Background: an optimization exercise with open tools, aiming at small area. Do not read the settings as production practice.
RTL that was checked went through simulation tests only; none was proved equivalent to the original.
Not every run is shown, and edits may drop behaviour that the tests do not exercise.
No functional check of the RTL was part of runs 4 to 9.
Power and IR drop assume default switching activity.

run_1/final_congestion.png
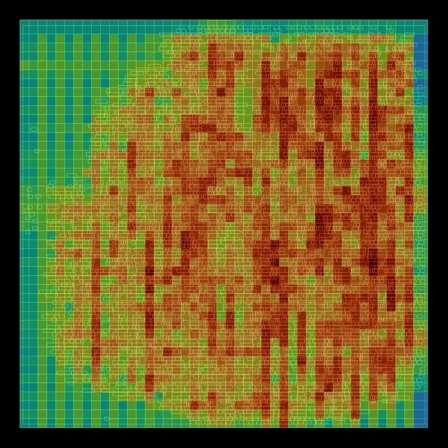
run_1/metal_stack.png
Scale: 1.5 px per micron. Only two layers are drawn.
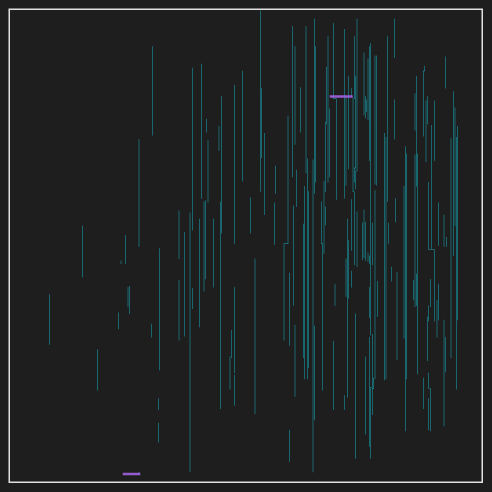
run_1/hierarchy.png
Scale: 1.5 px per micron. Other cells in gray.
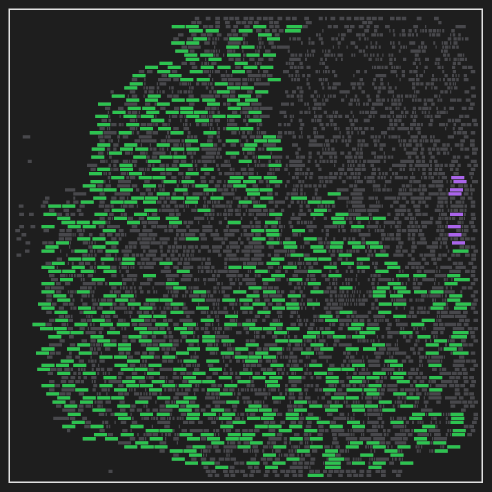
## run.sh

```bash
#!/bin/bash
# synth_recipe.tcl (not shown) runs the flow's synth.tcl, then flattens the netlist and writes it again
# the make line also repeats each setting of config.mk as NAME=value (left out here)
make -C /OpenROAD-flow-scripts/flow DESIGN_CONFIG=/design/flow/config.mk WORK_HOME=/design/flow/orfs CLKGATE_MAP_FILE= SYNTH_SCRIPT=/design/flow/synth_recipe.tcl finish
```

## config.mk

```make
export PLATFORM = sky130hd
export DESIGN_NAME = CPU
export DESIGN_NICKNAME = CPU
export VERILOG_FILES = /design/flow/design.v
export SDC_FILE = /design/flow/constraint.sdc
export NUM_CORES = 4
export LEC_CHECK = 0
export CAP_MARGIN = 20
export CORE_MARGIN = 2
export CORE_UTILIZATION = 40
export SETUP_SLACK_MARGIN = 0.2
export SLEW_MARGIN = 20
```

## constraint.sdc

```tcl
create_clock -name core_clock -period 7.0 [get_ports {clk}]
set_input_delay 1.4000 -clock core_clock [delete_from_list [all_inputs] [get_ports {clk}]]
set_output_delay 1.4000 -clock core_clock [all_outputs]
set_load 0.01 [all_outputs]
```

## design.v

```verilog
module    Prgm_Counter(clk, reset, PCsrc, address, PCreg);
input                 PCsrc, clk, reset;
input         [8 : 0] address;
output    reg [7 : 0] PCreg;
wire          [7 : 0] temp;
assign    temp = PCreg + 1;
always@(posedge clk, negedge reset)
begin
    if (reset == 0) begin
        PCreg = 0;
	end
    else begin
        if (PCsrc == 1)
            PCreg = temp + address;
        else
            PCreg = temp;
    end
end
endmodule
module ALU (ALUselect, ALUin1, ALUin2, ALUout);
    input		[3  : 0]	ALUselect;
    input		[15 : 0]	ALUin1, ALUin2;
    output	reg	[15 : 0]	ALUout;
    always@(*) 
    begin 
		if  (ALUselect == 0 || ALUselect == 5 || ALUselect == 7 || ALUselect == 8)
			ALUout = ALUin1 + ALUin2;
		else if (ALUselect == 1) 
			ALUout = ALUin1 << ALUin2;
		else if  (ALUselect == 2) 
			ALUout = ALUin1 >> ALUin2;
		else if (ALUselect == 3)
			ALUout = ALUin1 | ALUin2;
		else  if (ALUselect == 4)
			ALUout = ALUin1 & ALUin2;
		else if (ALUselect == 6)
			ALUout = ALUin2;
		else
			ALUout = 0;
    end
endmodule
module Control_Unit(clk, reset, inst_in, opCode, dst, src1, src2, shamt, iconst, jconst, regWrite, memWrite, PCsrc, memtoReg, ALUsrc);
input					clk, reset;
input		[15 : 0]	inst_in;
output		[3  : 0]	opCode;
output		[5  : 0]	iconst; 
output		[8  : 0]	jconst;
output		[2  : 0]	dst, src1, src2, shamt;
output	reg				regWrite, memWrite, PCsrc, memtoReg;  
output	reg	[1  : 0]	ALUsrc;  
assign	opCode	=	inst_in	[3  :  0];
assign	dst		=	inst_in	[6  :  4];
assign	src1	=	inst_in	[9  :  7];
assign	src2	=	inst_in	[12 : 10];
assign	shamt	=	inst_in	[15 : 13];
assign	iconst	=	inst_in	[15 : 10];
assign	jconst	=	inst_in	[12 :  4];
always@(*) begin
    if (reset == 0) begin
        regWrite	= 0;
        memWrite	= 0;
        PCsrc		= 0;
        memtoReg	= 0;
		ALUsrc		= 0;
    end  
    else begin  
        if (opCode < 4'b 1000)
            regWrite = 1'b 1;
        else
            regWrite = 1'b 0;
        if (opCode == 4'b 1000)
            memWrite = 1'b 1;
        else
            memWrite = 1'b 0;
        if (opCode == 4'b 1001)
            PCsrc = 1'b 1;
        else
            PCsrc = 1'b 0;
        if (opCode == 4'b 0111)
            memtoReg = 1'b 1;
        else
            memtoReg = 1'b 0;   
		if (opCode == 4'b 0101 || opCode == 4'b 0110 || opCode == 4'b 0111 || opCode == 4'b 1000)
			ALUsrc = 2'b 01;
		else if (opCode == 4'b 0001 || opCode == 4'b 0010)
			ALUsrc = 2'b 10;
		else
			ALUsrc = 2'b 00;
    end  
end
endmodule
module DataPath (clk, reset, ALUselect, dst, src1, src2, shamt, iconst, regWrite, memtoReg, memWrite, ALUsrc, reg0, reg1, reg2, reg3, reg4, reg5, reg6, reg7, dataMemValue0, dataMemValue1, dataMemValue2, dataMemValue3, dataMemValue4, dataMemValue5, dataMemValue6, dataMemValue7, ALUout, ALUin1, ALUin2, regDataIn);
output		[15 : 0]	reg0, reg1, reg2, reg3, reg4, reg5, reg6, reg7, dataMemValue0, dataMemValue1, dataMemValue2, dataMemValue3, dataMemValue4, dataMemValue5, dataMemValue6, dataMemValue7, ALUout, ALUin1;
output reg	[15 : 0]	ALUin2;
output reg	[15 : 0]	regDataIn;
input					clk, reset, regWrite, memtoReg, memWrite;
input		[1  : 0]	ALUsrc;
input		[2  : 0]	dst, src1, src2, shamt;
input  		[3  : 0]	ALUselect;
input		[5  : 0]	iconst;
reg			[127 : 0]	regFile;
reg			[511 : 0]	dataMem;
localparam	[511 : 0]	DMEM_RESET = {
	{19{16'd0}},
	16'b 0100, 16'b 0011, 16'b 0010, 16'b 0001, 16'b 0101,	 
	16'b 0101, 16'b 1100, 16'b 1000, 16'b 0011,				 
	16'b 0110, 16'b 0001, 16'b 0010, 16'b 0100				 
};
wire		[15 : 0]	nextData;
wire		[15 : 0]	memReadData;
wire		[15 : 0]	dstData;
wire					memInRange;
assign ALUin1	=	regFile[16*src1 +: 16];
assign dstData	=	regFile[16*dst +: 16];
ALU		DP1	(ALUselect, ALUin1, ALUin2, ALUout);
assign	  reg0 = regFile[  0 +: 16];
assign	  reg1 = regFile[ 16 +: 16];
assign    reg2 = regFile[ 32 +: 16];
assign    reg3 = regFile[ 48 +: 16];
assign    reg4 = regFile[ 64 +: 16];
assign    reg5 = regFile[ 80 +: 16];
assign    reg6 = regFile[ 96 +: 16];
assign    reg7 = regFile[112 +: 16];
assign	  dataMemValue0  = dataMem[  0 +: 16];
assign	  dataMemValue1  = dataMem[ 16 +: 16];
assign    dataMemValue2  = dataMem[ 32 +: 16];
assign    dataMemValue3  = dataMem[ 48 +: 16];
assign    dataMemValue4  = dataMem[ 64 +: 16];
assign    dataMemValue5  = dataMem[ 80 +: 16];
assign    dataMemValue6  = dataMem[ 96 +: 16];
assign    dataMemValue7  = dataMem[112 +: 16];
assign memInRange	=	(ALUout[15 : 5] == 11'd0);
assign memReadData	=	memInRange ? dataMem[16*ALUout[4 : 0] +: 16] : 16'd0;
assign nextData		=	(memtoReg == 1) ? memReadData : ALUout;
always@(posedge clk, negedge reset)
begin
	if (reset == 0) begin
		regFile	<=	128'd0;
		dataMem	<=	DMEM_RESET;
	end  
	else begin
		if (regWrite == 1)
			regFile[16*dst +: 16]			<=	nextData;
		if (memWrite == 1 && memInRange)
			dataMem[16*ALUout[4 : 0] +: 16]	<=	dstData;
	end  
end  
always@(posedge clk)
begin
	if (reset == 1)
		regDataIn	<=	nextData;
end
always@(*)
begin
	if (ALUsrc == 0)
		ALUin2	=	regFile[16*src2 +: 16];
	else if (ALUsrc == 1)
		ALUin2 = {10'd0, iconst};
	else if (ALUsrc == 2)
		ALUin2 = {13'd0, shamt};
	else
		ALUin2 = 16'd0;
end
endmodule
module	CPU(clk, reset, instr, pc, reg0, reg1, reg2, reg3, reg4, reg5, reg6, reg7, dataMemValue0, dataMemValue1, dataMemValue2, dataMemValue3, dataMemValue4, dataMemValue5, dataMemValue6, dataMemValue7, ALUout, ALUin1, ALUin2, regDataIn);
output	[15 : 0]	reg0, reg1, reg2, reg3, reg4, reg5, reg6, reg7, dataMemValue0, dataMemValue1, dataMemValue2, dataMemValue3, dataMemValue4, dataMemValue5, dataMemValue6, dataMemValue7, ALUout, ALUin1, ALUin2, regDataIn;
input				clk, reset;
input	[15 : 0]	instr;
output	[7  : 0]	pc;
wire	[7  : 0]	prgm_cntr;
wire 				PCsrc, regWrite, memWrite, memtoReg;
wire	[1  : 0]	ALUsrc;
wire 	[3  : 0]	opCode;
wire	[2	: 0]	dst, src1, src2, shamt;
wire	[5  : 0]	iconst;
wire	[8  : 0]	jconst;
assign pc		=	prgm_cntr;
Prgm_Counter	C1	(clk, reset, PCsrc, jconst, prgm_cntr);
Control_Unit	C2	(clk, reset, instr, opCode, dst, src1, src2, shamt, iconst, jconst, regWrite, memWrite, PCsrc, memtoReg, ALUsrc);
DataPath		C3	(clk, reset, opCode, dst, src1, src2, shamt, iconst, regWrite, memtoReg, memWrite, ALUsrc, reg0, reg1, reg2, reg3, reg4, reg5, reg6, reg7, dataMemValue0, dataMemValue1, dataMemValue2, dataMemValue3, dataMemValue4, dataMemValue5, dataMemValue6, dataMemValue7, ALUout, ALUin1, ALUin2, regDataIn);
endmodule
```

==> flow_metrics.env, run 1 <==
export IMPL_seqPwrFrac=0.362
export IMPL_synth_compound_area_frac=0.116
export IMPL_drc_errors=0
export IMPL_nNetsFinal=4317
export IMPL_p_leak_uw=0.0229
export IMPL_synth_xor_area_frac=0.00659
export IMPL_cts_root_buf="clkbuf_16"
export IMPL_setup_viol_count_final=0
export IMPL_synth_cell_types=108
export IMPL_h_tree_depth=3
export IMPL_antenna_diode_count=0
export IMPL_layout_setup_ws_ns=0.201
export IMPL_power_group_top="registers"
export IMPL_yosys_warnings=4
export IMPL_fin_area_sq_um=49400
export IMPL_crit_slowest_cell="a211oi_1"
export IMPL_synthMuxAreaShare=0.228
export IMPL_power_density_nw_per_um2=241
export IMPL_status="complete, no violations"
export IMPL_area_delta_synth_final_pct=28.2
export IMPL_hold_viol=0
export IMPL_yosysSeqAreaShare=0.434
export IMPL_cts_tree="built"
export IMPL_switchingPower_uw=4050
export IMPL_fin_skew_ns=0.0477
export IMPL_syn_area_per_cell_sq_um=10.5
export IMPL_hp_class="flip-flop to flip-flop"
export IMPL_dp_cells=5422
export IMPL_overflow=0
export IMPL_netlist_instances=3662
export IMPL_crit_family="buffers and inverters"
export IMPL_synth_adder_area_share=0.0160
export IMPL_period_share=0.971
export IMPL_clk_latency_ns=0.67
export IMPL_yosys_area_share_simple=0.130
export IMPL_ir_drop_v=0.000154
export IMPL_hpwl_mm=115
export IMPL_power_internal_uw=7850
export IMPL_ctsLongestPathBuffers=3
export IMPL_ys_seq_elements=664
export IMPL_grt_max_degree=131
export IMPL_initial_core_util=0.404
export IMPL_syn_nets=3728
export IMPL_worst_endpoint_required_ns=5.60
export IMPL_synth_edf_count=16
export IMPL_grt_pass1_wl_mm=226
export IMPL_antenna_found_initial=3
export IMPL_final_cell_mix="629 x dfrtp_1, 589 x nand2_1, 485 x buf_4"
export IMPL_rsz0062_at_grt="yes"
export IMPL_max_freq_mhz=147
export IMPL_synth_async_reset_ratio=0.976
export IMPL_clock_power_uw=4070
export IMPL_layout_commonest_cell="dfrtp_1"
export IMPL_placed_area_sq_um=46400
export IMPL_pre_cts_ws_ns=-0.271
export IMPL_grt_pass1_vias=32100
export IMPL_swShare=0.340
export IMPL_r2r_slack_ns=1.03
export IMPL_dr_pass1_iters=6
export IMPL_fp_dieW_microns=314
export IMPL_powerSeq_uw=4300
export IMPL_cts_buffers=74
export IMPL_max_stage_delay_ns=0.82
export IMPL_die_y_microns=314
export IMPL_cp_num_buf_inv=7
export IMPL_period_minus_slack_ns=6.80
export IMPL_clockPowerShare=0.341
export IMPL_cp_arrival_ns=5.40
export IMPL_slew_headroom=0.295
export IMPL_critPathCaptureType="primary output"
export IMPL_crit_fanout=7
export IMPL_rows=113
export IMPL_place_congestion=1.03
export IMPL_holdBufCountCts=0
export IMPL_io_buffers=345
export IMPL_setup_worst_path_class="input port to primary output"
export IMPL_crit_top_cell="buf_4"
export IMPL_initialDrtViolationCount=3568
export IMPL_cp_start_kind="input port"
export IMPL_combinationalPower_uw=3540
export IMPL_cts_sinks=664
export IMPL_ant_nets=0
export IMPL_synth_main_ff_cell="dfrtp_1"
export IMPL_ioPinCount=346
export IMPL_worst_pin_slew_ns=1.05
export IMPL_drv_slew=0
export IMPL_syn_cell_area_sq_um=38500
export IMPL_path_clk_slew_ns=0.05
export IMPL_pwr_share_comb=0.297
export IMPL_drive_gt1_frac=0.281
export IMPL_core_area_sq_um=95300
export IMPL_drv_cap=0
export IMPL_synth_top_family_by_area="multiplexers"
export IMPL_viasPerCell=5.90
Back to the opening pictures, final_congestion.png:
final core occ: 0.518
grt peak-use layer: met2
met3 Resource Use GR: 0.0525
M2 GR Usage: 0.483
drt wl/cell: 27.9 microns

Back to the opening pictures, metal_stack.png:
legend:
  purple:
    layer: met5
    wire_length: 23.9 microns
  cyan:
    layer: met4
    wire_length: 9090 microns
final wirelength: 156 mm
GRT Overall Usage: 0.309
via count: 32900

Back to the opening pictures, hierarchy.png:
legend:
  purple:
    scope: C1
    placed_flops: 8
    where: east
  green:
    scope: C3
    placed_flops: 656
    where: all over the die
Layout Cells excl Fill: 5572
total die area: 98800 sq um

-- run 1: routing by layer --
metal  up-vias  global-route usage  wire [microns]  share of wire
met5         -                   0              23        0.00015
met4         4               0.158            9090          0.058
met3       335              0.0525           12100          0.078
met2      1534               0.483           70100           0.45
met1     16700               0.415           64400           0.41
li1      14300                   -               -              -
-- run 1: through the flow --
| step | hold WS, ns | setup TNS (ns) | power [uW] | util |
|---|---|---|---|---|
| final | 0.484 | 0 | 11900 | 0.518 |
| after CTS | 0.489 | 0 | 11900 | 0.516 |
| after floorplan | 0.457 | 0 | 5880 | - |
| after global placement | 0.466 | -46.38 | 7770 | 0.487 |
| after global routing | 0.496 | 0 | 12300 | 0.518 |
| after detailed placement | 0.475 | -73.88 | 7770 | 0.487 |
-- run 1: sequential cells by signal, indices dropped and copies added, names as in the netlist --
signal and flops:
C1.PCreg 8, C3.dataMem 512, C3.regDataIn 16, C3.regFile 128
-- run 1: path summary, 6_finish.rpt --
kind	cells after the start	endpoint	start
worst max-delay path	15	ALUout[6]	instr[12]
worst min-delay path	1	C3.dataMem[286]	C3.dataMem[286]
worst max register to register	25	C3.dataMem[283]	C3.regFile[96]
worst min register to register	1	C3.dataMem[286]	C3.dataMem[286]
max in group asynchronous	5	C3.dataMem[261]	reset
min in group asynchronous	2	C3.dataMem[432]	reset
-- run 1: cells in the mapped netlist (28+ instances only) --
library cell,instances,share of area
buf_4,175,0.034
buf_2,70,0.0091
a22oi_1,63,0.012
mux2i_1,113,0.029
nor2_1,99,0.0096
mux2_1,258,0.075
nand2_1,591,0.058
a21oi_1,90,0.012
clkbuf_1,133,0.013
a31oi_1,46,0.0075
o21ai_1,74,0.0096
mux4_2,65,0.038
inv_1,51,0.0050
and3_1,53,0.0086
ha_1,46,0.015
a211oi_1,28,0.0055
nor3_1,39,0.0051
o22ai_1,56,0.0091
dfrtp_1,629,0.41
o21ai_0,118,0.015
mux2_2,291,0.085
nand3_1,125,0.016
-- run 1: cell type report --
cell class	count	area [sq um]
Sequential cell	664	16700
Clock buffer	108	2250
Inverter	64	249
Timing Repair Buffer	919	8820
Clock inverter	24	298
Fill cell	8539	45900
Tap cell	1265	1580
Multi-Input combinational cell	2528	19500
-- run 1: repair_timing --
| item | in CTS | in global routing |
|---|---|---|
| endpoints found under the setup margin | 15 | 559 |
| pin swaps | 9 | 12 |
| gates resized for setup | 42 | 39 |
| setup buffers | 14 | 4 |
run_1/port_nets.png
Scale: 1.5 px per micron.
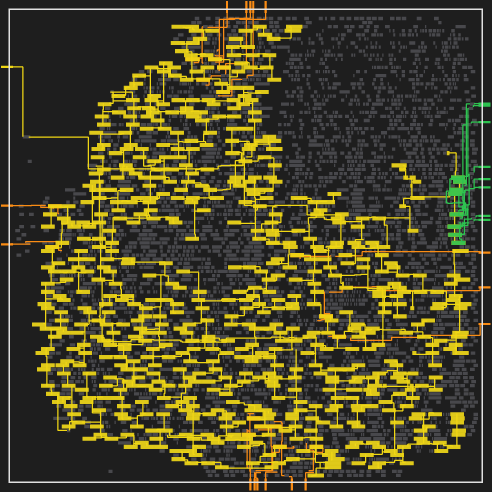

--- run 2 (diff from run 1) ---
--- a/config.mk
+++ b/config.mk
@@ -6,7 +6,8 @@
 export NUM_CORES = 4
 export LEC_CHECK = 0
+export ABC_AREA = 1
 export CAP_MARGIN = 20
 export CORE_MARGIN = 2
-export CORE_UTILIZATION = 40
-export SETUP_SLACK_MARGIN = 0.2
+export CORE_UTILIZATION = 60
+export SETUP_SLACK_MARGIN = 0.05
 export SLEW_MARGIN = 20
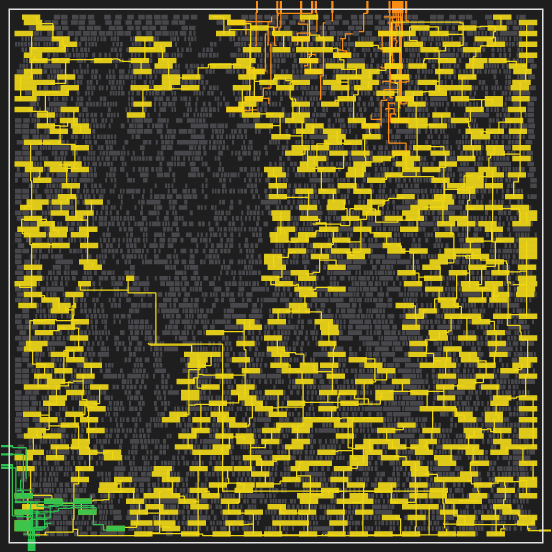
run_2/port_nets.png
Scale: 2 px per micron.
legend:
  orange:
    port: dataMemValue2
    direction: output
    end_cells: 16
    buffers: 16
    wire: 832 microns
  yellow:
    port: reset
    direction: input
    end_cells: 667
    buffers: 13
    wire: 5780 microns
  green:
    port: pc
    direction: output
    end_cells: 8
    buffers: 8
    wire: 428 microns

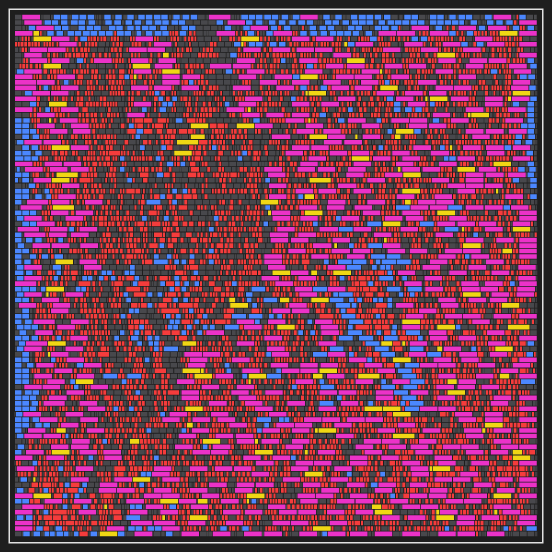
run_2/cell_classes.png
Scale: 2 px per micron. Fill, decap, tap and diode cells in gray.
legend:
  blue:
    class: other buffers and delay cells
    cells: 628
    share_of_their_area: 13%
  yellow:
    class: clock drivers and dummy loads
    cells: 139
    share_of_their_area: 5.3%
  magenta:
    class: flops
    cells: 664
    share_of_their_area: 35%
  red:
    class: all other logic
    cells: 4734
    share_of_their_area: 46%
fin area: 48500 sq um
sequential cell area share: 0.344
Core Footprint: 68200 sq um
final core occ: 0.711
row cnt: 96

==> run 2 against run 1 <==
Worst hold slack worse by 0.013 ns. Global-route usage is 12 points higher. Largest cell class unchanged. Still clean on timing, DRC and antenna. Synthesized area is 6.9% higher.
==> flow_metrics.env, run 2 <==
export IMPL_fin_skew_ns=0.0219
export IMPL_drc_errors=0
export IMPL_ff_latch_area_sq_um=16700
export IMPL_overflow=0
export IMPL_cts_buffers=75
export IMPL_h_tree_depth=3
export IMPL_power_density_nw_per_um2=261
export IMPL_yosysMostFrequentCell="nand2_1"
export IMPL_r2r_start="C3.regFile[112]"
export IMPL_reg2reg_depth=33
export IMPL_ioPinCount=346
export IMPL_wl_per_cell_microns=21.5
export IMPL_layout_commonest_cell="nand2_1"
export IMPL_synth_top_cells_by_count="1441 x nand2_1, 907 x nand3_1, 873 x inv_1"
export IMPL_status="complete, no violations"
export IMPL_ant_nets=0
export IMPL_cts_root_buf="clkbuf_16"
export IMPL_synth_top_area_frac=0.382
export IMPL_fp_dieW_microns=266
export IMPL_ys_seq_elements=664
export IMPL_power_total_uw=12700
export IMPL_slew_headroom=0.206
export IMPL_layoutNonFillerInstCount=7047
export IMPL_routed_wl_mm=152
export IMPL_io_buffers=345
export IMPL_layout_setup_ws_ns=0.258
export IMPL_fill_cells=5680
export IMPL_clk_latency_ns=0.64
export IMPL_hold_slack_ns=0.472
export IMPL_place_congestion=1.05
export IMPL_synth_main_ff_cell="dfrtp_1"
export IMPL_viasPerCell=5.90
export IMPL_crit_top_cell="nand2_1"
export IMPL_grtUsageTotal=0.427
export IMPL_syn_nets=5978
export IMPL_vias=41600
export IMPL_worst_pin_slew_ns=1.19
export IMPL_max_flop_register="C3.dataMem"
export IMPL_cp_cell_sequence="clkdlybuf4s50_1 -> buf_4 -> buf_4 -> nand3_1 -> nand2_1 -> nor2_2 -> nor2_1 -> nand2_1 -> nor2_4 -> buf_12 -> nand3_1 -> nand2_1 -> nand3_1 -> a21oi_1 -> nand2_1 -> nand2_1 -> nand2_1 -> nand4_1 -> o21ai_0 -> inv_1 -> clkdlybuf4s50_1"
export IMPL_ctsLongestPathBuffers=3
export IMPL_r2r_slack_ns=1.74
export IMPL_nNetsFinal=6169
export IMPL_synth_edf_count=16
export IMPL_max_stage_delay_ns=0.67
export IMPL_drive_gt1_frac=0.105
export IMPL_yosys_warnings=4
export IMPL_tns_ns=0
export IMPL_die_y_microns=266
export IMPL_die_area_sq_um=70800
export IMPL_yosysSeqAreaShare=0.406
export IMPL_initial_core_util=0.604
export IMPL_largest_reg_flops=512
export IMPL_holdBufCountCts=0
export IMPL_cp_endpoint="ALUout[5]"
export IMPL_cp_start_kind="input port"
export IMPL_top_regs="C3.dataMem: 512 flops, C3.regFile: 128 flops, C3.regDataIn: 16 flops"
export IMPL_cts_tree="built"
export IMPL_dr_pass1_iters=8
export IMPL_path_clk_slew_ns=0.05
export IMPL_timing_rr_end="C3.dataMem[110]"
export IMPL_syn_area_per_cell_sq_um=6.97
export IMPL_period_minus_slack_ns=6.74
export IMPL_initialDrtViolationCount=5443
export IMPL_crit_fanout=22
export IMPL_grt_pass1_wl_mm=232
export IMPL_grt_pass1_vias=39200
export IMPL_pre_cts_ws_ns=-0.0646
export IMPL_yosysTopAreaCell="dfrtp_1"
export IMPL_dp_cells=6906
export IMPL_ir_drop_v=0.000301
export IMPL_p_leak_uw=0.0238
export IMPL_netlist_instances=5912
export IMPL_crit_slowest_cell="clkdlybuf4s50_1"
export IMPL_crit_start="instr[12]"
export IMPL_final_cell_mix="1438 x nand2_1, 905 x nand3_1, 871 x inv_1"
export IMPL_synth_cell_types=58
export IMPL_drv_slew=0
export IMPL_hp_class="flip-flop to flip-flop"
export IMPL_area_delta_synth_final_pct=17.8
export IMPL_critPathCaptureType="primary output"
export IMPL_setup_viol_count_final=0
export IMPL_max_freq_mhz=148
export IMPL_syn_cell_area_sq_um=41200
export IMPL_rsz0062_at_grt="no"
export IMPL_cp_arrival_ns=5.34
export IMPL_synth_async_reset_ratio=0.976
export IMPL_setup_worst_path_class="input port to primary output"
export IMPL_cts_sinks=664
export IMPL_hold_viol=0
export IMPL_grt_max_degree=121
export IMPL_worst_endpoint_required_ns=5.60
export IMPL_synth_area_leaders="dfrtp_1 38%, nand2_1 13%, nand3_1 11%"
export IMPL_multi_input_area_sq_um=18400
export IMPL_drv_cap=0
export IMPL_antenna_diode_count=0
export IMPL_hpwl_mm=104
export IMPL_period_share=0.963
export IMPL_antenna_found_initial=1
[run 2: cell families (layout without fill, tap and decap cells)]
logic type	count (synthesis)	in the layout	share of synthesized area
compound gates	992	992	0.131
xor+xnor	15	15	0.00319
fa+ha+maj	48	48	0.0149
buf+inv	1433	1686	0.152
flops	664	664	0.406
simple gates	2760	2760	0.293
[run 2: worst min path at each step]
| stage | startpoint | end | slack (ns) | cells after the start |
|---|---|---|---|---|
| 2_1_floorplan | C3.dataMem[243] | C3.dataMem[243] | 0.44 | 2 |
| 3_3_place_gp | C3.dataMem[243] | C3.dataMem[243] | 0.46 | 2 |
| 3_5_place_dp | C3.dataMem[194] | C3.dataMem[194] | 0.47 | 2 |
| 4_1_cts | C3.dataMem[177] | C3.dataMem[177] | 0.47 | 2 |
| 5_1_grt | C3.dataMem[216] | C3.dataMem[216] | 0.50 | 2 |
| 6_report | C3.dataMem[177] | C3.dataMem[177] | 0.47 | 2 |
[run 2: area by class of cell]
type,instances,area share
multi-input combinational,3815,0.379
sequential,664,0.344
timing repair buffer,628,0.131
inverter,919,0.0713
clock buffer,100,0.0429
tap,882,0.0227
clock inverter,39,0.00902
[run 2: repair_timing]
item,in CTS,in global routing
pin swaps,0,7
resized for setup,7,20
buffers inserted,0,2
endpoints found under the setup margin,3,10
[run 2: per-layer routing]
layer	up-vias	share of wire	GRT usage
met5	-	0	0
met4	0	0.074	0.280
met3	576	0.10	0.0802
met2	2553	0.44	0.644
met1	19400	0.39	0.565
li1	19000	-	-
[run 2: per-stage QoR]
stage | area [sq um] | util
after floorplan | 41200 | -
after detailed placement | 45900 | 0.673
after global placement | 45900 | 0.673
after CTS | 48500 | 0.710
final | 48500 | 0.711
after global routing | 48500 | 0.711
[run 2: power by group]
| group | internal [uW] | switching, uW | leakage [uW] |
|---|---|---|---|
| Sequential | 4090 | 348 | 0.00704 |
| Combinational | 1450 | 2710 | 0.0155 |
| Clock | 2340 | 1730 | 0.00125 |
[run 2: worst max-delay path, delay by kind of cell]
family	cells	cell delay (ns)
and+or+nand+nor	13	1.33
buffers and inverters	6	2.06
AOI/OAI and AO/OA	2	0.51
run_2/final_congestion.png
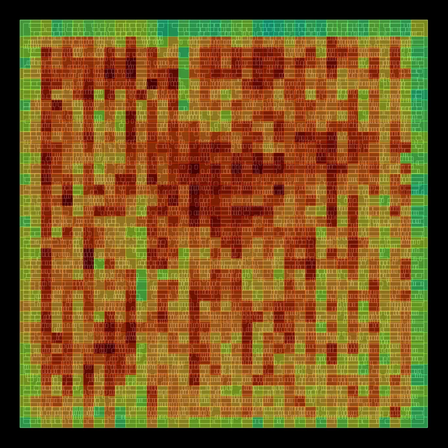

--- run 3 (diff from run 2) ---
--- a/config.mk
+++ b/config.mk
@@ -10,4 +10,6 @@
 export CORE_MARGIN = 2
 export CORE_UTILIZATION = 60
+export CTS_BUF_LIST = sky130_fd_sc_hd__clkbuf_4 sky130_fd_sc_hd__clkbuf_8
+export CTS_CLUSTER_SIZE = 30
 export SETUP_SLACK_MARGIN = 0.05
 export SLEW_MARGIN = 20
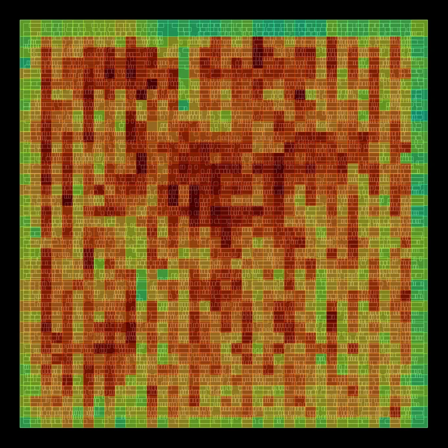
run_3/final_congestion.png
M2 GR Usage: 0.643
final core occ: 0.713

==> run 3 against run 2 <==
Non-clock buffer count unchanged. Critical path depth unchanged. Largest power group unchanged. Routed wire length decreased by 0.28%. Still clean on timing, DRC and antenna. Highest routed layer is now met5.
==> flow_metrics.env, run 3 <==
export IMPL_status="complete, no violations"
export IMPL_power_density_nw_per_um2=258
export IMPL_synth_compound_area_frac=0.131
export IMPL_place_congestion=1.05
export IMPL_crit_start="instr[12]"
export IMPL_syn_nets=5978
export IMPL_max_flop_register="C3.dataMem"
export IMPL_grt_pass1_wl_mm=231
export IMPL_cts_tree="built"
export IMPL_worst_pin_slew_ns=1.18
export IMPL_max_freq_mhz=149
export IMPL_synth_area_leaders="dfrtp_1 38%, nand2_1 13%, nand3_1 11%"
export IMPL_hold_viol=0
export IMPL_synth_top_family_by_area="simple AND/OR/NAND/NOR gates"
export IMPL_drc_errors=0
export IMPL_initial_core_util=0.604
export IMPL_crit_slowest_cell="clkdlybuf4s50_1"
export IMPL_yosys_warnings=4
export IMPL_cp_arrival_ns=5.32
export IMPL_grtUsageTotal=0.425
export IMPL_viasPerCell=5.84
export IMPL_syn_area_per_cell_sq_um=6.97
export IMPL_yosys_area_share_simple=0.293
export IMPL_yosysMostFrequentCell="nand2_1"
export IMPL_whs_path_depth=2
export IMPL_grt_max_degree=121
export IMPL_layout_commonest_cell="nand2_1"
export IMPL_path_clk_slew_ns=0.05
export IMPL_synth_main_ff_cell="dfrtp_1"
export IMPL_yosysSeqAreaShare=0.406
export IMPL_fill_cells=5698
export IMPL_setup_worst_path_class="input port to primary output"
export IMPL_core_area_sq_um=68200
export IMPL_ff_latch_area_sq_um=16700
export IMPL_antenna_found_initial=3
export IMPL_synth_edf_count=16
export IMPL_hold_slack_ns=0.474
export IMPL_crit_top_cell="nand2_1"
export IMPL_fin_skew_ns=0.0759
export IMPL_ctsLongestPathBuffers=3
export IMPL_ir_drop_v=0.000293
export IMPL_synth_async_reset_ratio=0.976
export IMPL_cts_root_buf="clkbuf_8"
export IMPL_synth_top_cells_by_count="1441 x nand2_1, 907 x nand3_1, 873 x inv_1"
export IMPL_slew_headroom=0.213
export IMPL_synth_adder_area_share=0.0149
export IMPL_ioPinCount=346
export IMPL_cp_start_kind="input port"
export IMPL_hp_class="flip-flop to flip-flop"
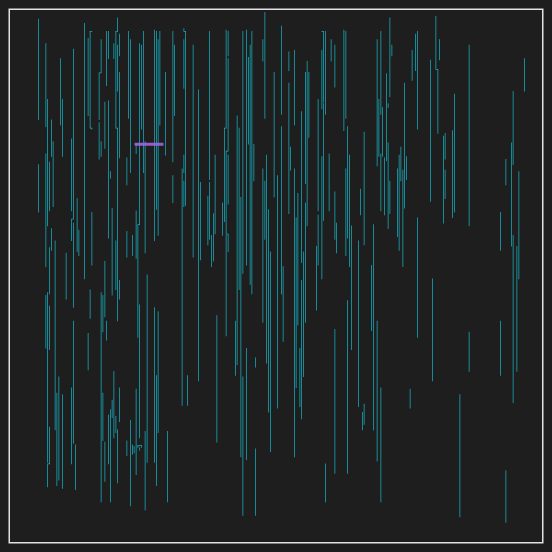
run_3/metal_stack.png
Scale: 2 px per micron. Only two layers are drawn.
legend:
  cyan:
    layer: met4
    wire_length: 10800 microns
  purple:
    layer: met5
    wire_length: 12.9 microns
via count: 41500
drt wl/cell: 21.2 microns

## run 3: layer usage
layer,track usage,part of all wire
met5,0,0.000079
met4,0.273,0.071
met3,0.0790,0.10
met2,0.643,0.44
met1,0.562,0.39
## run 3: cell type report
class / instances / area share
repair buffers: 628 / 0.130
multi-input cells: 3815 / 0.378
clock inverters: 21 / 0.00546
clock buffers: 188 / 0.0479
well taps: 882 / 0.0227
flip-flops and latches: 664 / 0.344
diodes: 1 / 0.0000515
inverters: 919 / 0.0711
## run 3: what timing repair did
item / in CTS / in global routing
buffers inserted: 0 / 2
endpoints found under the setup margin: 3 / 10
cloned: 0 / 0
gates resized for setup: 7 / 20
hold buffers: 0 / 0
pin swaps: 0 / 7
## run 3: path summary, 6_finish.rpt
kind / endpoint / slack (ns)
setup / recovery: ALUout[5] / 0.28
hold / removal: C3.dataMem[177] / 0.47
setup reg to reg: C3.regFile[60] / 1.73
hold reg to reg: C3.dataMem[177] / 0.47
max in group asynchronous: C3.regFile[31] / 2.46
min in group asynchronous: C3.dataMem[497] / 0.76
## run 3: cell families (layout without fill, tap and decap cells)
| group | count (synthesis) | count (layout) |
|---|---|---|
| AND/OR/NAND/NOR | 2760 | 2760 |
| adder cells (fa/ha/maj) | 48 | 48 |
| other | 0 | 1 |
| buffers and inverters | 1433 | 1756 |
| XOR/XNOR | 15 | 15 |
| flip-flops | 664 | 664 |
| AO/OA/AOI/OAI | 992 | 992 |
## run 3: per-stage QoR
stage               setup slack (ns)  power [uW]  area (sq um)  std cells
floorplan                      0.681        6520         41200       5912
global placement             -0.0529        8480         45900       6906
detailed placement           -0.0646        8490         45900       6906
CTS                           0.0704       12400         48500       7115
global route                  0.0664       13000         48600       7118
finish                         0.277       12600         48600       7118
## run 3: power breakdown
| part | switching (uW) | internal (uW) | leakage (uW) |
|---|---|---|---|
| registers | 348 | 4100 | 0.00704 |
| clock network | 1730 | 2230 | 0.00137 |
| logic | 2700 | 1450 | 0.0155 |
## run 3: worst max-delay path, delay by kind of cell
family / cells / cell delay, ns
compound gates: 2 / 0.49
buf+inv: 6 / 2.06
simple gates: 13 / 1.34
run_3/cell_classes.png
Scale: 2 px per micron. Fill, decap, tap and diode cells in gray.
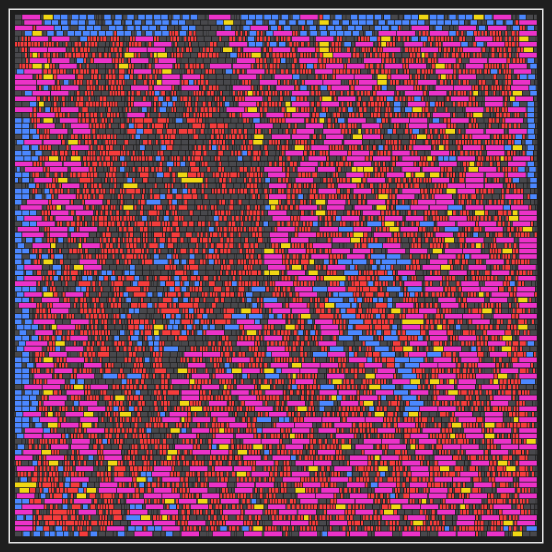

--- run 4 (changed files replaced; the others as in run 3) ---
removed: run.sh
==> design.v <==
module    Prgm_Counter(clk, reset, PCsrc, offset, PCreg);
input                 PCsrc, clk, reset;
input         [7 : 0] offset;
output    reg [7 : 0] PCreg;
always@(posedge clk, negedge reset)
begin
    if (reset == 0)
        PCreg <= 8'd0;
    else
        PCreg <= PCreg + (PCsrc ? offset : 8'd0) + 8'd1;
end
endmodule
module ALU (op, A, B, sh, imm, ALUout);
    input		[3  : 0]	op;
    input		[15 : 0]	A, B;		 
    input		[2  : 0]	sh;
    input		[5  : 0]	imm;
    output	reg	[15 : 0]	ALUout;
    wire		[15 : 0]	addB = (op == 4'd0) ? B : {10'd0, imm};
    wire		[15 : 0]	sum  = A + addB;
    always@(*)
    begin
        case (op)
            4'd0, 4'd5, 4'd7, 4'd8:	ALUout = sum;
            4'd1:					ALUout = A << sh;
            4'd2:					ALUout = A >> sh;
            4'd3:					ALUout = A | B;
            4'd4:					ALUout = A & B;
            4'd6:					ALUout = {10'd0, imm};
            default:				ALUout = 16'd0;
        endcase
    end
endmodule
module Control_Unit(inst_in, isJump, isSw, isLw, regWrite, useImm, useSh);
input		[15 : 0]	inst_in;
output					isJump, isSw, isLw, regWrite, useImm, useSh;
wire		[3  : 0]	op = inst_in[3 : 0];
assign isJump	= (op == 4'd9);
assign isSw		= (op == 4'd8);
assign isLw		= (op == 4'd7);
assign regWrite	= ~op[3];
assign useImm	= (op == 4'd5 || op == 4'd6 || op == 4'd7 || op == 4'd8);
assign useSh	= (op == 4'd1 || op == 4'd2);
endmodule
module DataPath (clk, reset, nextData, regDataIn);
input					clk, reset;
input		[15 : 0]	nextData;
output reg	[15 : 0]	regDataIn;
always@(posedge clk)
begin
	if (reset == 1)
		regDataIn	<=	nextData;
end
endmodule
module Word (clk, reset, we, d, q);
parameter	[15 : 0]	INIT = 16'd0;
input					clk, reset, we;
input		[15 : 0]	d;
output reg	[15 : 0]	q;
always@(posedge clk, negedge reset)
begin
	if (reset == 0)
		q	<=	INIT;
	else if (we)
		q	<=	d;
end
endmodule
module RegFile (clk, reset, ra, rb, wa, we, wd, qa, qb, r0, r1, r2, r3, r4, r5, r6, r7);
input					clk, reset, we;
input		[2  : 0]	ra, rb, wa;
input		[15 : 0]	wd;
output		[15 : 0]	qa, qb, r0, r1, r2, r3, r4, r5, r6, r7;
wire		[7  : 0]	wsel;
genvar w;
generate
	for (w = 0; w < 8; w = w + 1) begin : g_ws
		assign wsel[w] = we && (wa == w);
	end
endgenerate
Word	W0 (clk, reset, wsel[0], wd, r0);
Word	W1 (clk, reset, wsel[1], wd, r1);
Word	W2 (clk, reset, wsel[2], wd, r2);
Word	W3 (clk, reset, wsel[3], wd, r3);
Word	W4 (clk, reset, wsel[4], wd, r4);
Word	W5 (clk, reset, wsel[5], wd, r5);
Word	W6 (clk, reset, wsel[6], wd, r6);
Word	W7 (clk, reset, wsel[7], wd, r7);
Mux8	MA (ra, r0, r1, r2, r3, r4, r5, r6, r7, qa);
Mux8	MB (rb, r0, r1, r2, r3, r4, r5, r6, r7, qb);
endmodule
module Mux8 (s, i0, i1, i2, i3, i4, i5, i6, i7, y);
input		[2  : 0]	s;
input		[15 : 0]	i0, i1, i2, i3, i4, i5, i6, i7;
output reg	[15 : 0]	y;
always@(*)
	case (s)
		3'd0: y = i0;	3'd1: y = i1;	3'd2: y = i2;	3'd3: y = i3;
		3'd4: y = i4;	3'd5: y = i5;	3'd6: y = i6;	default: y = i7;
	endcase
endmodule
module DataMem (clk, reset, addr, we, wd, rdata, m0, m1, m2, m3, m4, m5, m6, m7);
input					clk, reset, we;
input		[15 : 0]	addr, wd;
output reg	[15 : 0]	rdata;
output		[15 : 0]	m0, m1, m2, m3, m4, m5, m6, m7;
localparam	[511 : 0]	DMEM_RESET = {
	{19{16'd0}},
	16'd4, 16'd3, 16'd2, 16'd1, 16'd5,	 
	16'd5, 16'd12, 16'd8, 16'd3,		 
	16'd6, 16'd1, 16'd2, 16'd4			 
};
wire					inRange	=	(addr[15 : 5] == 11'd0);
wire		[31 : 0]	sel;
wire		[511 : 0]	mem;
genvar w;
generate
	for (w = 0; w < 32; w = w + 1) begin : g_w
		assign sel[w] = (addr[4 : 0] == w);
		Word #(.INIT(DMEM_RESET[16*w +: 16])) W (clk, reset, we && inRange && sel[w], wd, mem[16*w +: 16]);
	end
endgenerate
assign m0 = mem[  0 +: 16];
assign m1 = mem[ 16 +: 16];
assign m2 = mem[ 32 +: 16];
assign m3 = mem[ 48 +: 16];
assign m4 = mem[ 64 +: 16];
assign m5 = mem[ 80 +: 16];
assign m6 = mem[ 96 +: 16];
assign m7 = mem[112 +: 16];
integer k;
always@(*)
begin
	rdata = 16'd0;
	for (k = 0; k < 32; k = k + 1)
		rdata = rdata | (mem[16*k +: 16] & {16{sel[k]}});
	rdata = inRange ? rdata : 16'd0;
end
endmodule
module	CPU(clk, reset, instr, pc, reg0, reg1, reg2, reg3, reg4, reg5, reg6, reg7, dataMemValue0, dataMemValue1, dataMemValue2, dataMemValue3, dataMemValue4, dataMemValue5, dataMemValue6, dataMemValue7, ALUout, ALUin1, ALUin2, regDataIn);
output	[15 : 0]	reg0, reg1, reg2, reg3, reg4, reg5, reg6, reg7, dataMemValue0, dataMemValue1, dataMemValue2, dataMemValue3, dataMemValue4, dataMemValue5, dataMemValue6, dataMemValue7, ALUout, ALUin1, ALUin2, regDataIn;
input				clk, reset;
input	[15 : 0]	instr;
output	[7  : 0]	pc;
wire	[3  : 0]	op		=	instr[3 : 0];
wire	[2  : 0]	rd		=	instr[6 : 4];
wire	[2  : 0]	rs1		=	instr[9 : 7];
wire	[2  : 0]	rs2		=	instr[12 : 10];
wire	[2  : 0]	sh		=	instr[15 : 13];
wire	[5  : 0]	imm		=	instr[15 : 10];
wire				isJump, isSw, isLw, regWrite, useImm, useSh;
Control_Unit	C2	(instr, isJump, isSw, isLw, regWrite, useImm, useSh);
Prgm_Counter	C1	(clk, reset, isJump, instr[11 : 4], pc);
wire	[2  : 0]	addrB	=	isSw ? rd : rs2;
wire	[15 : 0]	portA, portB;
RegFile			RF	(clk, reset, rs1, addrB, rd, regWrite, nextData, portA, portB,
					 reg0, reg1, reg2, reg3, reg4, reg5, reg6, reg7);
assign ALUin1 = portA;
assign ALUin2 = useSh ? {13'd0, sh} : useImm ? {10'd0, imm} : portB;
ALU				DP1	(op, portA, portB, sh, imm, ALUout);
wire	[15 : 0]	memRead;
DataMem			DM	(clk, reset, ALUout, isSw, portB, memRead,
					 dataMemValue0, dataMemValue1, dataMemValue2, dataMemValue3,
					 dataMemValue4, dataMemValue5, dataMemValue6, dataMemValue7);
wire	[15 : 0]	nextData	=	isLw ? memRead : ALUout;
DataPath		RDI	(clk, reset, nextData, regDataIn);
endmodule
==> flow/run.sh <==
#!/bin/bash
# Standard ORFS layout with two changes: synthesis maps logic with an
# area-oriented ABC script (flow/abc_area.script), and the ports are
# buffered with the smallest buffer cell.
set -euo pipefail
W=$(pwd)
rm -rf "$W/scripts_mod"
cp -r "$FLOW_HOME/scripts" "$W/scripts_mod"
cp "$W/flow/abc_area.script" "$W/scripts_mod/abc_area.script"
bash "$W/standard.sh" "SCRIPTS_DIR=$W/scripts_mod" \
  "BUFFER_PORTS_ARGS=-buffer_cell sky130_fd_sc_hd__buf_1" finish > "$W/standard_make.log" 2>&1
==> flow/abc_area.script <==
strash
dch -f
&get -n
&nf -R 1000 -p
&put
topo
==> standard.sh <==
#!/bin/bash
# synth_recipe.tcl (not shown) runs the flow's synth.tcl, then flattens the netlist and writes it again
# the make line also repeats each setting of config.mk as NAME=value (left out here)
make -C /OpenROAD-flow-scripts/flow DESIGN_CONFIG=/design/flow/config.mk WORK_HOME=/design/flow/orfs CLKGATE_MAP_FILE= SYNTH_SCRIPT=/design/flow/synth_recipe.tcl "${@:-finish}"
==> config.mk <==
export PLATFORM = sky130hd
export DESIGN_NAME = CPU
export DESIGN_NICKNAME = CPU
export VERILOG_FILES = /design/flow/design.v
export SDC_FILE = /design/flow/constraint.sdc
export NUM_CORES = 4
export LEC_CHECK = 0
export ABC_AREA = 1
export CAP_MARGIN = 20
export CORE_MARGIN = 2
export CORE_UTILIZATION = 40
export SETUP_SLACK_MARGIN = 0.05
export SLEW_MARGIN = 20
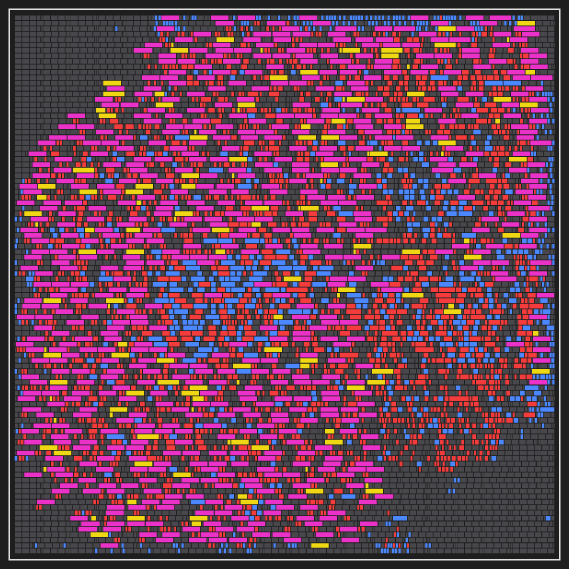
run_4/cell_classes.png
Scale: 2 px per micron. Fill, decap, tap and diode cells in gray.
legend:
  magenta:
    class: flops
    cells: 664
    share_of_their_area: 42%
  yellow:
    class: clock drivers and dummy loads
    cells: 136
    share_of_their_area: 6.4%
  blue:
    class: other buffers and delay cells
    cells: 856
    share_of_their_area: 16%
  red:
    class: all other logic
    cells: 2397
    share_of_their_area: 36%
sequential cell area share: 0.406
row cnt: 99
final core occ: 0.566
Core Footprint: 72700 sq um

==> run 4 against run 3 <==
The layout now fails its checks (setup timing). Global-route usage down 9.5 points. Worst hold slack improved by 0.033 ns. Highest routed layer unchanged. Largest cell class is now sequential cells. Synthesized area down 29%. Synthesized cell count is 48% lower. Setup slack got worse by 0.31 ns.
==> flow_metrics.env, run 4 <==
export IMPL_crit_fanout=5
export IMPL_worst_pin_slew_ns=0.901
export IMPL_initial_core_util=0.403
export IMPL_synth_main_ff_cell="dfrtp_1"
export IMPL_cp_arrival_ns=5.64
export IMPL_violations="setup timing"
export IMPL_cp_start_kind="input port"
export IMPL_area_delta_synth_final_pct=40.7
export IMPL_grt_max_degree=167
export IMPL_yosys_warnings=15
export IMPL_drv_cap=0
export IMPL_tns_ns=-0.0678
export IMPL_hp_class="flip-flop to flip-flop"
export IMPL_worst_endpoint_required_ns=5.60
export IMPL_vias=29700
export IMPL_layoutNonFillerInstCount=5012
export IMPL_drv_slew=0
export IMPL_ctsLongestPathBuffers=3
export IMPL_hold_slack_ns=0.507
export IMPL_largest_reg_flops=512
export IMPL_synth_cell_types=51
export IMPL_overflow=0
export IMPL_setup_viol_count_final=3
export IMPL_synth_area_leaders="dfrtp_1 54%, a21oi_1 10%, nor2_1 8.4%"
export IMPL_pre_cts_ws_ns=-0.711
export IMPL_p_leak_uw=0.0186
export IMPL_yosysTopAreaCell="dfrtp_1"
export IMPL_layout_setup_ws_ns=-0.0353
export IMPL_dp_cells=4788
export IMPL_synth_top_area_frac=0.538
export IMPL_status="finished with violations"
export IMPL_dr_pass1_iters=6
export IMPL_max_stage_delay_ns=0.34
export IMPL_grtUsageTotal=0.329
export IMPL_yosysMostFrequentCell="nor2_1"
export IMPL_hold_viol=0
export IMPL_crit_slowest_cell="fa_2"
export IMPL_antenna_diode_count=0
export IMPL_period_minus_slack_ns=7.04
export IMPL_netlist_instances=3060
export IMPL_path_clk_slew_ns=0.06
export IMPL_max_flop_register="DM.g_w.W.q"
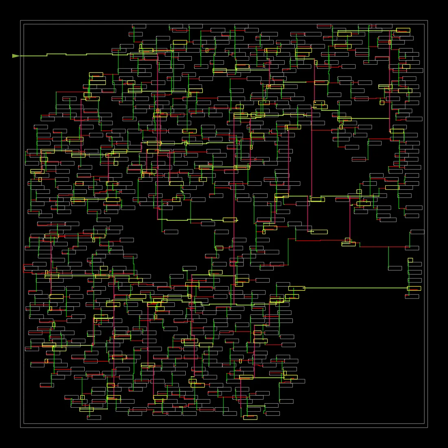
run_4/final_clocks.png
P_clk: 4090 uW
CTS Sinks: 664
seq_cells: 664
clk_skew: 0.0288 ns
total CTS buffers: 74

[run 4: cell families after synthesis]
logic type	count (synthesis)	synth area share
and+or+nand+nor	1091	0.157
muxes	7	0.00244
adders and majority gates	24	0.0108
AOI/OAI and AO/OA	1219	0.250
xor gates and xnor gates	11	0.00329
buffers and inverters	44	0.00564
DFF	664	0.571
[run 4: timing repair]
| item | in CTS | in global routing |
|---|---|---|
| gates resized for setup | 35 | 372 |
| pin swaps | 33 | 133 |
| endpoints found under the setup margin | 34 | 174 |
| gates cloned | 0 | 14 |
| setup buffers | 13 | 62 |
[run 4: cell type report]
type | instances | area [sq um]
repair buffers | 856 | 6250
clock inverters | 29 | 435
multi-input cells | 2353 | 14300
well taps | 959 | 1200
flip-flops and latches | 664 | 16700
inverters | 44 | 199
clock buffers | 107 | 2130
fillers | 6513 | 31500
[run 4: layer usage]
layer / track usage / wire length [microns] / vias up / part of all wire
li1: - / - / 13300 / -
met1: 0.438 / 51500 / 14700 / 0.40
met2: 0.531 / 60300 / 1403 / 0.47
met3: 0.0553 / 9980 / 286 / 0.078
met4: 0.146 / 6460 / 2 / 0.050
met5: 0 / 9 / - / 0.000070
[run 4: where the power goes]
| group | total (uW) | internal [uW] | switching, uW |
|---|---|---|---|
| Combinational | 2780 | 1020 | 1750 |
| Sequential | 4770 | 4280 | 489 |
| Clock | 4090 | 2380 | 1720 |
| Total | 11600 | 7680 | 3960 |
[run 4: final timing paths]
check / cells past startpoint / slack [ns] / startpoint / end
min in group asynchronous: 1 / 0.89 / reset / C1.PCreg[3]
min reg2reg: 2 / 0.51 / DM.g_w[12].W.q[2] / DM.g_w[12].W.q[2]
max in group asynchronous: 2 / 4.71 / reset / DM.g_w[12].W.q[13]
min: 2 / 0.51 / DM.g_w[12].W.q[2] / DM.g_w[12].W.q[2]
max: 29 / -0.04 / instr[2] / ALUout[10]
max reg2reg: 26 / 1.31 / RF.W0.q[0] / RDI.regDataIn[13]
[run 4: critical path: cells and delay by family]
| kind | cells | cell delay [ns] |
|---|---|---|
| and+or+nand+nor | 11 | 1.38 |
| AOI/OAI and AO/OA | 8 | 1.20 |
| buffers and inverters | 7 | 0.83 |
| adders and majority gates | 2 | 0.53 |
| muxes | 1 | 0.27 |
run_4/port_nets.png
Scale: 1.5 px per micron.
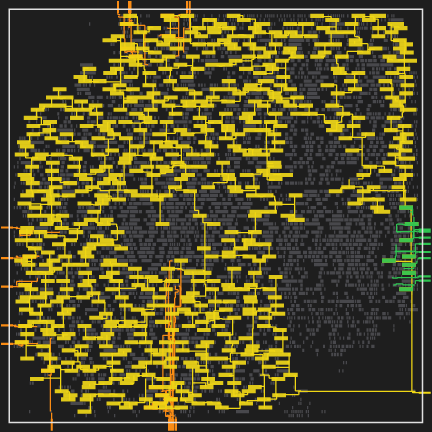

--- run 5 (diff from run 4) ---
--- a/design.v
+++ b/design.v
@@ -3,4 +3,5 @@
 input         [7 : 0] offset;
 output    reg [7 : 0] PCreg;
+wire          [8 : 0] sum = {PCreg, 1'b1} + {(PCsrc ? offset : 8'd0), 1'b1};
 always@(posedge clk, negedge reset)
 begin
@@ -8,27 +9,90 @@
         PCreg <= 8'd0;
     else
-        PCreg <= PCreg + (PCsrc ? offset : 8'd0) + 8'd1;
-end
-endmodule
-module ALU (op, A, B, sh, imm, ALUout);
+        PCreg <= sum[8 : 1];
+end
+endmodule
+module ALU (op, A, X, sh, ALUout);
     input		[3  : 0]	op;
-    input		[15 : 0]	A, B;		 
+    input		[15 : 0]	A, X;
     input		[2  : 0]	sh;
-    input		[5  : 0]	imm;
     output	reg	[15 : 0]	ALUout;
-    wire		[15 : 0]	addB = (op == 4'd0) ? B : {10'd0, imm};
-    wire		[15 : 0]	sum  = A + addB;
+    wire		[15 : 0]	sum;
+    Adder16		ADD	(A, X, sum);
+    wire					left = ~op[1];
+    wire		[15 : 0]	Arev, src, shr, shrRev;
+    genvar i;
+    generate
+        for (i = 0; i < 16; i = i + 1) begin : g_rev
+            assign Arev[i]   = A[15 - i];
+            assign shrRev[i] = shr[15 - i];
+        end
+    endgenerate
+    assign src = left ? Arev : A;
+    assign shr = src >> sh;
     always@(*)
     begin
         case (op)
             4'd0, 4'd5, 4'd7, 4'd8:	ALUout = sum;
-            4'd1:					ALUout = A << sh;
-            4'd2:					ALUout = A >> sh;
-            4'd3:					ALUout = A | B;
-            4'd4:					ALUout = A & B;
-            4'd6:					ALUout = {10'd0, imm};
+            4'd1:					ALUout = shrRev;
+            4'd2:					ALUout = shr;
+            4'd3:					ALUout = A | X;
+            4'd4:					ALUout = A & X;
+            4'd6:					ALUout = X;
             default:				ALUout = 16'd0;
         endcase
     end
+endmodule
+module Adder16 (a, b, s);
+    input		[15 : 0]	a, b;
+    output		[15 : 0]	s;
+    wire		[15 : 0]	g = a & b;
+    wire		[15 : 0]	p = a ^ b;
+    wire		[15 : 0]	G1, P1, G2, P2, G3, P3;
+    wire		[15 : 0]	C;
+    genvar i;
+    generate
+        for (i = 0; i < 16; i = i + 1) begin : g_l1
+            if (i % 2 == 1) begin : g_o
+                assign G1[i] = g[i] | (p[i] & g[i-1]);
+                assign P1[i] = p[i] & p[i-1];
+            end else begin : g_e
+                assign G1[i] = g[i];
+                assign P1[i] = p[i];
+            end
+        end
+        for (i = 0; i < 16; i = i + 1) begin : g_l2
+            if (i % 4 == 3) begin : g_o
+                assign G2[i] = G1[i] | (P1[i] & G1[i-2]);
+                assign P2[i] = P1[i] & P1[i-2];
+            end else begin : g_e
+                assign G2[i] = G1[i];
+                assign P2[i] = P1[i];
+            end
+        end
+        for (i = 0; i < 16; i = i + 1) begin : g_l3
+            if (i % 8 == 7) begin : g_o
+                assign G3[i] = G2[i] | (P2[i] & G2[i-4]);
+                assign P3[i] = P2[i] & P2[i-4];
+            end else begin : g_e
+                assign G3[i] = G2[i];
+                assign P3[i] = P2[i];
+            end
+        end
+    endgenerate
+    assign C[0]  = g[0];
+    assign C[1]  = G1[1];
+    assign C[3]  = G2[3];
+    assign C[7]  = G3[7];
+    assign C[15] = G3[15] | (P3[15] & C[7]);
+    assign C[11] = G2[11] | (P2[11] & C[7]);
+    assign C[5]  = G1[5]  | (P1[5]  & C[3]);
+    assign C[9]  = G1[9]  | (P1[9]  & C[7]);
+    assign C[13] = G1[13] | (P1[13] & C[11]);
+    generate
+        for (i = 2; i < 16; i = i + 2) begin : g_l7
+            assign C[i] = g[i] | (p[i] & C[i-1]);
+        end
+    endgenerate
+    assign s = p ^ {C[14 : 0], 1'b0};
 endmodule
 module Control_Unit(inst_in, isJump, isSw, isLw, regWrite, useImm, useSh);
@@ -157,5 +221,5 @@
 assign ALUin1 = portA;
 assign ALUin2 = useSh ? {13'd0, sh} : useImm ? {10'd0, imm} : portB;
-ALU				DP1	(op, portA, portB, sh, imm, ALUout);
+ALU				DP1	(op, portA, ALUin2, sh, ALUout);
 wire	[15 : 0]	memRead;
 DataMem			DM	(clk, reset, ALUout, isSw, portB, memRead,
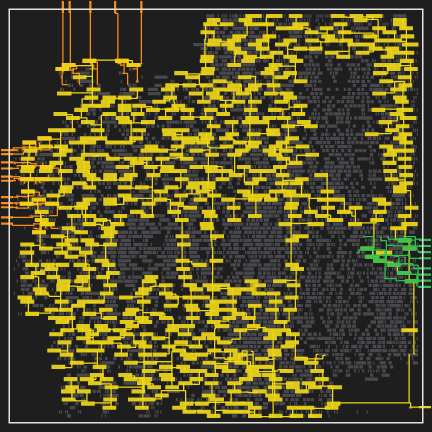
run_5/port_nets.png
Scale: 1.5 px per micron.
legend:
  green:
    port: pc
    direction: output
    end_cells: 8
    buffers: 8
    wire: 274 microns
  orange:
    port: dataMemValue2
    direction: output
    end_cells: 16
    buffers: 16
    wire: 686 microns
  yellow:
    port: reset
    direction: input
    end_cells: 664
    buffers: 7
    wire: 4930 microns

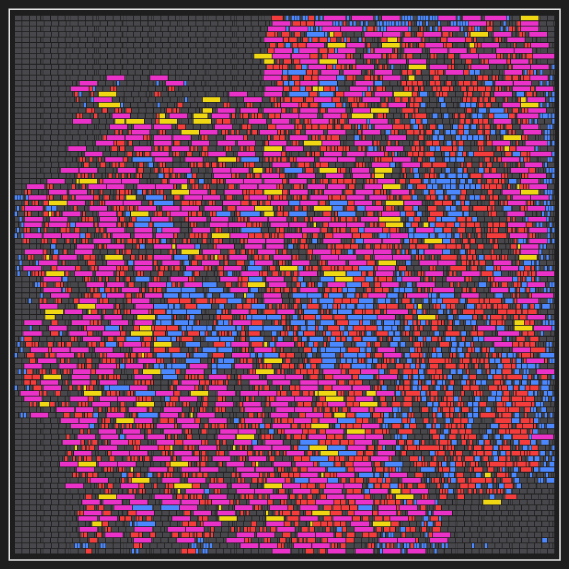
run_5/cell_classes.png
Scale: 2 px per micron. Fill, decap, tap and diode cells in gray.
legend:
  blue:
    class: other buffers and delay cells
    cells: 933
    share_of_their_area: 18%
  yellow:
    class: clock drivers and dummy loads
    cells: 136
    share_of_their_area: 5.9%
  magenta:
    class: flops
    cells: 664
    share_of_their_area: 39%
  red:
    class: all other logic
    cells: 2338
    share_of_their_area: 37%
sequential cell area share: 0.383
fin area: 43700 sq um
final core occ: 0.601

==> run 5 against run 4 <==
Still fails the layout checks on setup timing. Sequential cell count unchanged. Sequential power about the same. Total power up 2.0%. Cell count up 0.36%. Synthesized cell count down 1.9%. Fmax down 11%. Non-clock buffer count up 77. Register-to-register slack worse by 0.74 ns. Critical path type unchanged. Critical endpoint is now ALUout[15]. Highest routed layer is now met4.
==> flow_metrics.env, run 5 <==
export IMPL_violations="setup timing"
export IMPL_synth_edf_count=16
export IMPL_power_density_nw_per_um2=272
export IMPL_synth_async_reset_ratio=0.976
export IMPL_drc_errors=0
export IMPL_worst_endpoint_required_ns=5.60
export IMPL_h_tree_depth=3
export IMPL_period_minus_slack_ns=7.95
export IMPL_worst_pin_slew_ns=0.896
export IMPL_r2r_start="RF.W6.q[0]"
export IMPL_yosys_warnings=15
export IMPL_max_freq_mhz=126
export IMPL_cts_buffers=75
export IMPL_fp_dieW_microns=275
export IMPL_viasPerCell=5.90
export IMPL_crit_top_cell="a21o_1"
export IMPL_grtUsageTotal=0.314
export IMPL_netlist_instances=3002
export IMPL_hpwl_mm=83.0
export IMPL_final_cell_mix="629 x dfrtp_1, 454 x nor2_1, 413 x a21oi_1"
export IMPL_max_stage_delay_ns=0.35
export IMPL_cts_root_buf="clkbuf_16"
export IMPL_status="finished with violations"
export IMPL_antenna_diode_count=0
export IMPL_synth_top_area_frac=0.537
export IMPL_die_area_sq_um=75400
export IMPL_syn_nets=3068
export IMPL_rsz0062_at_grt="yes"
export IMPL_ir_drop_v=0.000223
export IMPL_nNetsFinal=4078
export IMPL_grt_pass1_wl_mm=178
export IMPL_largest_reg_flops=512
export IMPL_p_leak_uw=0.0194
export IMPL_crit_fanout=4
export IMPL_cts_tree="built"
export IMPL_ctsLongestPathBuffers=3
export IMPL_period_share=1.14
export IMPL_syn_cell_area_sq_um=29300
export IMPL_synth_cell_types=49
export IMPL_ioPinCount=346
export IMPL_pre_cts_ws_ns=-1.59
export IMPL_drive_gt1_frac=0.300
export IMPL_routed_wl_mm=126
export IMPL_wl_per_cell_microns=25.1
export IMPL_vias=29700
export IMPL_ys_seq_elements=664
export IMPL_area_delta_synth_final_pct=49.1
export IMPL_yosysTopAreaCell="dfrtp_1"
export IMPL_critPathCaptureType="primary output"
export IMPL_max_flop_register="DM.g_w.W.q"
export IMPL_tns_ns=-503.27
export IMPL_layout_setup_ws_ns=-0.949
export IMPL_hold_viol=0
export IMPL_core_area_sq_um=72700
export IMPL_yosysSeqAreaShare=0.571
export IMPL_synth_main_ff_cell="dfrtp_1"
export IMPL_synth_top_cells_by_count="629 x dfrtp_1, 617 x nor2_1, 580 x a21oi_1"
export IMPL_fin_skew_ns=0.0426
export IMPL_initial_core_util=0.403
export IMPL_rows=99
export IMPL_setup_worst_path_class="input port to primary output"
export IMPL_cts_sinks=664
export IMPL_reg2reg_depth=38
export IMPL_yosysMostFrequentCell="dfrtp_1"
export IMPL_crit_family="compound AO/OA/AOI/OAI gates"
export IMPL_grt_pass1_vias=27500
export IMPL_cp_arrival_ns=6.55
export IMPL_setup_viol_count_final=669
export IMPL_antenna_found_initial=0
export IMPL_synth_area_leaders="dfrtp_1 54%, a21oi_1 9.9%, a22oi_1 8.6%"
export IMPL_ant_nets=0
export IMPL_placed_area_sq_um=36800
export IMPL_place_congestion=1.01
export IMPL_drv_cap=0
export IMPL_overflow=0
export IMPL_dr_pass1_iters=12
export IMPL_syn_area_per_cell_sq_um=9.76
export IMPL_hold_end="DM.g_w[10].W.q[1]"
export IMPL_hp_start="DM.g_w[10].W.q[1]"
export IMPL_initialDrtViolationCount=3210
export IMPL_cp_num_buf_inv=7
export IMPL_drv_slew=0
-- run 5: cell count changes after synthesis, moves of 27 or more --
cell      change
a22o_1       -29
nand3_1      -36
nor2_1       -35
nand4_1      +29
a21oi_1      -27
a221oi_1     -29
a22oi_1      +53
-- run 5: final cells by class --
class	instances	area, sq um	share of cell area
clock inverters	25	320	0.00733
clock buffers	111	2190	0.0502
multi-input cells	2278	15300	0.350
repair buffers	933	7740	0.177
flip-flops and latches	664	16700	0.383
inverters	60	235	0.00538
well taps	959	1200	0.0275
-- run 5: routing by layer --
metal  share of wire  GRT usage  vias up  wire length [microns]
met4           0.066      0.167        0                   8360
met1            0.40      0.419    14600                  50000
met3           0.076     0.0502      376                   9610
met2            0.46      0.493     1514                  58300
li1                -          -    13100                      -
met5               0          0        -                      0
-- run 5: kinds of logic after synthesis --
family,count (synthesis),synth area share
fa+ha+maj,48,0.0228
xor+xnor,14,0.00419
compound gates,1165,0.238
buf+inv,60,0.00769
flops,664,0.571
simple gates,1021,0.146
mux,30,0.0105
-- run 5: worst reg2reg max path: cells and delay by family (launching register included) --
kind,cells,cell delay (ns)
AOI/OAI and AO/OA,14,1.95
adders and majority gates,3,0.90
xor gates and xnor gates,1,0.17
DFF,1,0.51
and+or+nand+nor,11,1.66
buffers and inverters,9,1.16
-- run 5: power by group --
| group | internal [uW] | switching (uW) | total, uW |
|---|---|---|---|
| logic | 1190 | 1850 | 3030 |
| clock network | 2370 | 1680 | 4050 |
| registers | 4270 | 514 | 4780 |
-- run 5: timing repair --
action	in CTS	in global routing
buffers inserted	53	25
resized for setup	177	603
setup endpoints to repair	669	670
pin swaps	52	94
cloned	21	30
-- run 5: per-stage QoR --
stage | total power, uW | hold WS [ns] | instances
after floorplan | 5730 | 0.481 | 3002
after global placement | 7290 | 0.489 | 4773
after detailed placement | 7330 | 0.491 | 4773
after CTS | 11500 | 0.503 | 4983
after global routing | 12300 | 0.525 | 5030
final | 11900 | 0.502 | 5030
-- run 5: how the worst max path moves through the flow --
stage | startpoint | end | slack, ns | cells after the start
global placement | instr[0] | RF.W1.q[13] | -1.53 | 41
CTS | instr[1] | ALUout[13] | -0.90 | 32
global route | instr[1] | DM.g_w[21].W.q[1] | -1.14 | 46
detailed placement | instr[0] | RF.W4.q[13] | -1.59 | 41
floorplan | instr[0] | DM.g_w[21].W.q[12] | -2.56 | 26
finish | instr[1] | ALUout[15] | -0.95 | 35
run_5/final_clocks.png
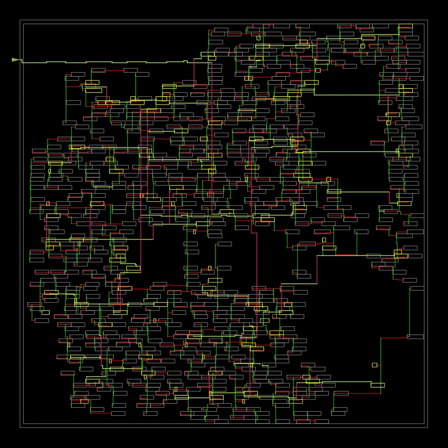

--- run 6 (diff from run 5) ---
--- a/config.mk
+++ b/config.mk
@@ -10,4 +10,5 @@
 export CORE_MARGIN = 2
 export CORE_UTILIZATION = 40
+export GPL_TIMING_DRIVEN = 0
 export SETUP_SLACK_MARGIN = 0.05
 export SLEW_MARGIN = 20
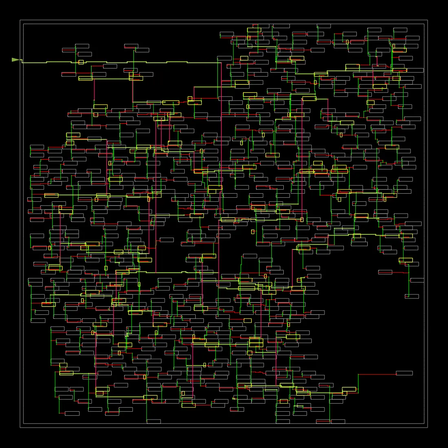
run_6/final_clocks.png
P_clk: 3980 uW
Clock Latency Late Sink: 0.65 ns
clkbuf count: 108

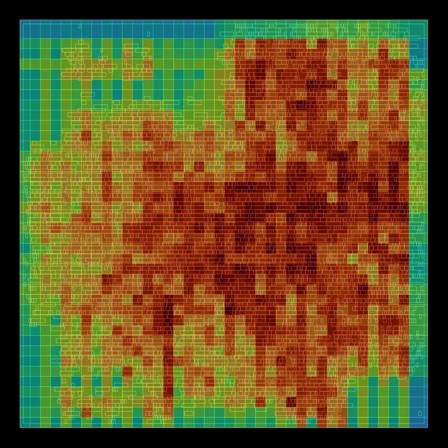
run_6/final_congestion.png
M2 GR Usage: 0.492
drt wl/cell: 28.3 microns
GRT Overall Usage: 0.318
met1 usage: 0.408

==> run 6 against run 5 <==
The layout still fails its checks (setup timing). Fmax shrank 4.3%. Clock power is 2% lower. Total power is 0.57% higher. Die area did not move. Register-to-register slack lost 0.25 ns. Synthesized cell count did not move. Via count increased by 4.2%. Sequential share of layout area down 1.4 points. Non-clock buffer count shrank 121. Sequential cell count did not move. Setup slack worse by 0.36 ns. Global-route usage increased by 0.37 points. Critical path type unchanged. Critical endpoint is now ALUout[8]. Largest power group unchanged. Highest routed layer is now met5.
==> flow_metrics.env, run 6 <==
export IMPL_netlist_instances=3002
export IMPL_tns_ns=-703.24
export IMPL_hold_viol=0
export IMPL_r2r_start="RF.W0.q[3]"
export IMPL_synth_edf_count=16
export IMPL_crit_top_cell="a21o_1"
export IMPL_layout_setup_ws_ns=-1.31
export IMPL_cp_start_kind="input port"
export IMPL_period_share=1.19
export IMPL_synth_area_leaders="dfrtp_1 54%, a21oi_1 9.9%, a22oi_1 8.6%"
export IMPL_cts_buffers=74
export IMPL_ctsLongestPathBuffers=3
export IMPL_synth_top_cells_by_count="629 x dfrtp_1, 617 x nor2_1, 580 x a21oi_1"
export IMPL_cts_sinks=664
export IMPL_holdBufCountCts=0
export IMPL_grt_max_degree=33
export IMPL_hp_start="DM.g_w[10].W.q[1]"
export IMPL_seqPwrFrac=0.396
export IMPL_fp_dieW_microns=275
export IMPL_nNetsFinal=3970
export IMPL_hp_class="flip-flop to flip-flop"
export IMPL_overflow=0
export IMPL_ant_nets=0
export IMPL_area_delta_synth_final_pct=54.7
export IMPL_place_congestion=0.935
export IMPL_antenna_diode_count=0
export IMPL_cts_root_buf="clkbuf_16"
export IMPL_routed_wl_mm=140
export IMPL_yosys_warnings=15
export IMPL_syn_area_per_cell_sq_um=9.76
export IMPL_initialDrtViolationCount=4228
export IMPL_viasPerCell=6.28
export IMPL_yosysMostFrequentCell="dfrtp_1"
export IMPL_rsz0062_at_grt="yes"
export IMPL_vias=30900
export IMPL_largest_reg_flops=512
export IMPL_cp_num_buf_inv=11
export IMPL_rows=99
export IMPL_power_internal_uw=7710
export IMPL_setup_viol_count_final=672
export IMPL_crit_fanout=5
export IMPL_pre_cts_ws_ns=-4.46
export IMPL_layoutNonFillerInstCount=4923
export IMPL_synth_top_area_frac=0.537
export IMPL_synth_cell_types=49
export IMPL_crit_start="instr[0]"
export IMPL_violations="setup timing"
export IMPL_core_area_sq_um=72700
export IMPL_switchingPower_uw=4230
export IMPL_clockPowerShare=0.334
export IMPL_initial_core_util=0.403
export IMPL_yosysSeqAreaShare=0.571
export IMPL_p_leak_uw=0.0196
export IMPL_grt_pass1_vias=26900
export IMPL_die_y_microns=275
export IMPL_antenna_found_initial=1
export IMPL_synth_async_reset_ratio=0.976
export IMPL_ioPinCount=346
export IMPL_dp_cells=4418
export IMPL_status="finished with violations"
export IMPL_critPathCaptureType="primary output"
export IMPL_setup_worst_path_class="input port to primary output"
export IMPL_max_freq_mhz=120
export IMPL_drv_cap=0
export IMPL_drc_errors=0
export IMPL_cp_arrival_ns=6.91
export IMPL_fin_skew_ns=0.0384
export IMPL_pwr_share_comb=0.270
export IMPL_worst_endpoint_required_ns=5.60
export IMPL_io_buffers=345
run 6: power groups by stage:
| stage | logic, uW | registers, uW | clock network [uW] |
|---|---|---|---|
| global route | 3370 | 4770 | 4170 |
| detailed placement | 2310 | 4710 | 0 |
| floorplan | 971 | 4760 | 0 |
| finish | 3220 | 4730 | 3980 |
| CTS | 2830 | 4640 | 3990 |
| global placement | 2060 | 4720 | 0 |
run 6: timing repair:
item / CTS / global route
endpoints found under the setup margin: 672 / 672
gates resized for setup: 425 / 806
gates cloned: 20 / 71
setup buffers: 178 / 111
pin swaps: 186 / 154
run 6: cell families after synthesis:
family	synth area share
flops	0.571
simple gates	0.146
fa+ha+maj	0.0228
compound gates	0.238
xor+xnor	0.00419
buf+inv	0.00769
mux	0.0105
run 6: routing by layer:
| layer | vias up | part of all wire | GRT usage |
|---|---|---|---|
| met2 | 2032 | 0.45 | 0.492 |
| met1 | 15300 | 0.36 | 0.408 |
| li1 | 13000 | - | - |
| met3 | 575 | 0.11 | 0.0725 |
| met4 | 2 | 0.082 | 0.190 |
| met5 | - | 0.000079 | 0 |
run 6: final timing paths:
path / endpoint / cells after the start / slack, ns
max: ALUout[8] / 30 / -1.31
min reg2reg: DM.g_w[10].W.q[1] / 2 / 0.50
max in group asynchronous: DM.g_w[26].W.q[10] / 8 / 4.33
max reg2reg: DM.g_w[31].W.q[6] / 26 / 0.32
min in group asynchronous: C1.PCreg[0] / 1 / 0.82
min: DM.g_w[10].W.q[1] / 2 / 0.50
run 6: area by class of cell:
class | count | area [sq um] | share of cell area
inverters | 60 | 285 | 0.00630
multi-input cells | 2291 | 16700 | 0.369
repair buffers | 812 | 7950 | 0.175
clock buffers | 108 | 2130 | 0.0470
clock inverters | 28 | 314 | 0.00693
well taps | 959 | 1200 | 0.0265
flip-flops and latches | 664 | 16700 | 0.369
repair inverters | 1 | 16.3 | 0.000359
run 6: stage by stage:
stage / cell area, sq um / power (uW)
global placement: 32100 / 6780
finish: 45300 / 11900
CTS: 40100 / 11500
global route: 45300 / 12300
floorplan: 29700 / 5730
detailed placement: 34400 / 7020
run_6/cell_classes.png
Scale: 2 px per micron. Fill, decap, tap and diode cells in gray.
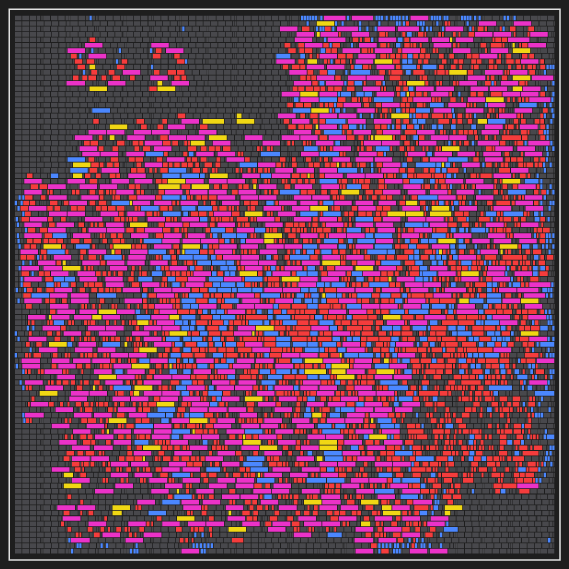

--- run 7 (diff from run 6) ---
==> flow/run.sh (replaced) <==
#!/bin/bash
# Standard ORFS layout with these changes: synthesis maps logic with an
# area-oriented ABC script (flow/abc_area.script), except the adder, which
# is mapped with ORFS's speed script (flow/patch_synth.py); and the ports
# are buffered with the smallest buffer cell.
set -euo pipefail
W=$(pwd)
rm -rf "$W/scripts_mod"
cp -r "$FLOW_HOME/scripts" "$W/scripts_mod"
cp "$W/flow/abc_area.script" "$W/scripts_mod/abc_area.script"
python3 "$W/flow/patch_synth.py" "$W/scripts_mod/synth.tcl"
bash "$W/standard.sh" "SCRIPTS_DIR=$W/scripts_mod" \
  "BUFFER_PORTS_ARGS=-buffer_cell sky130_fd_sc_hd__buf_1" finish > "$W/standard_make.log" 2>&1
==> flow/patch_synth.py (new file) <==
# Patch the copied ORFS synth.tcl: keep module Adder16 as its own module
# through synthesis and map it with ABC's speed script; the rest of the
# design is mapped with the area script. synth_recipe.tcl flattens afterwards.
import sys
path = sys.argv[1]
s = open(path).read()
a = "hierarchy -check -top $::env(DESIGN_NAME)\n"
assert a in s
s = s.replace(a, a + "setattr -mod -set keep_hierarchy 1 Adder16\n", 1)
b = "  log_cmd abc {*}$abc_args\n"
assert b in s
s = s.replace(b,
    "  set fast_args [lreplace $abc_args 1 1 $::env(SCRIPTS_DIR)/abc_speed.script]\n"
    "  log_cmd abc {*}$abc_args $::env(DESIGN_NAME)\n"
    "  log_cmd abc {*}$fast_args Adder16\n", 1)
open(path, "w").write(s)
--- a/config.mk
+++ b/config.mk
@@ -10,5 +10,4 @@
 export CORE_MARGIN = 2
 export CORE_UTILIZATION = 40
-export GPL_TIMING_DRIVEN = 0
 export SETUP_SLACK_MARGIN = 0.05
 export SLEW_MARGIN = 20
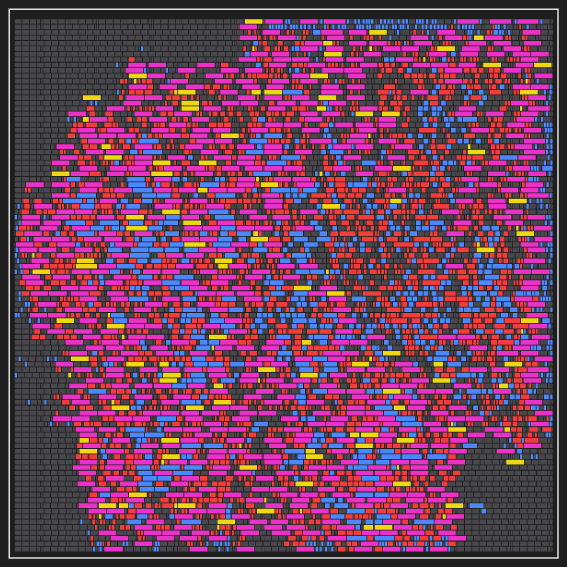
run_7/cell_classes.png
Scale: 2 px per micron. Fill, decap, tap and diode cells in gray.
legend:
  blue:
    class: other buffers and delay cells
    cells: 984
    share_of_their_area: 20%
  red:
    class: all other logic
    cells: 2286
    share_of_their_area: 36%
  yellow:
    class: clock drivers and dummy loads
    cells: 134
    share_of_their_area: 5.6%
  magenta:
    class: flops
    cells: 664
    share_of_their_area: 38%

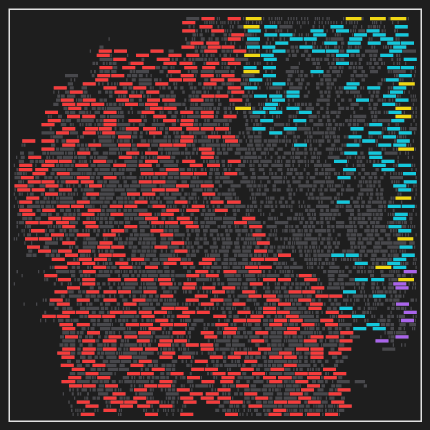
run_7/hierarchy.png
Scale: 1.5 px per micron. Other cells in gray.
legend:
  yellow:
    scope: RDI
    placed_flops: 16
  cyan:
    scope: RF
    placed_flops: 128
  red:
    scope: DM
    placed_flops: 512
  purple:
    scope: C1
    placed_flops: 8
    where: south-east

==> run 7 against run 6 <==
Critical endpoint is now ALUout[10]. The layout still fails its checks (setup timing). Synthesized area fell by 0.73%. Utilization rose by 0.38 points. Sequential share of layout area rose by 0.28 points. Cell count rose by 1.9%. Count of clock-buffer cells in the layout rose by 1.
==> flow_metrics.env, run 7 <==
export IMPL_status="finished with violations"
export IMPL_violations="setup timing"
export IMPL_initial_core_util=0.405
export IMPL_io_buffers=345
export IMPL_max_flop_register="DM.g_w.W.q"
export IMPL_synth_area_leaders="dfrtp_1 54%, a21oi_1 10%, a22oi_1 8.9%"
export IMPL_crit_family="compound AO/OA/AOI/OAI gates"
export IMPL_ioPinCount=346
export IMPL_period_minus_slack_ns=7.39
export IMPL_drv_cap=0
export IMPL_fin_skew_ns=0.0280
export IMPL_crit_top_cell="buf_6"
export IMPL_setup_worst_path_class="input port to primary output"
export IMPL_ctsLongestPathBuffers=3
export IMPL_worst_pin_slew_ns=0.915
export IMPL_yosysMostFrequentCell="dfrtp_1"
export IMPL_syn_cell_area_sq_um=29100
export IMPL_drv_slew=0
export IMPL_place_congestion=0.984
export IMPL_drc_errors=0
export IMPL_rsz0062_at_grt="yes"
export IMPL_ys_seq_elements=664
export IMPL_viasPerCell=6.07
export IMPL_antenna_found_initial=3
export IMPL_synth_cell_types=50
export IMPL_slew_headroom=0.386
export IMPL_layoutNonFillerInstCount=5018
export IMPL_critPathCaptureType="primary output"
export IMPL_max_freq_mhz=135
export IMPL_nNetsFinal=4057
export IMPL_wl_met3_mm=10.8
export IMPL_cp_arrival_ns=5.99
export IMPL_p_leak_uw=0.0196
export IMPL_rows=98
export IMPL_die_y_microns=274
export IMPL_initialDrtViolationCount=3542
export IMPL_area_delta_synth_final_pct=54.7
export IMPL_tns_ns=-87.48
export IMPL_layout_setup_ws_ns=-0.391
export IMPL_power_density_nw_per_um2=271
export IMPL_routed_wl_mm=133
export IMPL_placed_area_sq_um=36800
export IMPL_fin_util=0.627
export IMPL_synth_top_cells_by_count="629 x dfrtp_1, 587 x a21oi_1, 584 x nor2_1"
export IMPL_hold_viol=0
export IMPL_wl_met1_mm=51.2
export IMPL_cts_root_buf="clkbuf_16"
export IMPL_synth_async_reset_ratio=0.976
export IMPL_pre_cts_ws_ns=-1.03
export IMPL_setup_viol_count_final=568
export IMPL_synth_top_area_frac=0.541
export IMPL_die_area_sq_um=74900
export IMPL_antenna_diode_count=0
export IMPL_wl_met2_mm=62.9
export IMPL_grt_pass1_vias=29200
export IMPL_cts_buffers=74
export IMPL_cts_tree="built"
export IMPL_syn_area_per_cell_sq_um=9.86
export IMPL_h_tree_depth=3
export IMPL_wl_per_cell_microns=26.4
export IMPL_grt_max_degree=156
run 7: cell count changes in the layout (fill, tap and decap cells not counted), moves of 27 or more:
| cell | change |
|---|---|
| and3_4 | +27 |
| buf_4 | +217 |
| o21ai_2 | -74 |
| clkbuf_16 | -36 |
| o21ai_0 | +142 |
| buf_12 | +29 |
| nor2_4 | -49 |
| o21ai_1 | -59 |
| nand2_1 | -31 |
run 7: cells by family after synthesis:
logic type,share of synthesized area
simple gates,0.143
buf+inv,0.00774
fa+ha+maj,0.0148
mux,0.0113
flops,0.575
compound gates,0.244
xor+xnor,0.00452
run 7: per-module statistics from Yosys, one instance, submodules excluded:
module / copies in the design / cell area [sq um]
CPU: 1 / 28500
Adder16: 1 / 584
run 7: worst paths after layout:
| path | to | slack [ns] | from | cells after the start |
|---|---|---|---|---|
| worst max register to register | DM.g_w[28].W.q[11] | 1.00 | RF.W3.q[5] | 26 |
| min in group asynchronous | DM.g_w[17].W.q[12] | 0.83 | reset | 1 |
| worst min-delay path | DM.g_w[12].W.q[2] | 0.51 | DM.g_w[12].W.q[2] | 2 |
| max in group asynchronous | DM.g_w[2].W.q[4] | 4.50 | reset | 3 |
| worst max-delay path | ALUout[10] | -0.39 | instr[0] | 27 |
| worst min register to register | DM.g_w[12].W.q[2] | 0.51 | DM.g_w[12].W.q[2] | 2 |
run 7: power by group:
part,switching (uW),internal (uW),total [uW],leakage [uW]
Sequential,559,4320,4880,0.00902
Combinational,1990,1380,3370,0.00934
Clock,1650,2310,3960,0.00121
run 7: per-layer routing:
layer | vias to the layer above | track usage
met4 | 6 | 0.171
li1 | 13200 | -
met5 | - | 0
met3 | 390 | 0.0638
met1 | 15200 | 0.429
met2 | 1638 | 0.539
run 7: cell type report:
class,count,area share
Inverter,60,0.00526
Clock buffer,109,0.0483
Timing Repair Buffer,984,0.198
Tap cell,950,0.0264
Clock inverter,25,0.00573
Multi-Input combinational cell,2226,0.344
Sequential cell,664,0.372
run 7: what timing repair did:
action                                  4_1_cts  5_1_grt
buffers inserted                             70       53
gates resized for setup                     334      561
hold buffers                                  0        0
endpoints found under the setup margin      667      670
gates cloned                                 48       22
pin swaps                                    63      113
run 7: worst min-delay path, delay by kind of cell (launching register included):
kind / cells / cell delay, ns
flops: 1 / 0.37
simple gates: 1 / 0.09
compound gates: 1 / 0.05
run_7/metal_stack.png
Scale: 1.5 px per micron. Only two layers are drawn.
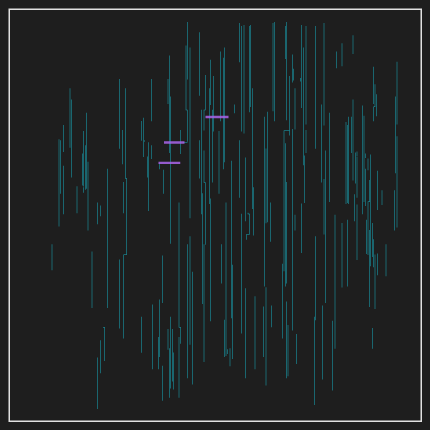

--- run 8 (diff from run 7) ---
--- a/design.v
+++ b/design.v
@@ -11,4 +11,23 @@
         PCreg <= sum[8 : 1];
 end
+endmodule
+module ExecUnit (instr, r0, r1, r2, r3, r4, r5, r6, r7, ALUin1, ALUin2, ALUout, storeN);
+input		[15 : 0]	instr, r0, r1, r2, r3, r4, r5, r6, r7;
+output		[15 : 0]	ALUin1, ALUin2, ALUout, storeN;
+wire		[15 : 0]	portB;
+wire		[3  : 0]	op		=	instr[3 : 0];
+wire		[2  : 0]	rd		=	instr[6 : 4];
+wire		[2  : 0]	rs1		=	instr[9 : 7];
+wire		[2  : 0]	rs2		=	instr[12 : 10];
+wire		[2  : 0]	sh		=	instr[15 : 13];
+wire		[5  : 0]	imm		=	instr[15 : 10];
+wire					isSw	=	(op == 4'd8);
+wire					useImm	=	(op == 4'd5 || op == 4'd6 || op == 4'd7 || op == 4'd8);
+wire					useSh	=	(op == 4'd1 || op == 4'd2);
+Mux8	MA (rs1, r0, r1, r2, r3, r4, r5, r6, r7, ALUin1);
+Mux8	MB (isSw ? rd : rs2, r0, r1, r2, r3, r4, r5, r6, r7, portB);
+assign storeN = ~portB;
+assign ALUin2 = useSh ? {13'd0, sh} : useImm ? {10'd0, imm} : portB;
+ALU		DP1	(op, ALUin1, ALUin2, sh, ALUout);
 endmodule
 module ALU (op, A, X, sh, ALUout);
@@ -130,9 +149,9 @@
 end
 endmodule
-module RegFile (clk, reset, ra, rb, wa, we, wd, qa, qb, r0, r1, r2, r3, r4, r5, r6, r7);
+module RegFile (clk, reset, wa, we, wd, r0, r1, r2, r3, r4, r5, r6, r7);
 input					clk, reset, we;
-input		[2  : 0]	ra, rb, wa;
+input		[2  : 0]	wa;
 input		[15 : 0]	wd;
-output		[15 : 0]	qa, qb, r0, r1, r2, r3, r4, r5, r6, r7;
+output		[15 : 0]	r0, r1, r2, r3, r4, r5, r6, r7;
 wire		[7  : 0]	wsel;
 genvar w;
@@ -150,16 +169,13 @@
 Word	W6 (clk, reset, wsel[6], wd, r6);
 Word	W7 (clk, reset, wsel[7], wd, r7);
-Mux8	MA (ra, r0, r1, r2, r3, r4, r5, r6, r7, qa);
-Mux8	MB (rb, r0, r1, r2, r3, r4, r5, r6, r7, qb);
 endmodule
 module Mux8 (s, i0, i1, i2, i3, i4, i5, i6, i7, y);
 input		[2  : 0]	s;
 input		[15 : 0]	i0, i1, i2, i3, i4, i5, i6, i7;
-output reg	[15 : 0]	y;
-always@(*)
-	case (s)
-		3'd0: y = i0;	3'd1: y = i1;	3'd2: y = i2;	3'd3: y = i3;
-		3'd4: y = i4;	3'd5: y = i5;	3'd6: y = i6;	default: y = i7;
-	endcase
+output		[15 : 0]	y;
+assign y =	({16{s == 3'd0}} & i0) | ({16{s == 3'd1}} & i1) |
+			({16{s == 3'd2}} & i2) | ({16{s == 3'd3}} & i3) |
+			({16{s == 3'd4}} & i4) | ({16{s == 3'd5}} & i5) |
+			({16{s == 3'd6}} & i6) | ({16{s == 3'd7}} & i7);
 endmodule
 module DataMem (clk, reset, addr, we, wd, rdata, m0, m1, m2, m3, m4, m5, m6, m7);
@@ -215,16 +231,15 @@
 Control_Unit	C2	(instr, isJump, isSw, isLw, regWrite, useImm, useSh);
 Prgm_Counter	C1	(clk, reset, isJump, instr[11 : 4], pc);
-wire	[2  : 0]	addrB	=	isSw ? rd : rs2;
-wire	[15 : 0]	portA, portB;
-RegFile			RF	(clk, reset, rs1, addrB, rd, regWrite, nextData, portA, portB,
-					 reg0, reg1, reg2, reg3, reg4, reg5, reg6, reg7);
-assign ALUin1 = portA;
-assign ALUin2 = useSh ? {13'd0, sh} : useImm ? {10'd0, imm} : portB;
-ALU				DP1	(op, portA, ALUin2, sh, ALUout);
+wire	[15 : 0]	nextData;
+wire	[15 : 0]	r0, r1, r2, r3, r4, r5, r6, r7;
+RegFile			RF	(clk, reset, rd, regWrite, nextData, r0, r1, r2, r3, r4, r5, r6, r7);
+assign {reg0, reg1, reg2, reg3, reg4, reg5, reg6, reg7} = {r0, r1, r2, r3, r4, r5, r6, r7};
+wire	[15 : 0]	storeN;
+ExecUnit		EX	(instr, r0, r1, r2, r3, r4, r5, r6, r7, ALUin1, ALUin2, ALUout, storeN);
 wire	[15 : 0]	memRead;
-DataMem			DM	(clk, reset, ALUout, isSw, portB, memRead,
+DataMem			DM	(clk, reset, ALUout, isSw, ~storeN, memRead,
 					 dataMemValue0, dataMemValue1, dataMemValue2, dataMemValue3,
 					 dataMemValue4, dataMemValue5, dataMemValue6, dataMemValue7);
-wire	[15 : 0]	nextData	=	isLw ? memRead : ALUout;
+assign				nextData	=	isLw ? memRead : ALUout;
 DataPath		RDI	(clk, reset, nextData, regDataIn);
 endmodule
==> flow/run.sh (replaced) <==
#!/bin/bash
# Standard ORFS layout with these changes: synthesis maps logic with an
# area-oriented ABC script (flow/abc_area.script), except the register reads and ALU (module ExecUnit), which
# is mapped with a delay-oriented script (flow/abc_fast.script, flow/patch_synth.py); and the ports
# are buffered with the smallest buffer cell.
set -euo pipefail
W=$(pwd)
rm -rf "$W/scripts_mod"
cp -r "$FLOW_HOME/scripts" "$W/scripts_mod"
cp "$W/flow/abc_area.script" "$W/flow/abc_fast.script" "$W/scripts_mod/"
python3 "$W/flow/patch_synth.py" "$W/scripts_mod/synth.tcl"
bash "$W/standard.sh" "SCRIPTS_DIR=$W/scripts_mod" \
  "BUFFER_PORTS_ARGS=-buffer_cell sky130_fd_sc_hd__buf_1" finish > "$W/standard_make.log" 2>&1
==> flow/abc_fast.script (new file) <==
strash
dch -f
&get -n
&nf -p
&put
topo
==> flow/patch_synth.py (replaced) <==
# Patch the copied ORFS synth.tcl: keep module ExecUnit (register reads,
# operand selection, ALU) as its own module through synthesis and map it with
# a delay-oriented ABC script (abc_fast.script, copied beside synth.tcl); the
# rest of the design is mapped with the area script. synth_recipe.tcl
# flattens the design afterwards.
import sys
path = sys.argv[1]
s = open(path).read()
a = "hierarchy -check -top $::env(DESIGN_NAME)\n"
assert a in s
s = s.replace(a, a + "setattr -mod -set keep_hierarchy 1 ExecUnit\n", 1)
b = "  log_cmd abc {*}$abc_args\n"
assert b in s
s = s.replace(b,
    "  set fast_args [lreplace $abc_args 1 1 $::env(SCRIPTS_DIR)/abc_fast.script]\n"
    "  log_cmd abc {*}$abc_args $::env(DESIGN_NAME)\n"
    "  log_cmd abc {*}$fast_args ExecUnit\n", 1)
open(path, "w").write(s)
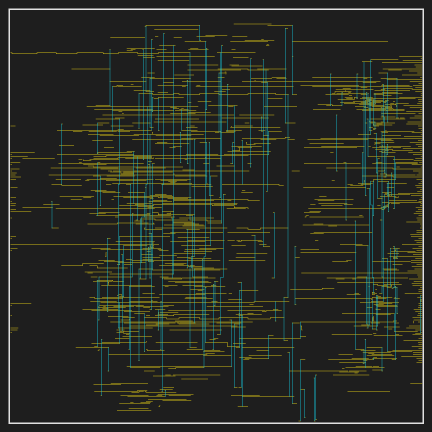
run_8/metal_stack.png
Scale: 1.5 px per micron. Only two layers are drawn.
legend:
  yellow:
    layer: met3
    wire_length: 12600 microns
  cyan:
    layer: met4
    wire_length: 6480 microns

==> run 8 against run 7 <==
Still fails the layout checks on setup timing. Die area rose by 0.95%. Highest routed layer is now met4. Register-to-register slack lost 0.20 ns. Critical path depth is 1 higher. Fmax decreased by 8.1%. Cell area decreased by 8.9%. Cell count decreased by 2.7%.
==> flow_metrics.env, run 8 <==
export IMPL_status="finished with violations"
export IMPL_largest_reg_flops=512
export IMPL_setup_viol_count_final=670
export IMPL_io_buffers=345
export IMPL_yosys_warnings=14
export IMPL_h_tree_depth=3
export IMPL_final_cell_mix="629 x dfrtp_1, 507 x nor2_1, 498 x a21oi_1"
export IMPL_grt_max_degree=165
export IMPL_initialDrtViolationCount=3651
export IMPL_cts_root_buf="clkbuf_16"
export IMPL_viasPerCell=6.02
export IMPL_cts_buffers=72
export IMPL_powerSeq_uw=5020
export IMPL_cp_arrival_ns=6.64
export IMPL_syn_area_per_cell_sq_um=10.1
export IMPL_die_y_microns=275
export IMPL_cts_setup_buffers=21
export IMPL_place_congestion=0.986
export IMPL_violations="setup timing"
export IMPL_ir_drop_v=0.000207
export IMPL_seqPwrFrac=0.410
export IMPL_cts_repair_resized=67
export IMPL_pre_cts_ws_ns=-1.77
export IMPL_syn_nets=2987
export IMPL_max_stage_delay_ns=0.55
export IMPL_hp_class="flip-flop to flip-flop"
export IMPL_yosysMostFrequentCell="dfrtp_1"
export IMPL_fp_dieW_microns=275
export IMPL_r2r_start="RF.W0.q[0]"
export IMPL_layout_setup_ws_ns=-1.04
export IMPL_crit_fanout=6
export IMPL_drv_cap=0
export IMPL_ioPinCount=346
export IMPL_yosysTopAreaCell="dfrtp_1"
export IMPL_synth_top_cells_by_count="629 x dfrtp_1, 549 x nor2_1, 532 x a21oi_1"
export IMPL_cp_num_buf_inv=8
export IMPL_core_area_sq_um=72800
export IMPL_fill_cells=6462
export IMPL_vias=29400
export IMPL_cp_start_kind="input port"
export IMPL_cts_tree="built"
export IMPL_switchingPower_uw=4220
export IMPL_drv_slew=0
export IMPL_die_area_sq_um=75600
export IMPL_holdBufCountCts=0
export IMPL_combinationalPower_uw=3250
export IMPL_power_density_nw_per_um2=298
export IMPL_slew_headroom=0.318
export IMPL_nNetsFinal=3928
export IMPL_routed_wl_mm=133
export IMPL_ctsLongestPathBuffers=3
export IMPL_rsz0062_at_grt="yes"
export IMPL_clockPowerShare=0.324
export IMPL_layout_commonest_cell="dfrtp_1"
export IMPL_worst_endpoint_required_ns=5.60
export IMPL_clock_power_uw=3970
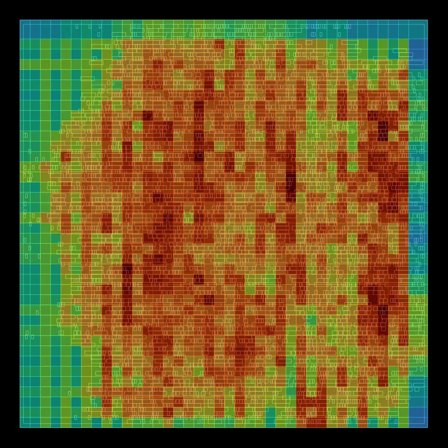
run_8/final_congestion.png
met1 usage: 0.448
final core occ: 0.563
GRT Overall Usage: 0.322

==> run 8: metal layers <==
metal	vias up	part of all wire	GRT usage
met3	365	0.095	0.0553
met2	1740	0.46	0.512
met4	0	0.049	0.107
li1	12800	-	-
met5	-	0	0
met1	14500	0.40	0.448
==> run 8: cell families (layout without fill, tap and decap cells) <==
kind of cell	Yosys count	in the layout	share of synthesized area
AOI/OAI and AO/OA	1125	1125	0.237
and+or+nand+nor	966	966	0.143
DFF	664	664	0.569
buffers and inverters	62	1062	0.00792
adders and majority gates	48	48	0.0228
muxes	42	42	0.0153
xor gates and xnor gates	14	14	0.00418
other	0	1	0
==> run 8: how the worst min path moves through the flow <==
stage / to / depth (start not counted) / slack, ns / startpoint
2_1_floorplan: DM.g_w[10].W.q[1] / 2 / 0.48 / DM.g_w[10].W.q[1]
5_1_grt: DM.g_w[12].W.q[2] / 2 / 0.52 / DM.g_w[12].W.q[2]
3_5_place_dp: DM.g_w[12].W.q[2] / 2 / 0.49 / DM.g_w[12].W.q[2]
3_3_place_gp: DM.g_w[9].W.q[0] / 2 / 0.49 / DM.g_w[9].W.q[0]
4_1_cts: DM.g_w[12].W.q[2] / 2 / 0.50 / DM.g_w[12].W.q[2]
6_report: DM.g_w[8].W.q[0] / 2 / 0.50 / DM.g_w[8].W.q[0]
==> run 8: per-stage QoR <==
| step | cells | area [sq um] | total power (uW) | utilization | TNS [ns] |
|---|---|---|---|---|---|
| global placement | 4679 | 36300 | 7970 | 0.499 | -1054.11 |
| CTS | 4834 | 39200 | 12000 | 0.539 | -429.85 |
| floorplan | 2921 | 29600 | 6210 | - | -993.25 |
| finish | 4881 | 41000 | 12200 | 0.563 | -413.00 |
| detailed placement | 4680 | 36300 | 8000 | 0.499 | -1029.65 |
| global route | 4881 | 41000 | 12700 | 0.563 | -543.28 |
==> run 8: area by class of cell <==
class | count | area (sq um) | area share
diodes | 1 | 2.50 | 0.0000610
clock buffers | 110 | 2190 | 0.0534
clock inverters | 23 | 259 | 0.00632
inverters | 62 | 238 | 0.00580
multi-input cells | 2195 | 13700 | 0.334
flip-flops and latches | 664 | 16700 | 0.408
well taps | 959 | 1200 | 0.0293
repair buffers | 867 | 6680 | 0.163
==> run 8: modules after synthesis, one instance, submodules excluded <==
module | flip-flops and latches | times used | area [sq um]
CPU | 664 | 1 | 25900
ExecUnit | 0 | 1 | 3480
run_8/cell_classes.png
Scale: 2 px per micron. Fill, decap, tap and diode cells in gray.
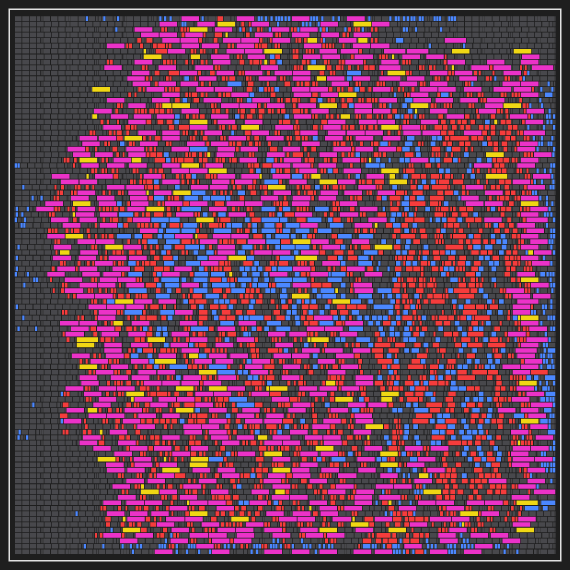

--- run 9 (diff from run 8) ---
--- a/design.v
+++ b/design.v
@@ -25,6 +25,14 @@
 wire					useImm	=	(op == 4'd5 || op == 4'd6 || op == 4'd7 || op == 4'd8);
 wire					useSh	=	(op == 4'd1 || op == 4'd2);
-Mux8	MA (rs1, r0, r1, r2, r3, r4, r5, r6, r7, ALUin1);
-Mux8	MB (isSw ? rd : rs2, r0, r1, r2, r3, r4, r5, r6, r7, portB);
+wire		[7  : 0]	selA, selB;
+genvar k;
+generate
+	for (k = 0; k < 8; k = k + 1) begin : g_sel
+		assign selA[k] = (rs1 == k);
+		assign selB[k] = isSw ? (rd == k) : (rs2 == k);
+	end
+endgenerate
+Mux8	MA (selA, r0, r1, r2, r3, r4, r5, r6, r7, ALUin1);
+Mux8	MB (selB, r0, r1, r2, r3, r4, r5, r6, r7, portB);
 assign storeN = ~portB;
 assign ALUin2 = useSh ? {13'd0, sh} : useImm ? {10'd0, imm} : portB;
@@ -171,11 +179,9 @@
 endmodule
 module Mux8 (s, i0, i1, i2, i3, i4, i5, i6, i7, y);
-input		[2  : 0]	s;
+input		[7  : 0]	s;
 input		[15 : 0]	i0, i1, i2, i3, i4, i5, i6, i7;
 output		[15 : 0]	y;
-assign y =	({16{s == 3'd0}} & i0) | ({16{s == 3'd1}} & i1) |
-			({16{s == 3'd2}} & i2) | ({16{s == 3'd3}} & i3) |
-			({16{s == 3'd4}} & i4) | ({16{s == 3'd5}} & i5) |
-			({16{s == 3'd6}} & i6) | ({16{s == 3'd7}} & i7);
+assign y =	({16{s[0]}} & i0) | ({16{s[1]}} & i1) | ({16{s[2]}} & i2) | ({16{s[3]}} & i3) |
+			({16{s[4]}} & i4) | ({16{s[5]}} & i5) | ({16{s[6]}} & i6) | ({16{s[7]}} & i7);
 endmodule
 module DataMem (clk, reset, addr, we, wd, rdata, m0, m1, m2, m3, m4, m5, m6, m7);
==> flow/run.sh (replaced) <==
#!/bin/bash
# Standard ORFS layout with these changes:
# - synthesis maps logic with ABC scripts of its own (flow/patch_synth.py):
#   an area-oriented one for most of the design, delay-oriented ones for the
#   register reads, operand selection and ALU;
# - no full-adder extraction before ABC (ADDER_MAP_FILE empty);
# - the ports are buffered with the smallest buffer cell.
# Every tool's output goes to ORFS's logs under orfs/logs and to standard_make.log.
set -euo pipefail
W=$(pwd)
rm -rf "$W/scripts_mod"
cp -r "$FLOW_HOME/scripts" "$W/scripts_mod"
cp "$W/flow/abc_area.script" "$W/flow/abc_fast.script" "$W/flow/abc_add.script" "$W/scripts_mod/"
python3 "$W/flow/patch_synth.py" "$W/scripts_mod/synth.tcl"
bash "$W/standard.sh" "SCRIPTS_DIR=$W/scripts_mod" "ADDER_MAP_FILE=" \
  "BUFFER_PORTS_ARGS=-buffer_cell sky130_fd_sc_hd__buf_1" finish > "$W/standard_make.log" 2>&1
==> flow/abc_add.script (new file) <==
strash
dch -f
map
topo
==> flow/patch_synth.py (replaced) <==
# Patch the copied ORFS synth.tcl so that ABC maps three parts of the design
# with different scripts (all copied beside synth.tcl):
#   Adder16  (the ALU's adder)                      abc_add.script  (delay)
#   ExecUnit (register reads, operands, ALU)        abc_fast.script (delay)
#   the rest (register file, data memory, PC, ...)  abc_area.script (area)
# Adder16 and ExecUnit are kept as modules through synthesis only;
# synth_recipe.tcl flattens the design afterwards.
import sys
path = sys.argv[1]
s = open(path).read()
a = "hierarchy -check -top $::env(DESIGN_NAME)\n"
assert a in s
s = s.replace(a, a + "setattr -mod -set keep_hierarchy 1 ExecUnit Adder16\n", 1)
b = "  log_cmd abc {*}$abc_args\n"
assert b in s
s = s.replace(b,
    "  set fast_args [lreplace $abc_args 1 1 $::env(SCRIPTS_DIR)/abc_fast.script]\n"
    "  set add_args [lreplace $abc_args 1 1 $::env(SCRIPTS_DIR)/abc_add.script]\n"
    "  log_cmd abc {*}$abc_args $::env(DESIGN_NAME)\n"
    "  log_cmd abc {*}$fast_args ExecUnit\n"
    "  log_cmd abc {*}$add_args Adder16\n", 1)
open(path, "w").write(s)
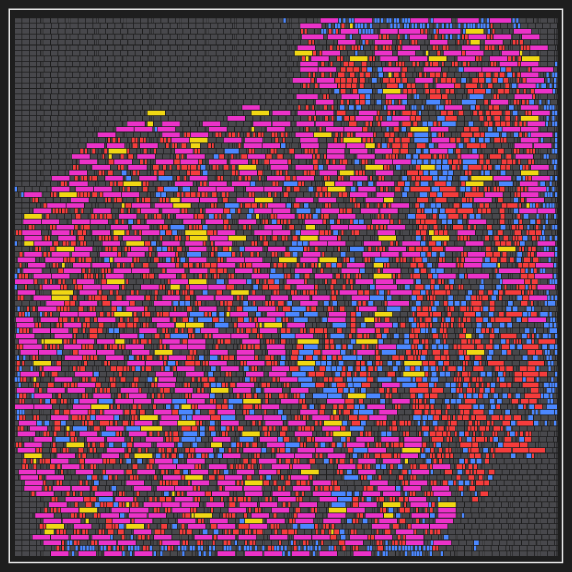
run_9/cell_classes.png
Scale: 2 px per micron. Fill, decap, tap and diode cells in gray.
legend:
  red:
    class: all other logic
    cells: 2334
    share_of_their_area: 35%
  blue:
    class: other buffers and delay cells
    cells: 924
    share_of_their_area: 17%
  magenta:
    class: flops
    cells: 664
    share_of_their_area: 42%
  yellow:
    class: clock drivers and dummy loads
    cells: 132
    share_of_their_area: 6.3%

==> run 9 against run 8 <==
Still fails the layout checks on setup timing. Sequential cell count is the same. Synthesized cell count increased by 2.6%. Setup slack better by 1.0 ns. Utilization fell by 0.24 points. Total power is 3.2% higher. Via count increased by 2.9%. Register-to-register slack gained 0.52 ns. Cell area about the same. Global-route usage rose by 1.8 points. Critical endpoint is now ALUout[15]. Clock power about the same. Synthesized area up 0.69%.
==> flow_metrics.env, run 9 <==
export IMPL_status="finished with violations"
export IMPL_violations="setup timing"
export IMPL_power_density_nw_per_um2=308
export IMPL_synth_top_cells_by_count="629 x dfrtp_1, 570 x nor2_1, 542 x a21oi_1"
export IMPL_ioPinCount=346
export IMPL_nNonClkInverters=35
export IMPL_vias=30200
export IMPL_power_group_top="registers"
export IMPL_place_congestion=1.01
export IMPL_comb_multi_input_count=2299
export IMPL_power_total_uw=12600
export IMPL_setup_viol_count_final=1
export IMPL_power_internal_uw=8100
export IMPL_die_area_sq_um=76100
export IMPL_layout_setup_ws_ns=-0.0352
export IMPL_pwr_share_comb=0.280
export IMPL_drive_gt1_frac=0.225
export IMPL_max_flop_register="DM.g_w.W.q"
export IMPL_pre_cts_ws_ns=-0.963
export IMPL_routed_wl_mm=132
export IMPL_yosysTopAreaCell="dfrtp_1"
export IMPL_synth_edf_count=16
export IMPL_area_share_clock_buf_inv=0.0607
export IMPL_hold_viol=0
export IMPL_synth_top_area_frac=0.532
export IMPL_io_buffers=345
export IMPL_placed_area_sq_um=37600
export IMPL_initialDrtViolationCount=3097
export IMPL_cts_root_buf="clkbuf_16"
export IMPL_hold_slack_ns=0.506
export IMPL_drv_cap=0
export IMPL_area_delta_synth_final_pct=38.5
export IMPL_wl_per_cell_microns=26.3
export IMPL_switchingPower_uw=4540
export IMPL_slew_headroom=0.364
export IMPL_grtUsageTotal=0.340
export IMPL_cp_start_kind="input port"
export IMPL_yosys_warnings=14
export IMPL_die_y_microns=276
export IMPL_syn_nets=3016
export IMPL_antenna_found_initial=1
export IMPL_fin_area_sq_um=41000
export IMPL_core_area_sq_um=73100
export IMPL_combinationalPower_uw=3530
export IMPL_rsz0062_at_grt="yes"
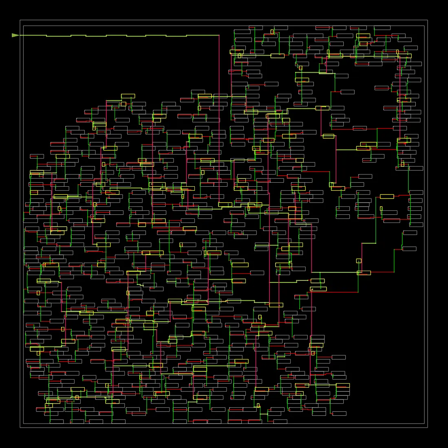
run_9/final_clocks.png
total CTS buffers: 73
clkbuf count: 100
clk_skew: 0.0454 ns
P_clk: 3990 uW

-- run 9: logic make-up (layout without fill, tap and decap cells) --
family | after synthesis | count (layout) | share of synthesized area
AND/OR/NAND/NOR | 1100 | 1100 | 0.166
XOR/XNOR | 31 | 31 | 0.00918
other | 0 | 2 | 0
buffers and inverters | 35 | 1091 | 0.00444
multiplexers | 44 | 44 | 0.0220
AO/OA/AOI/OAI | 1121 | 1121 | 0.232
adder cells (fa/ha/maj) | 3 | 3 | 0.00102
flip-flops | 664 | 664 | 0.565
-- run 9: worst paths after layout --
path	from	end	slack, ns	depth (start not counted)
worst max-delay path	instr[2]	ALUout[15]	-0.04	26
worst min-delay path	DM.g_w[10].W.q[1]	DM.g_w[10].W.q[1]	0.51	2
worst max register to register	RF.W0.q[0]	RDI.regDataIn[13]	1.32	19
worst min register to register	DM.g_w[10].W.q[1]	DM.g_w[10].W.q[1]	0.51	2
max in group asynchronous	reset	RF.W1.q[8]	4.73	3
min in group asynchronous	reset	DM.g_w[4].W.q[6]	0.85	1
-- run 9: worst max-delay path: stages --
cell and delay (ns):
buf_8 0.10, nor4b_4 0.28, buf_6 0.20, buf_8 0.14, mux2i_4 0.32, buf_6 0.19
nor3_4 0.06, buf_6 0.14, buf_4 0.16, a22o_1 0.21, nor3_4 0.22, buf_12 0.16
nor2_4 0.04, or2_4 0.23, and2_4 0.14, nand2_1 0.05, nor2_1 0.05, nor2_2 0.20
a21oi_4 0.10, o21bai_4 0.18, o2bb2ai_2 0.11, nand2_1 0.06, a222oi_1 0.37, o311ai_2 0.18
buf_4 0.18, buf_6 0.11
-- run 9: repair_timing --
| action | 4_1_cts | 5_1_grt |
|---|---|---|
| hold buffers | 0 | 0 |
| resized for setup | 46 | 83 |
| cloned | 0 | 2 |
| setup endpoints to repair | 652 | 653 |
| endpoints found under the hold margin | 0 | 0 |
| pin swaps | 22 | 41 |
| buffers inserted | 12 | 18 |
-- run 9: per-layer routing --
| metal | up-vias | part of all wire | track usage |
|---|---|---|---|
| met3 | 375 | 0.097 | 0.0647 |
| met5 | - | 0.000076 | 0 |
| met4 | 2 | 0.057 | 0.172 |
| li1 | 13300 | - | - |
| met1 | 14900 | 0.39 | 0.453 |
| met2 | 1726 | 0.46 | 0.530 |
run_9/hierarchy.png
Scale: 1.5 px per micron. Other cells in gray.
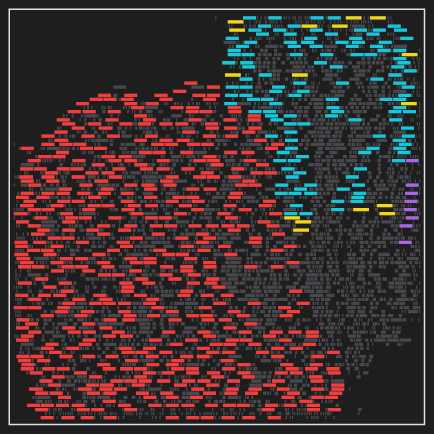

--- run 10 (diff from run 9) ---
--- a/design.v
+++ b/design.v
@@ -12,7 +12,7 @@
 end
 endmodule
-module ExecUnit (instr, r0, r1, r2, r3, r4, r5, r6, r7, ALUin1, ALUin2, ALUout, storeN);
+module ExecUnit (instr, r0, r1, r2, r3, r4, r5, r6, r7, ALUin1, ALUin2, ALUout, storeN, memAddr);
 input		[15 : 0]	instr, r0, r1, r2, r3, r4, r5, r6, r7;
-output		[15 : 0]	ALUin1, ALUin2, ALUout, storeN;
+output		[15 : 0]	ALUin1, ALUin2, ALUout, storeN, memAddr;
 wire		[15 : 0]	portB;
 wire		[3  : 0]	op		=	instr[3 : 0];
@@ -37,13 +37,16 @@
 assign storeN = ~portB;
 assign ALUin2 = useSh ? {13'd0, sh} : useImm ? {10'd0, imm} : portB;
-ALU		DP1	(op, ALUin1, ALUin2, sh, ALUout);
-endmodule
-module ALU (op, A, X, sh, ALUout);
+ALU		DP1	(op, ALUin1, portB, imm, sh, ALUout, memAddr);
+endmodule
+module ALU (op, A, B, imm, sh, ALUout, sumI);
     input		[3  : 0]	op;
-    input		[15 : 0]	A, X;
+    input		[15 : 0]	A, B;
+    input		[5  : 0]	imm;
     input		[2  : 0]	sh;
     output	reg	[15 : 0]	ALUout;
-    wire		[15 : 0]	sum;
-    Adder16		ADD	(A, X, sum);
+    output		[15 : 0]	sumI;
+    wire		[15 : 0]	sumB;
+    Adder16		ADD	(A, B, sumB);
+    assign sumI = A + {10'd0, imm};
     wire					left = ~op[1];
     wire		[15 : 0]	Arev, src, shr, shrRev;
@@ -60,10 +63,11 @@
     begin
         case (op)
-            4'd0, 4'd5, 4'd7, 4'd8:	ALUout = sum;
+            4'd0:					ALUout = sumB;
+            4'd5, 4'd7, 4'd8:		ALUout = sumI;
             4'd1:					ALUout = shrRev;
             4'd2:					ALUout = shr;
-            4'd3:					ALUout = A | X;
-            4'd4:					ALUout = A & X;
-            4'd6:					ALUout = X;
+            4'd3:					ALUout = A | B;
+            4'd4:					ALUout = A & B;
+            4'd6:					ALUout = {10'd0, imm};
             default:				ALUout = 16'd0;
         endcase
@@ -241,8 +245,8 @@
 RegFile			RF	(clk, reset, rd, regWrite, nextData, r0, r1, r2, r3, r4, r5, r6, r7);
 assign {reg0, reg1, reg2, reg3, reg4, reg5, reg6, reg7} = {r0, r1, r2, r3, r4, r5, r6, r7};
-wire	[15 : 0]	storeN;
-ExecUnit		EX	(instr, r0, r1, r2, r3, r4, r5, r6, r7, ALUin1, ALUin2, ALUout, storeN);
+wire	[15 : 0]	storeN, memAddr;
+ExecUnit		EX	(instr, r0, r1, r2, r3, r4, r5, r6, r7, ALUin1, ALUin2, ALUout, storeN, memAddr);
 wire	[15 : 0]	memRead;
-DataMem			DM	(clk, reset, ALUout, isSw, ~storeN, memRead,
+DataMem			DM	(clk, reset, memAddr, isSw, ~storeN, memRead,
 					 dataMemValue0, dataMemValue1, dataMemValue2, dataMemValue3,
 					 dataMemValue4, dataMemValue5, dataMemValue6, dataMemValue7);
--- a/flow/run.sh
+++ b/flow/run.sh
@@ -5,5 +5,6 @@
 #   register reads, operand selection and ALU;
 # - no full-adder extraction before ABC (ADDER_MAP_FILE empty);
-# - the ports are buffered with the smallest buffer cell.
+# - the ports are buffered with the smallest buffer cell;
+# - the clock tree uses larger sink clusters of clkbuf_16 and no dummy loads.
 # Every tool's output goes to ORFS's logs under orfs/logs and to standard_make.log.
 set -euo pipefail
@@ -14,3 +15,4 @@
 python3 "$W/flow/patch_synth.py" "$W/scripts_mod/synth.tcl"
 bash "$W/standard.sh" "SCRIPTS_DIR=$W/scripts_mod" "ADDER_MAP_FILE=" \
-  "BUFFER_PORTS_ARGS=-buffer_cell sky130_fd_sc_hd__buf_1" finish > "$W/standard_make.log" 2>&1
+  "BUFFER_PORTS_ARGS=-buffer_cell sky130_fd_sc_hd__buf_1" \
+  "CTS_ARGS=-sink_clustering_enable -repair_clock_nets -dont_use_dummy_load -sink_clustering_size 24 -sink_clustering_max_diameter 120 -sink_clustering_buffer sky130_fd_sc_hd__clkbuf_16 -buf_list {sky130_fd_sc_hd__clkbuf_8 sky130_fd_sc_hd__clkbuf_16}" finish > "$W/standard_make.log" 2>&1
--- a/config.mk
+++ b/config.mk
@@ -9,5 +9,5 @@
 export CAP_MARGIN = 20
 export CORE_MARGIN = 2
-export CORE_UTILIZATION = 40
-export SETUP_SLACK_MARGIN = 0.05
+export CORE_UTILIZATION = 45
+export SETUP_SLACK_MARGIN = 0.1
 export SLEW_MARGIN = 20
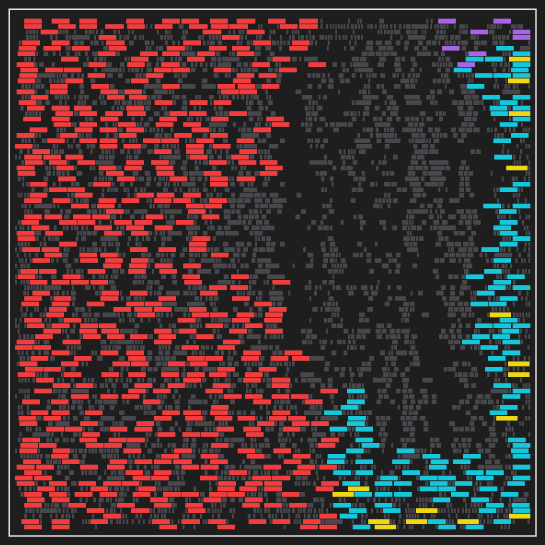
run_10/hierarchy.png
Scale: 2 px per micron. Other cells in gray.
legend:
  purple:
    scope: C1
    placed_flops: 8
    where: north-east
  red:
    scope: DM
    placed_flops: 512
  cyan:
    scope: RF
    placed_flops: 128
  yellow:
    scope: RDI
    placed_flops: 16

==> run 10 against run 9 <==
Now clean on timing, DRC and antenna. Total power is 27% lower. Non-clock buffer count is 166 lower. Cell area is 7.8% lower. Synthesized cell count is 2.3% higher. Sequential cell count stayed put. Synthesized area is 1.8% higher. Worst hold slack better by 0.0099 ns. Largest cell class unchanged. Highest routed layer is now met4.
==> flow_metrics.env, run 10 <==
export IMPL_fin_skew_ns=0.0546
export IMPL_largest_reg_flops=512
export IMPL_routed_wl_mm=137
export IMPL_crit_family="simple AND/OR/NAND/NOR gates"
export IMPL_cts_tree="built"
export IMPL_place_congestion=0.943
export IMPL_holdBufCountCts=0
export IMPL_initial_core_util=0.456
export IMPL_netlist_instances=3068
export IMPL_cp_cell_sequence="buf_8 -> nor4b_4 -> buf_12 -> mux2_2 -> nor3_2 -> buf_6 -> buf_4 -> a22oi_1 -> nand4_1 -> or2b_2 -> nand2_1 -> nand3_2 -> a21oi_4 -> buf_6 -> o21bai_4 -> a21oi_2 -> o21bai_1 -> nand3_1 -> nand2_1 -> a32oi_1 -> o21ai_1 -> a221o_1 -> buf_2"
export IMPL_final_cell_mix="629 x dfrtp_1, 568 x nor2_1, 556 x a21oi_1"
export IMPL_worst_pin_slew_ns=1.03
export IMPL_syn_area_per_cell_sq_um=9.81
export IMPL_fin_util=0.572
export IMPL_synth_edf_count=16
export IMPL_crit_slowest_cell="mux2_2"
export IMPL_vias=30000
export IMPL_synth_top_area_frac=0.523
export IMPL_syn_cell_area_sq_um=30100
export IMPL_antenna_diode_count=0
export IMPL_cts_buffers=34
export IMPL_initialDrtViolationCount=3654
export IMPL_period_minus_slack_ns=6.86
export IMPL_ys_seq_elements=664
export IMPL_h_tree_depth=2
export IMPL_layout_commonest_cell="dfrtp_1"
export IMPL_dr_pass1_iters=8
export IMPL_placed_area_sq_um=36500
export IMPL_grt_pass1_vias=28600
export IMPL_viasPerCell=6.35
export IMPL_cp_start_kind="input port"
export IMPL_area_delta_synth_final_pct=25.5
export IMPL_cts_root_buf="clkbuf_16"
export IMPL_wl_per_cell_microns=29.0
export IMPL_yosys_warnings=14
export IMPL_grt_pass1_wl_mm=198
export IMPL_synth_cell_types=60
export IMPL_ctsLongestPathBuffers=3
export IMPL_core_area_sq_um=66000
export IMPL_drc_errors=0
export IMPL_period_share=0.980
export IMPL_cts_sinks=664
export IMPL_overflow=0
export IMPL_rsz0062_at_grt="yes"
export IMPL_path_clk_slew_ns=0.07
export IMPL_synth_main_ff_cell="dfrtp_1"
export IMPL_syn_nets=3086
export IMPL_status="complete, no violations"
export IMPL_max_freq_mhz=146
export IMPL_hp_class="flip-flop to flip-flop"
export IMPL_max_stage_delay_ns=0.38
export IMPL_clk_latency_ns=0.60
export IMPL_ir_drop_v=0.000223
export IMPL_fp_dieW_microns=263
export IMPL_slew_headroom=0.311
export IMPL_yosysSeqAreaShare=0.556
export IMPL_cp_arrival_ns=5.46
export IMPL_worst_endpoint_required_ns=5.60
export IMPL_synth_async_reset_ratio=0.976
export IMPL_max_flop_register="DM.g_w.W.q"
export IMPL_hpwl_mm=99.9
export IMPL_crit_fanout=10
export IMPL_ioPinCount=346
export IMPL_drive_gt1_frac=0.157
export IMPL_grt_max_degree=171
export IMPL_hold_viol=0
export IMPL_power_density_nw_per_um2=244
export IMPL_yosysTopAreaCell="dfrtp_1"
export IMPL_drv_cap=0
export IMPL_fin_area_sq_um=37700
export IMPL_setup_viol_count_final=0
export IMPL_synth_top_cells_by_count="629 x dfrtp_1, 573 x nor2_1, 559 x a21oi_1"
export IMPL_die_y_microns=263
export IMPL_rows=94
export IMPL_drv_slew=0
export IMPL_ant_nets=0
export IMPL_synth_area_leaders="dfrtp_1 52%, a21oi_1 9.3%, nor2_1 7.1%"
export IMPL_die_area_sq_um=69000
export IMPL_antenna_found_initial=0
export IMPL_setup_worst_path_class="input port to primary output"
export IMPL_fill_cells=5848
export IMPL_p_leak_uw=0.0169
export IMPL_hold_slack_ns=0.516
export IMPL_io_buffers=345
export IMPL_critPathCaptureType="primary output"
export IMPL_grtUsageTotal=0.388
export IMPL_cp_num_buf_inv=6
export IMPL_nNetsFinal=3880
export IMPL_yosysMostFrequentCell="dfrtp_1"
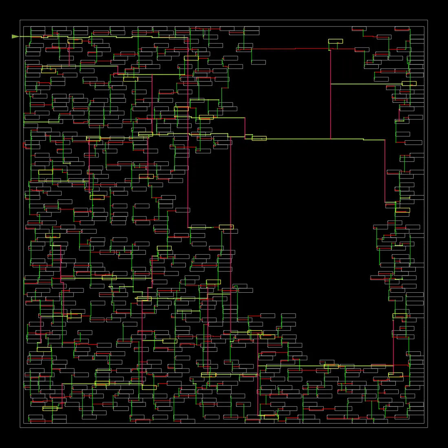
run_10/final_clocks.png
clkbuf count: 34
P_clk: 2100 uW

run 10: logic make-up after synthesis:
family / after synthesis / share of synthesized area
buffers and inverters: 47 / 0.00586
flip-flops: 664 / 0.556
multiplexers: 40 / 0.0178
adder cells (fa/ha/maj): 4 / 0.00133
AND/OR/NAND/NOR: 1090 / 0.166
AO/OA/AOI/OAI: 1180 / 0.241
XOR/XNOR: 43 / 0.0125
run 10: timing repair:
| action | 4_1_cts | 5_1_grt |
|---|---|---|
| pin swaps | 11 | 28 |
| endpoints found under the hold margin | 0 | 0 |
| endpoints found under the setup margin | 4 | 11 |
| gates cloned | 0 | 0 |
| resized for setup | 21 | 57 |
| buffers inserted | 7 | 14 |
run 10: report_power, final:
| group | internal [uW] | leakage [uW] | switching [uW] | total (uW) |
|---|---|---|---|---|
| registers | 4390 | 0.00903 | 443 | 4840 |
| clock network | 874 | 0.000419 | 1230 | 2100 |
| logic | 826 | 0.00741 | 1450 | 2280 |
| total | 6090 | 0.0169 | 3120 | 9220 |
run 10: per-stage QoR:
step	instances	total power, uW	setup WS, ns	setup TNS (ns)
floorplan	3068	5820	0.0688	0
global placement	4668	7030	0.0342	0
detailed placement	4668	7100	0.00411	0
CTS	4709	9170	0.120	0
global route	4724	9590	-0.00809	-0.0120
finish	4724	9220	0.141	0
run 10: final cells by class:
cell class	count	area, sq um	area share
timing repair buffer	758	5200	0.138
multi-input combinational	2357	13700	0.363
clock buffer	34	851	0.0225
sequential	664	16700	0.443
tap	864	1080	0.0286
inverter	47	176	0.00467
run 10: path summary, 6_finish.rpt:
kind                                   startpoint                end  slack, ns  depth (start not counted)
worst max-delay path                     instr[1]         ALUout[15]       0.14                         23
worst max register to register         RF.W7.q[0]   RDI.regDataIn[1]       1.58                         19
min in group asynchronous                   reset         RF.W7.q[6]       0.96                          1
max in group asynchronous                   reset   DM.g_w[5].W.q[4]       4.46                          2
worst min register to register  DM.g_w[12].W.q[2]  DM.g_w[12].W.q[2]       0.52                          2
worst min-delay path            DM.g_w[12].W.q[2]  DM.g_w[12].W.q[2]       0.52                          2
run 10: routing by layer:
| layer | part of all wire | GRT usage |
|---|---|---|
| met2 | 0.48 | 0.641 |
| met4 | 0.065 | 0.217 |
| met3 | 0.080 | 0.0541 |
| met1 | 0.38 | 0.495 |
| met5 | 0 | 0 |
run_10/port_nets.png
Scale: 2 px per micron.
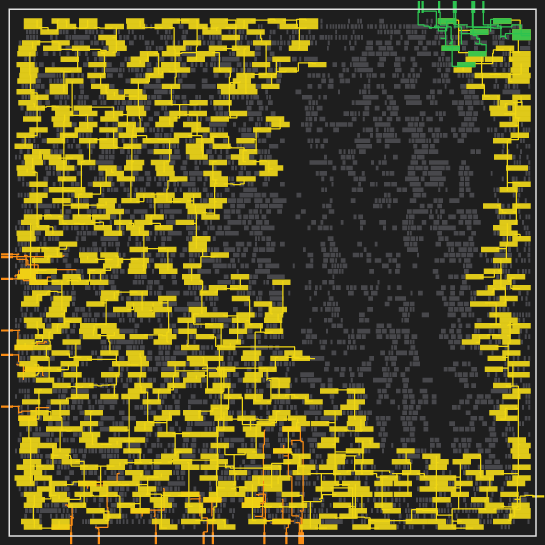

--- run 11 (diff from run 10) ---
--- a/config.mk
+++ b/config.mk
@@ -9,5 +9,6 @@
 export CAP_MARGIN = 20
 export CORE_MARGIN = 2
-export CORE_UTILIZATION = 45
+export CORE_UTILIZATION = 50
+export GPL_TIMING_DRIVEN = 0
 export SETUP_SLACK_MARGIN = 0.1
 export SLEW_MARGIN = 20
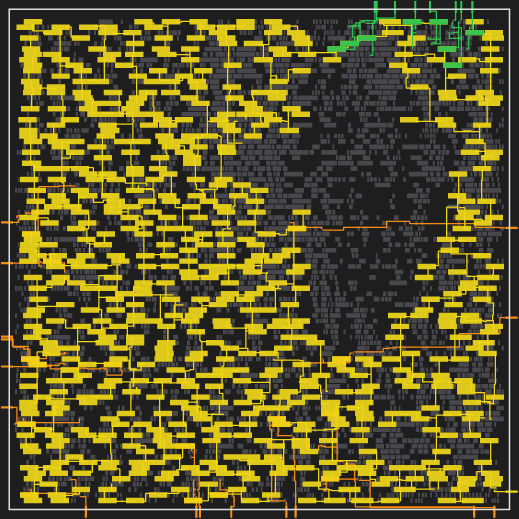
run_11/port_nets.png
Scale: 2 px per micron.
legend:
  orange:
    port: dataMemValue2
    direction: output
    end_cells: 16
    buffers: 16
    wire: 1020 microns
  yellow:
    port: reset
    direction: input
    end_cells: 664
    buffers: 24
    wire: 4850 microns
  green:
    port: pc
    direction: output
    end_cells: 8
    buffers: 8
    wire: 271 microns
I/O pins: 346
port buffer count: 345

==> run 11 against run 10 <==
The layout now fails its checks (setup timing). Combinational power hardly changed. Die area is 9.9% lower. Largest power group unchanged. Synthesized cell count stayed put. Sequential power is 1% lower. Critical endpoint is now ALUout[11]. Critical path type unchanged.
==> flow_metrics.env, run 11 <==
export IMPL_status="finished with violations"
export IMPL_violations="setup timing"
export IMPL_setup_viol_count_final=3
export IMPL_nNonClkInverters=47
export IMPL_crit_slowest_cell="a222oi_1"
export IMPL_synth_top_area_frac=0.523
export IMPL_hpwl_mm=90.8
export IMPL_power_group_top="registers"
export IMPL_slew_headroom=0.253
export IMPL_max_flop_register="DM.g_w.W.q"
export IMPL_power_total_uw=9090
export IMPL_overflow=0
export IMPL_hp_class="flip-flop to flip-flop"
export IMPL_multi_input_area_share=0.384
export IMPL_hold_viol=0
export IMPL_ctsLongestPathBuffers=3
export IMPL_layout_commonest_cell="dfrtp_1"
export IMPL_synth_async_reset_ratio=0.976
export IMPL_largestClassByArea="sequential cells"
export IMPL_clk_latency_ns=0.67
export IMPL_max_freq_mhz=141
export IMPL_whs_path_depth=2
export IMPL_syn_cell_area_sq_um=30100
export IMPL_fin_skew_ns=0.0450
export IMPL_grt_pass1_vias=27900
export IMPL_nNetsFinal=3708
export IMPL_buffers=580
export IMPL_period_share=1.01
export IMPL_r2r_slack_ns=1.21
export IMPL_netlist_instances=3068
export IMPL_critPathCaptureType="primary output"
export IMPL_rsz0062_at_grt="yes"
export IMPL_dr_pass1_iters=6
export IMPL_drive_gt1_frac=0.143
export IMPL_max_stage_delay_ns=0.39
export IMPL_cp_start_kind="input port"
export IMPL_synth_main_ff_cell="dfrtp_1"
export IMPL_cts_sinks=664
export IMPL_fp_dieW_microns=249
export IMPL_setup_worst_path_class="input port to primary output"
export IMPL_place_congestion=0.983
export IMPL_ys_seq_elements=664
export IMPL_cp_cell_sequence="buf_12 -> nor4b_4 -> buf_6 -> buf_12 -> mux2i_4 -> buf_6 -> nor3_4 -> buf_8 -> a22o_1 -> a221oi_4 -> and3_4 -> clkinv_4 -> or2b_4 -> nand2_2 -> nand4_1 -> a21oi_4 -> nor2_4 -> o21ai_2 -> a21boi_1 -> xor2_1 -> a222oi_1 -> nand3_1 -> buf_2"
export IMPL_pwr_share_comb=0.250
export IMPL_routed_wl_mm=136
export IMPL_power_internal_uw=5940
export IMPL_buffer_area_frac=0.119
export IMPL_vias=29900
export IMPL_die_area_sq_um=62200
export IMPL_p_leak_uw=0.0163
export IMPL_clockPowerShare=0.223
export IMPL_syn_area_per_cell_sq_um=9.81
export IMPL_switchingPower_uw=3150
export IMPL_multi_input_area_sq_um=14400
export IMPL_clock_power_uw=2030
export IMPL_area_delta_synth_final_pct=24.7
export IMPL_antenna_found_initial=12
export IMPL_power_density_nw_per_um2=242
export IMPL_worst_endpoint_required_ns=5.60
export IMPL_synth_top_cells_by_count="629 x dfrtp_1, 573 x nor2_1, 559 x a21oi_1"
export IMPL_comb_multi_input_count=2366
export IMPL_pre_cts_ws_ns=-2.39
export IMPL_period_minus_slack_ns=7.09
export IMPL_final_cell_mix="629 x dfrtp_1, 565 x nor2_1, 553 x a21oi_1"
export IMPL_cts_tree="built"
export IMPL_nFlopsAndLatches=664
export IMPL_ff_latch_area_sq_um=16700
export IMPL_crit_fanout=7
export IMPL_swShare=0.347
export IMPL_n_clock_buffer=31
export IMPL_yosysTopAreaCell="dfrtp_1"
export IMPL_syn_nets=3086
export IMPL_viasPerCell=6.68
export IMPL_largest_reg_flops=512
export IMPL_h_tree_depth=1
export IMPL_cts_root_buf="clkbuf_16"
export IMPL_wl_per_cell_microns=30.4
export IMPL_hold_end="DM.g_w[9].W.q[0]"
export IMPL_synth_area_leaders="dfrtp_1 52%, a21oi_1 9.3%, nor2_1 7.1%"
export IMPL_ant_nets=0
export IMPL_synth_cell_types=60
export IMPL_cp_arrival_ns=5.69
export IMPL_area_share_clock_buf_inv=0.0207
export IMPL_layout_setup_ws_ns=-0.0892
export IMPL_worst_pin_slew_ns=1.12
export IMPL_num_tap_cells=773
export IMPL_seqPwrFrac=0.527
export IMPL_fill_cells=4937
export IMPL_ir_drop_v=0.000215
export IMPL_initial_core_util=0.508
export IMPL_grt_pass1_wl_mm=194
export IMPL_grt_max_degree=47
export IMPL_hold_slack_ns=0.511
export IMPL_synth_edf_count=16
export IMPL_drv_slew=0
export IMPL_powerSeq_uw=4790
export IMPL_holdBufCountCts=0
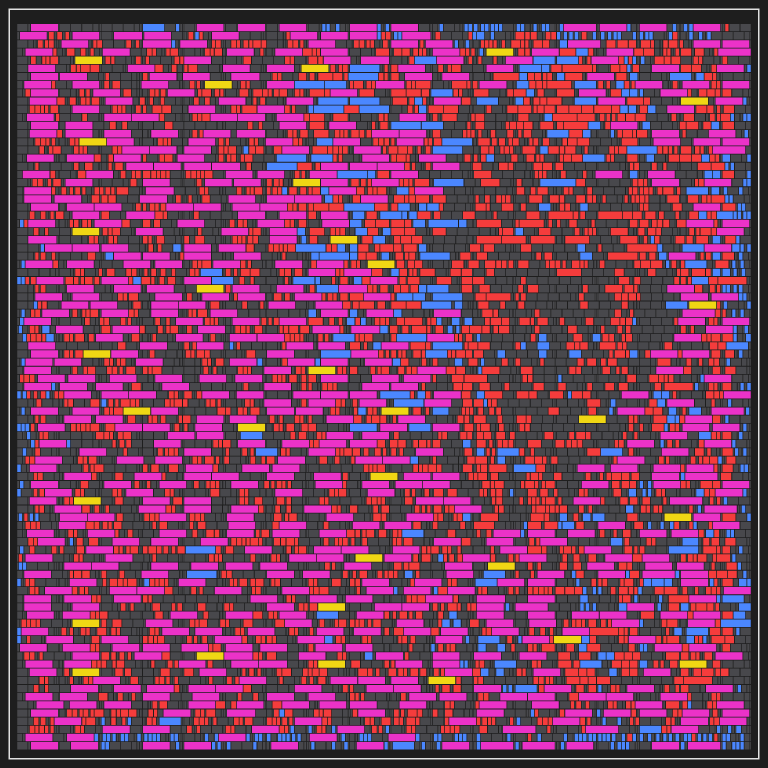
run_11/cell_classes.png
Scale: 3 px per micron. Fill, decap, tap and diode cells in gray.
legend:
  red:
    class: all other logic
    cells: 2413
    share_of_their_area: 40%
  yellow:
    class: cells driving clock nets
    cells: 31
    share_of_their_area: 2.1%
  blue:
    class: other buffers and delay cells
    cells: 580
    share_of_their_area: 12%
  magenta:
    class: flops
    cells: 664
    share_of_their_area: 46%
sequential cell area share: 0.446
Core Footprint: 59200 sq um
final core occ: 0.633
fin area: 37500 sq um
row cnt: 89

## run 11: cell types whose count changed in the layout (fill, tap and decap cells not counted), moves of 16 or more
cell / previous run / this run
a22oi_1: 281 / 251
a22oi_2: 2 / 32
buf_16: 0 / 31
buf_2: 3 / 19
buf_4: 344 / 121
buf_6: 8 / 24
nor2b_2: 27 / 0
nor2b_4: 4 / 32
## run 11: cell families (layout without fill, tap and decap cells)
| kind of cell | after synthesis | in the layout | synth area share |
|---|---|---|---|
| mux | 40 | 40 | 0.0178 |
| simple gates | 1090 | 1099 | 0.166 |
| fa+ha+maj | 4 | 4 | 0.00133 |
| other cells | 0 | 5 | 0 |
| buf+inv | 47 | 658 | 0.00586 |
| compound gates | 1180 | 1180 | 0.241 |
| flops | 664 | 664 | 0.556 |
| xor+xnor | 43 | 43 | 0.0125 |
## run 11: worst max path at each step
stage	from	end	slack, ns	cells after the start
2_1_floorplan	instr[0]	ALUout[11]	0.07	17
3_3_place_gp	reset	DM.g_w[25].W.q[3]	-29.06	1
3_5_place_dp	instr[1]	ALUout[11]	-2.39	19
4_1_cts	instr[0]	ALUout[14]	-0.02	26
5_1_grt	instr[2]	ALUout[14]	-0.20	26
6_report	instr[2]	ALUout[11]	-0.09	23
## run 11: metrics by stage
| stage | std cells | area [sq um] | setup TNS [ns] |
|---|---|---|---|
| finish | 4466 | 37500 | -0.177 |
| global route | 4462 | 37500 | -0.792 |
| floorplan | 3068 | 30100 | 0 |
| global placement | 4186 | 32400 | - |
| CTS | 4430 | 37000 | -0.0179 |
| detailed placement | 4317 | 34900 | -757.38 |
## run 11: worst max-delay path, delay by kind of cell
family                 cells  cell delay, ns
AND/OR/NAND/NOR            8            1.42
buffers and inverters      7            0.97
XOR/XNOR                   1            0.20
multiplexers               1            0.27
AO/OA/AOI/OAI              6            1.37
## run 11: repair_timing
item | 4_1_cts | 5_1_grt
cloned | 9 | 3
endpoints found under the setup margin | 685 | 393
gates resized for setup | 139 | 58
pin swaps | 48 | 30
setup buffers | 73 | 26
## run 11: routing by layer
metal / track usage / wire, microns / up-vias / part of all wire
li1: - / - / 12700 / -
met1: 0.540 / 49800 / 14700 / 0.37
met2: 0.660 / 60900 / 1952 / 0.45
met3: 0.100 / 14600 / 497 / 0.11
met4: 0.262 / 10400 / 10 / 0.077
met5: 0 / 78 / - / 0.00057

[re-timing with driven ports]
In the flow no input, the clock included, has a driving cell. The finished layouts below were timed again as built, in two steps. Step 1 sets driving cells, clkbuf_16 on the clock port and buf_2 on the other inputs (assumed; they add their load-dependent delay and slew). Step 2, shift: input delay + t, output delay - t, t = (earliest + latest rising clock arrival at the registers) / 2. This alone moves slack from input paths to output paths. a / b / c = ideal / step 1 / step 2; a / b = the first two.
run	shift t [ns]	setup slack, ns	hold WS [ns]
run 1	0.714	0.201 / 0.148 / -0.315	0.484 / 0.484 / 0.484
run 2	0.702	0.258 / 0.236 / 0.102	0.472 / 0.472 / 0.472
run 3	0.836	0.277 / 0.255 / 0.093	0.474 / 0.474 / 0.474
run 4	0.707	-0.035 / -0.061 / -0.649	0.507 / 0.507 / 0.507
run 5	0.684	-0.949 / -0.983 / -1.585	0.502 / 0.502 / 0.502
run 6	0.694	-1.306 / -1.374 / -1.968	0.503 / 0.503 / 0.503
run 7	0.680	-0.391 / -0.427 / -1.028	0.509 / 0.509 / 0.509
run 8	0.684	-1.042 / -1.082 / -1.494	0.504 / 0.504 / 0.504
run 9	0.699	-0.035 / -0.077 / -0.562	0.506 / 0.506 / 0.506
run 10	0.638	0.141 / 0.081 / 0.017	0.516 / 0.516 / 0.516
run 11	0.718	-0.089 / -0.197 / -0.486	0.511 / 0.511 / 0.511
Met with ideal ports but missed after step 2: setup timing in run 1. For run 6, which loses most, drivers alone change the setup slack by -0.068 ns; drivers and shift together by -0.662 ns.
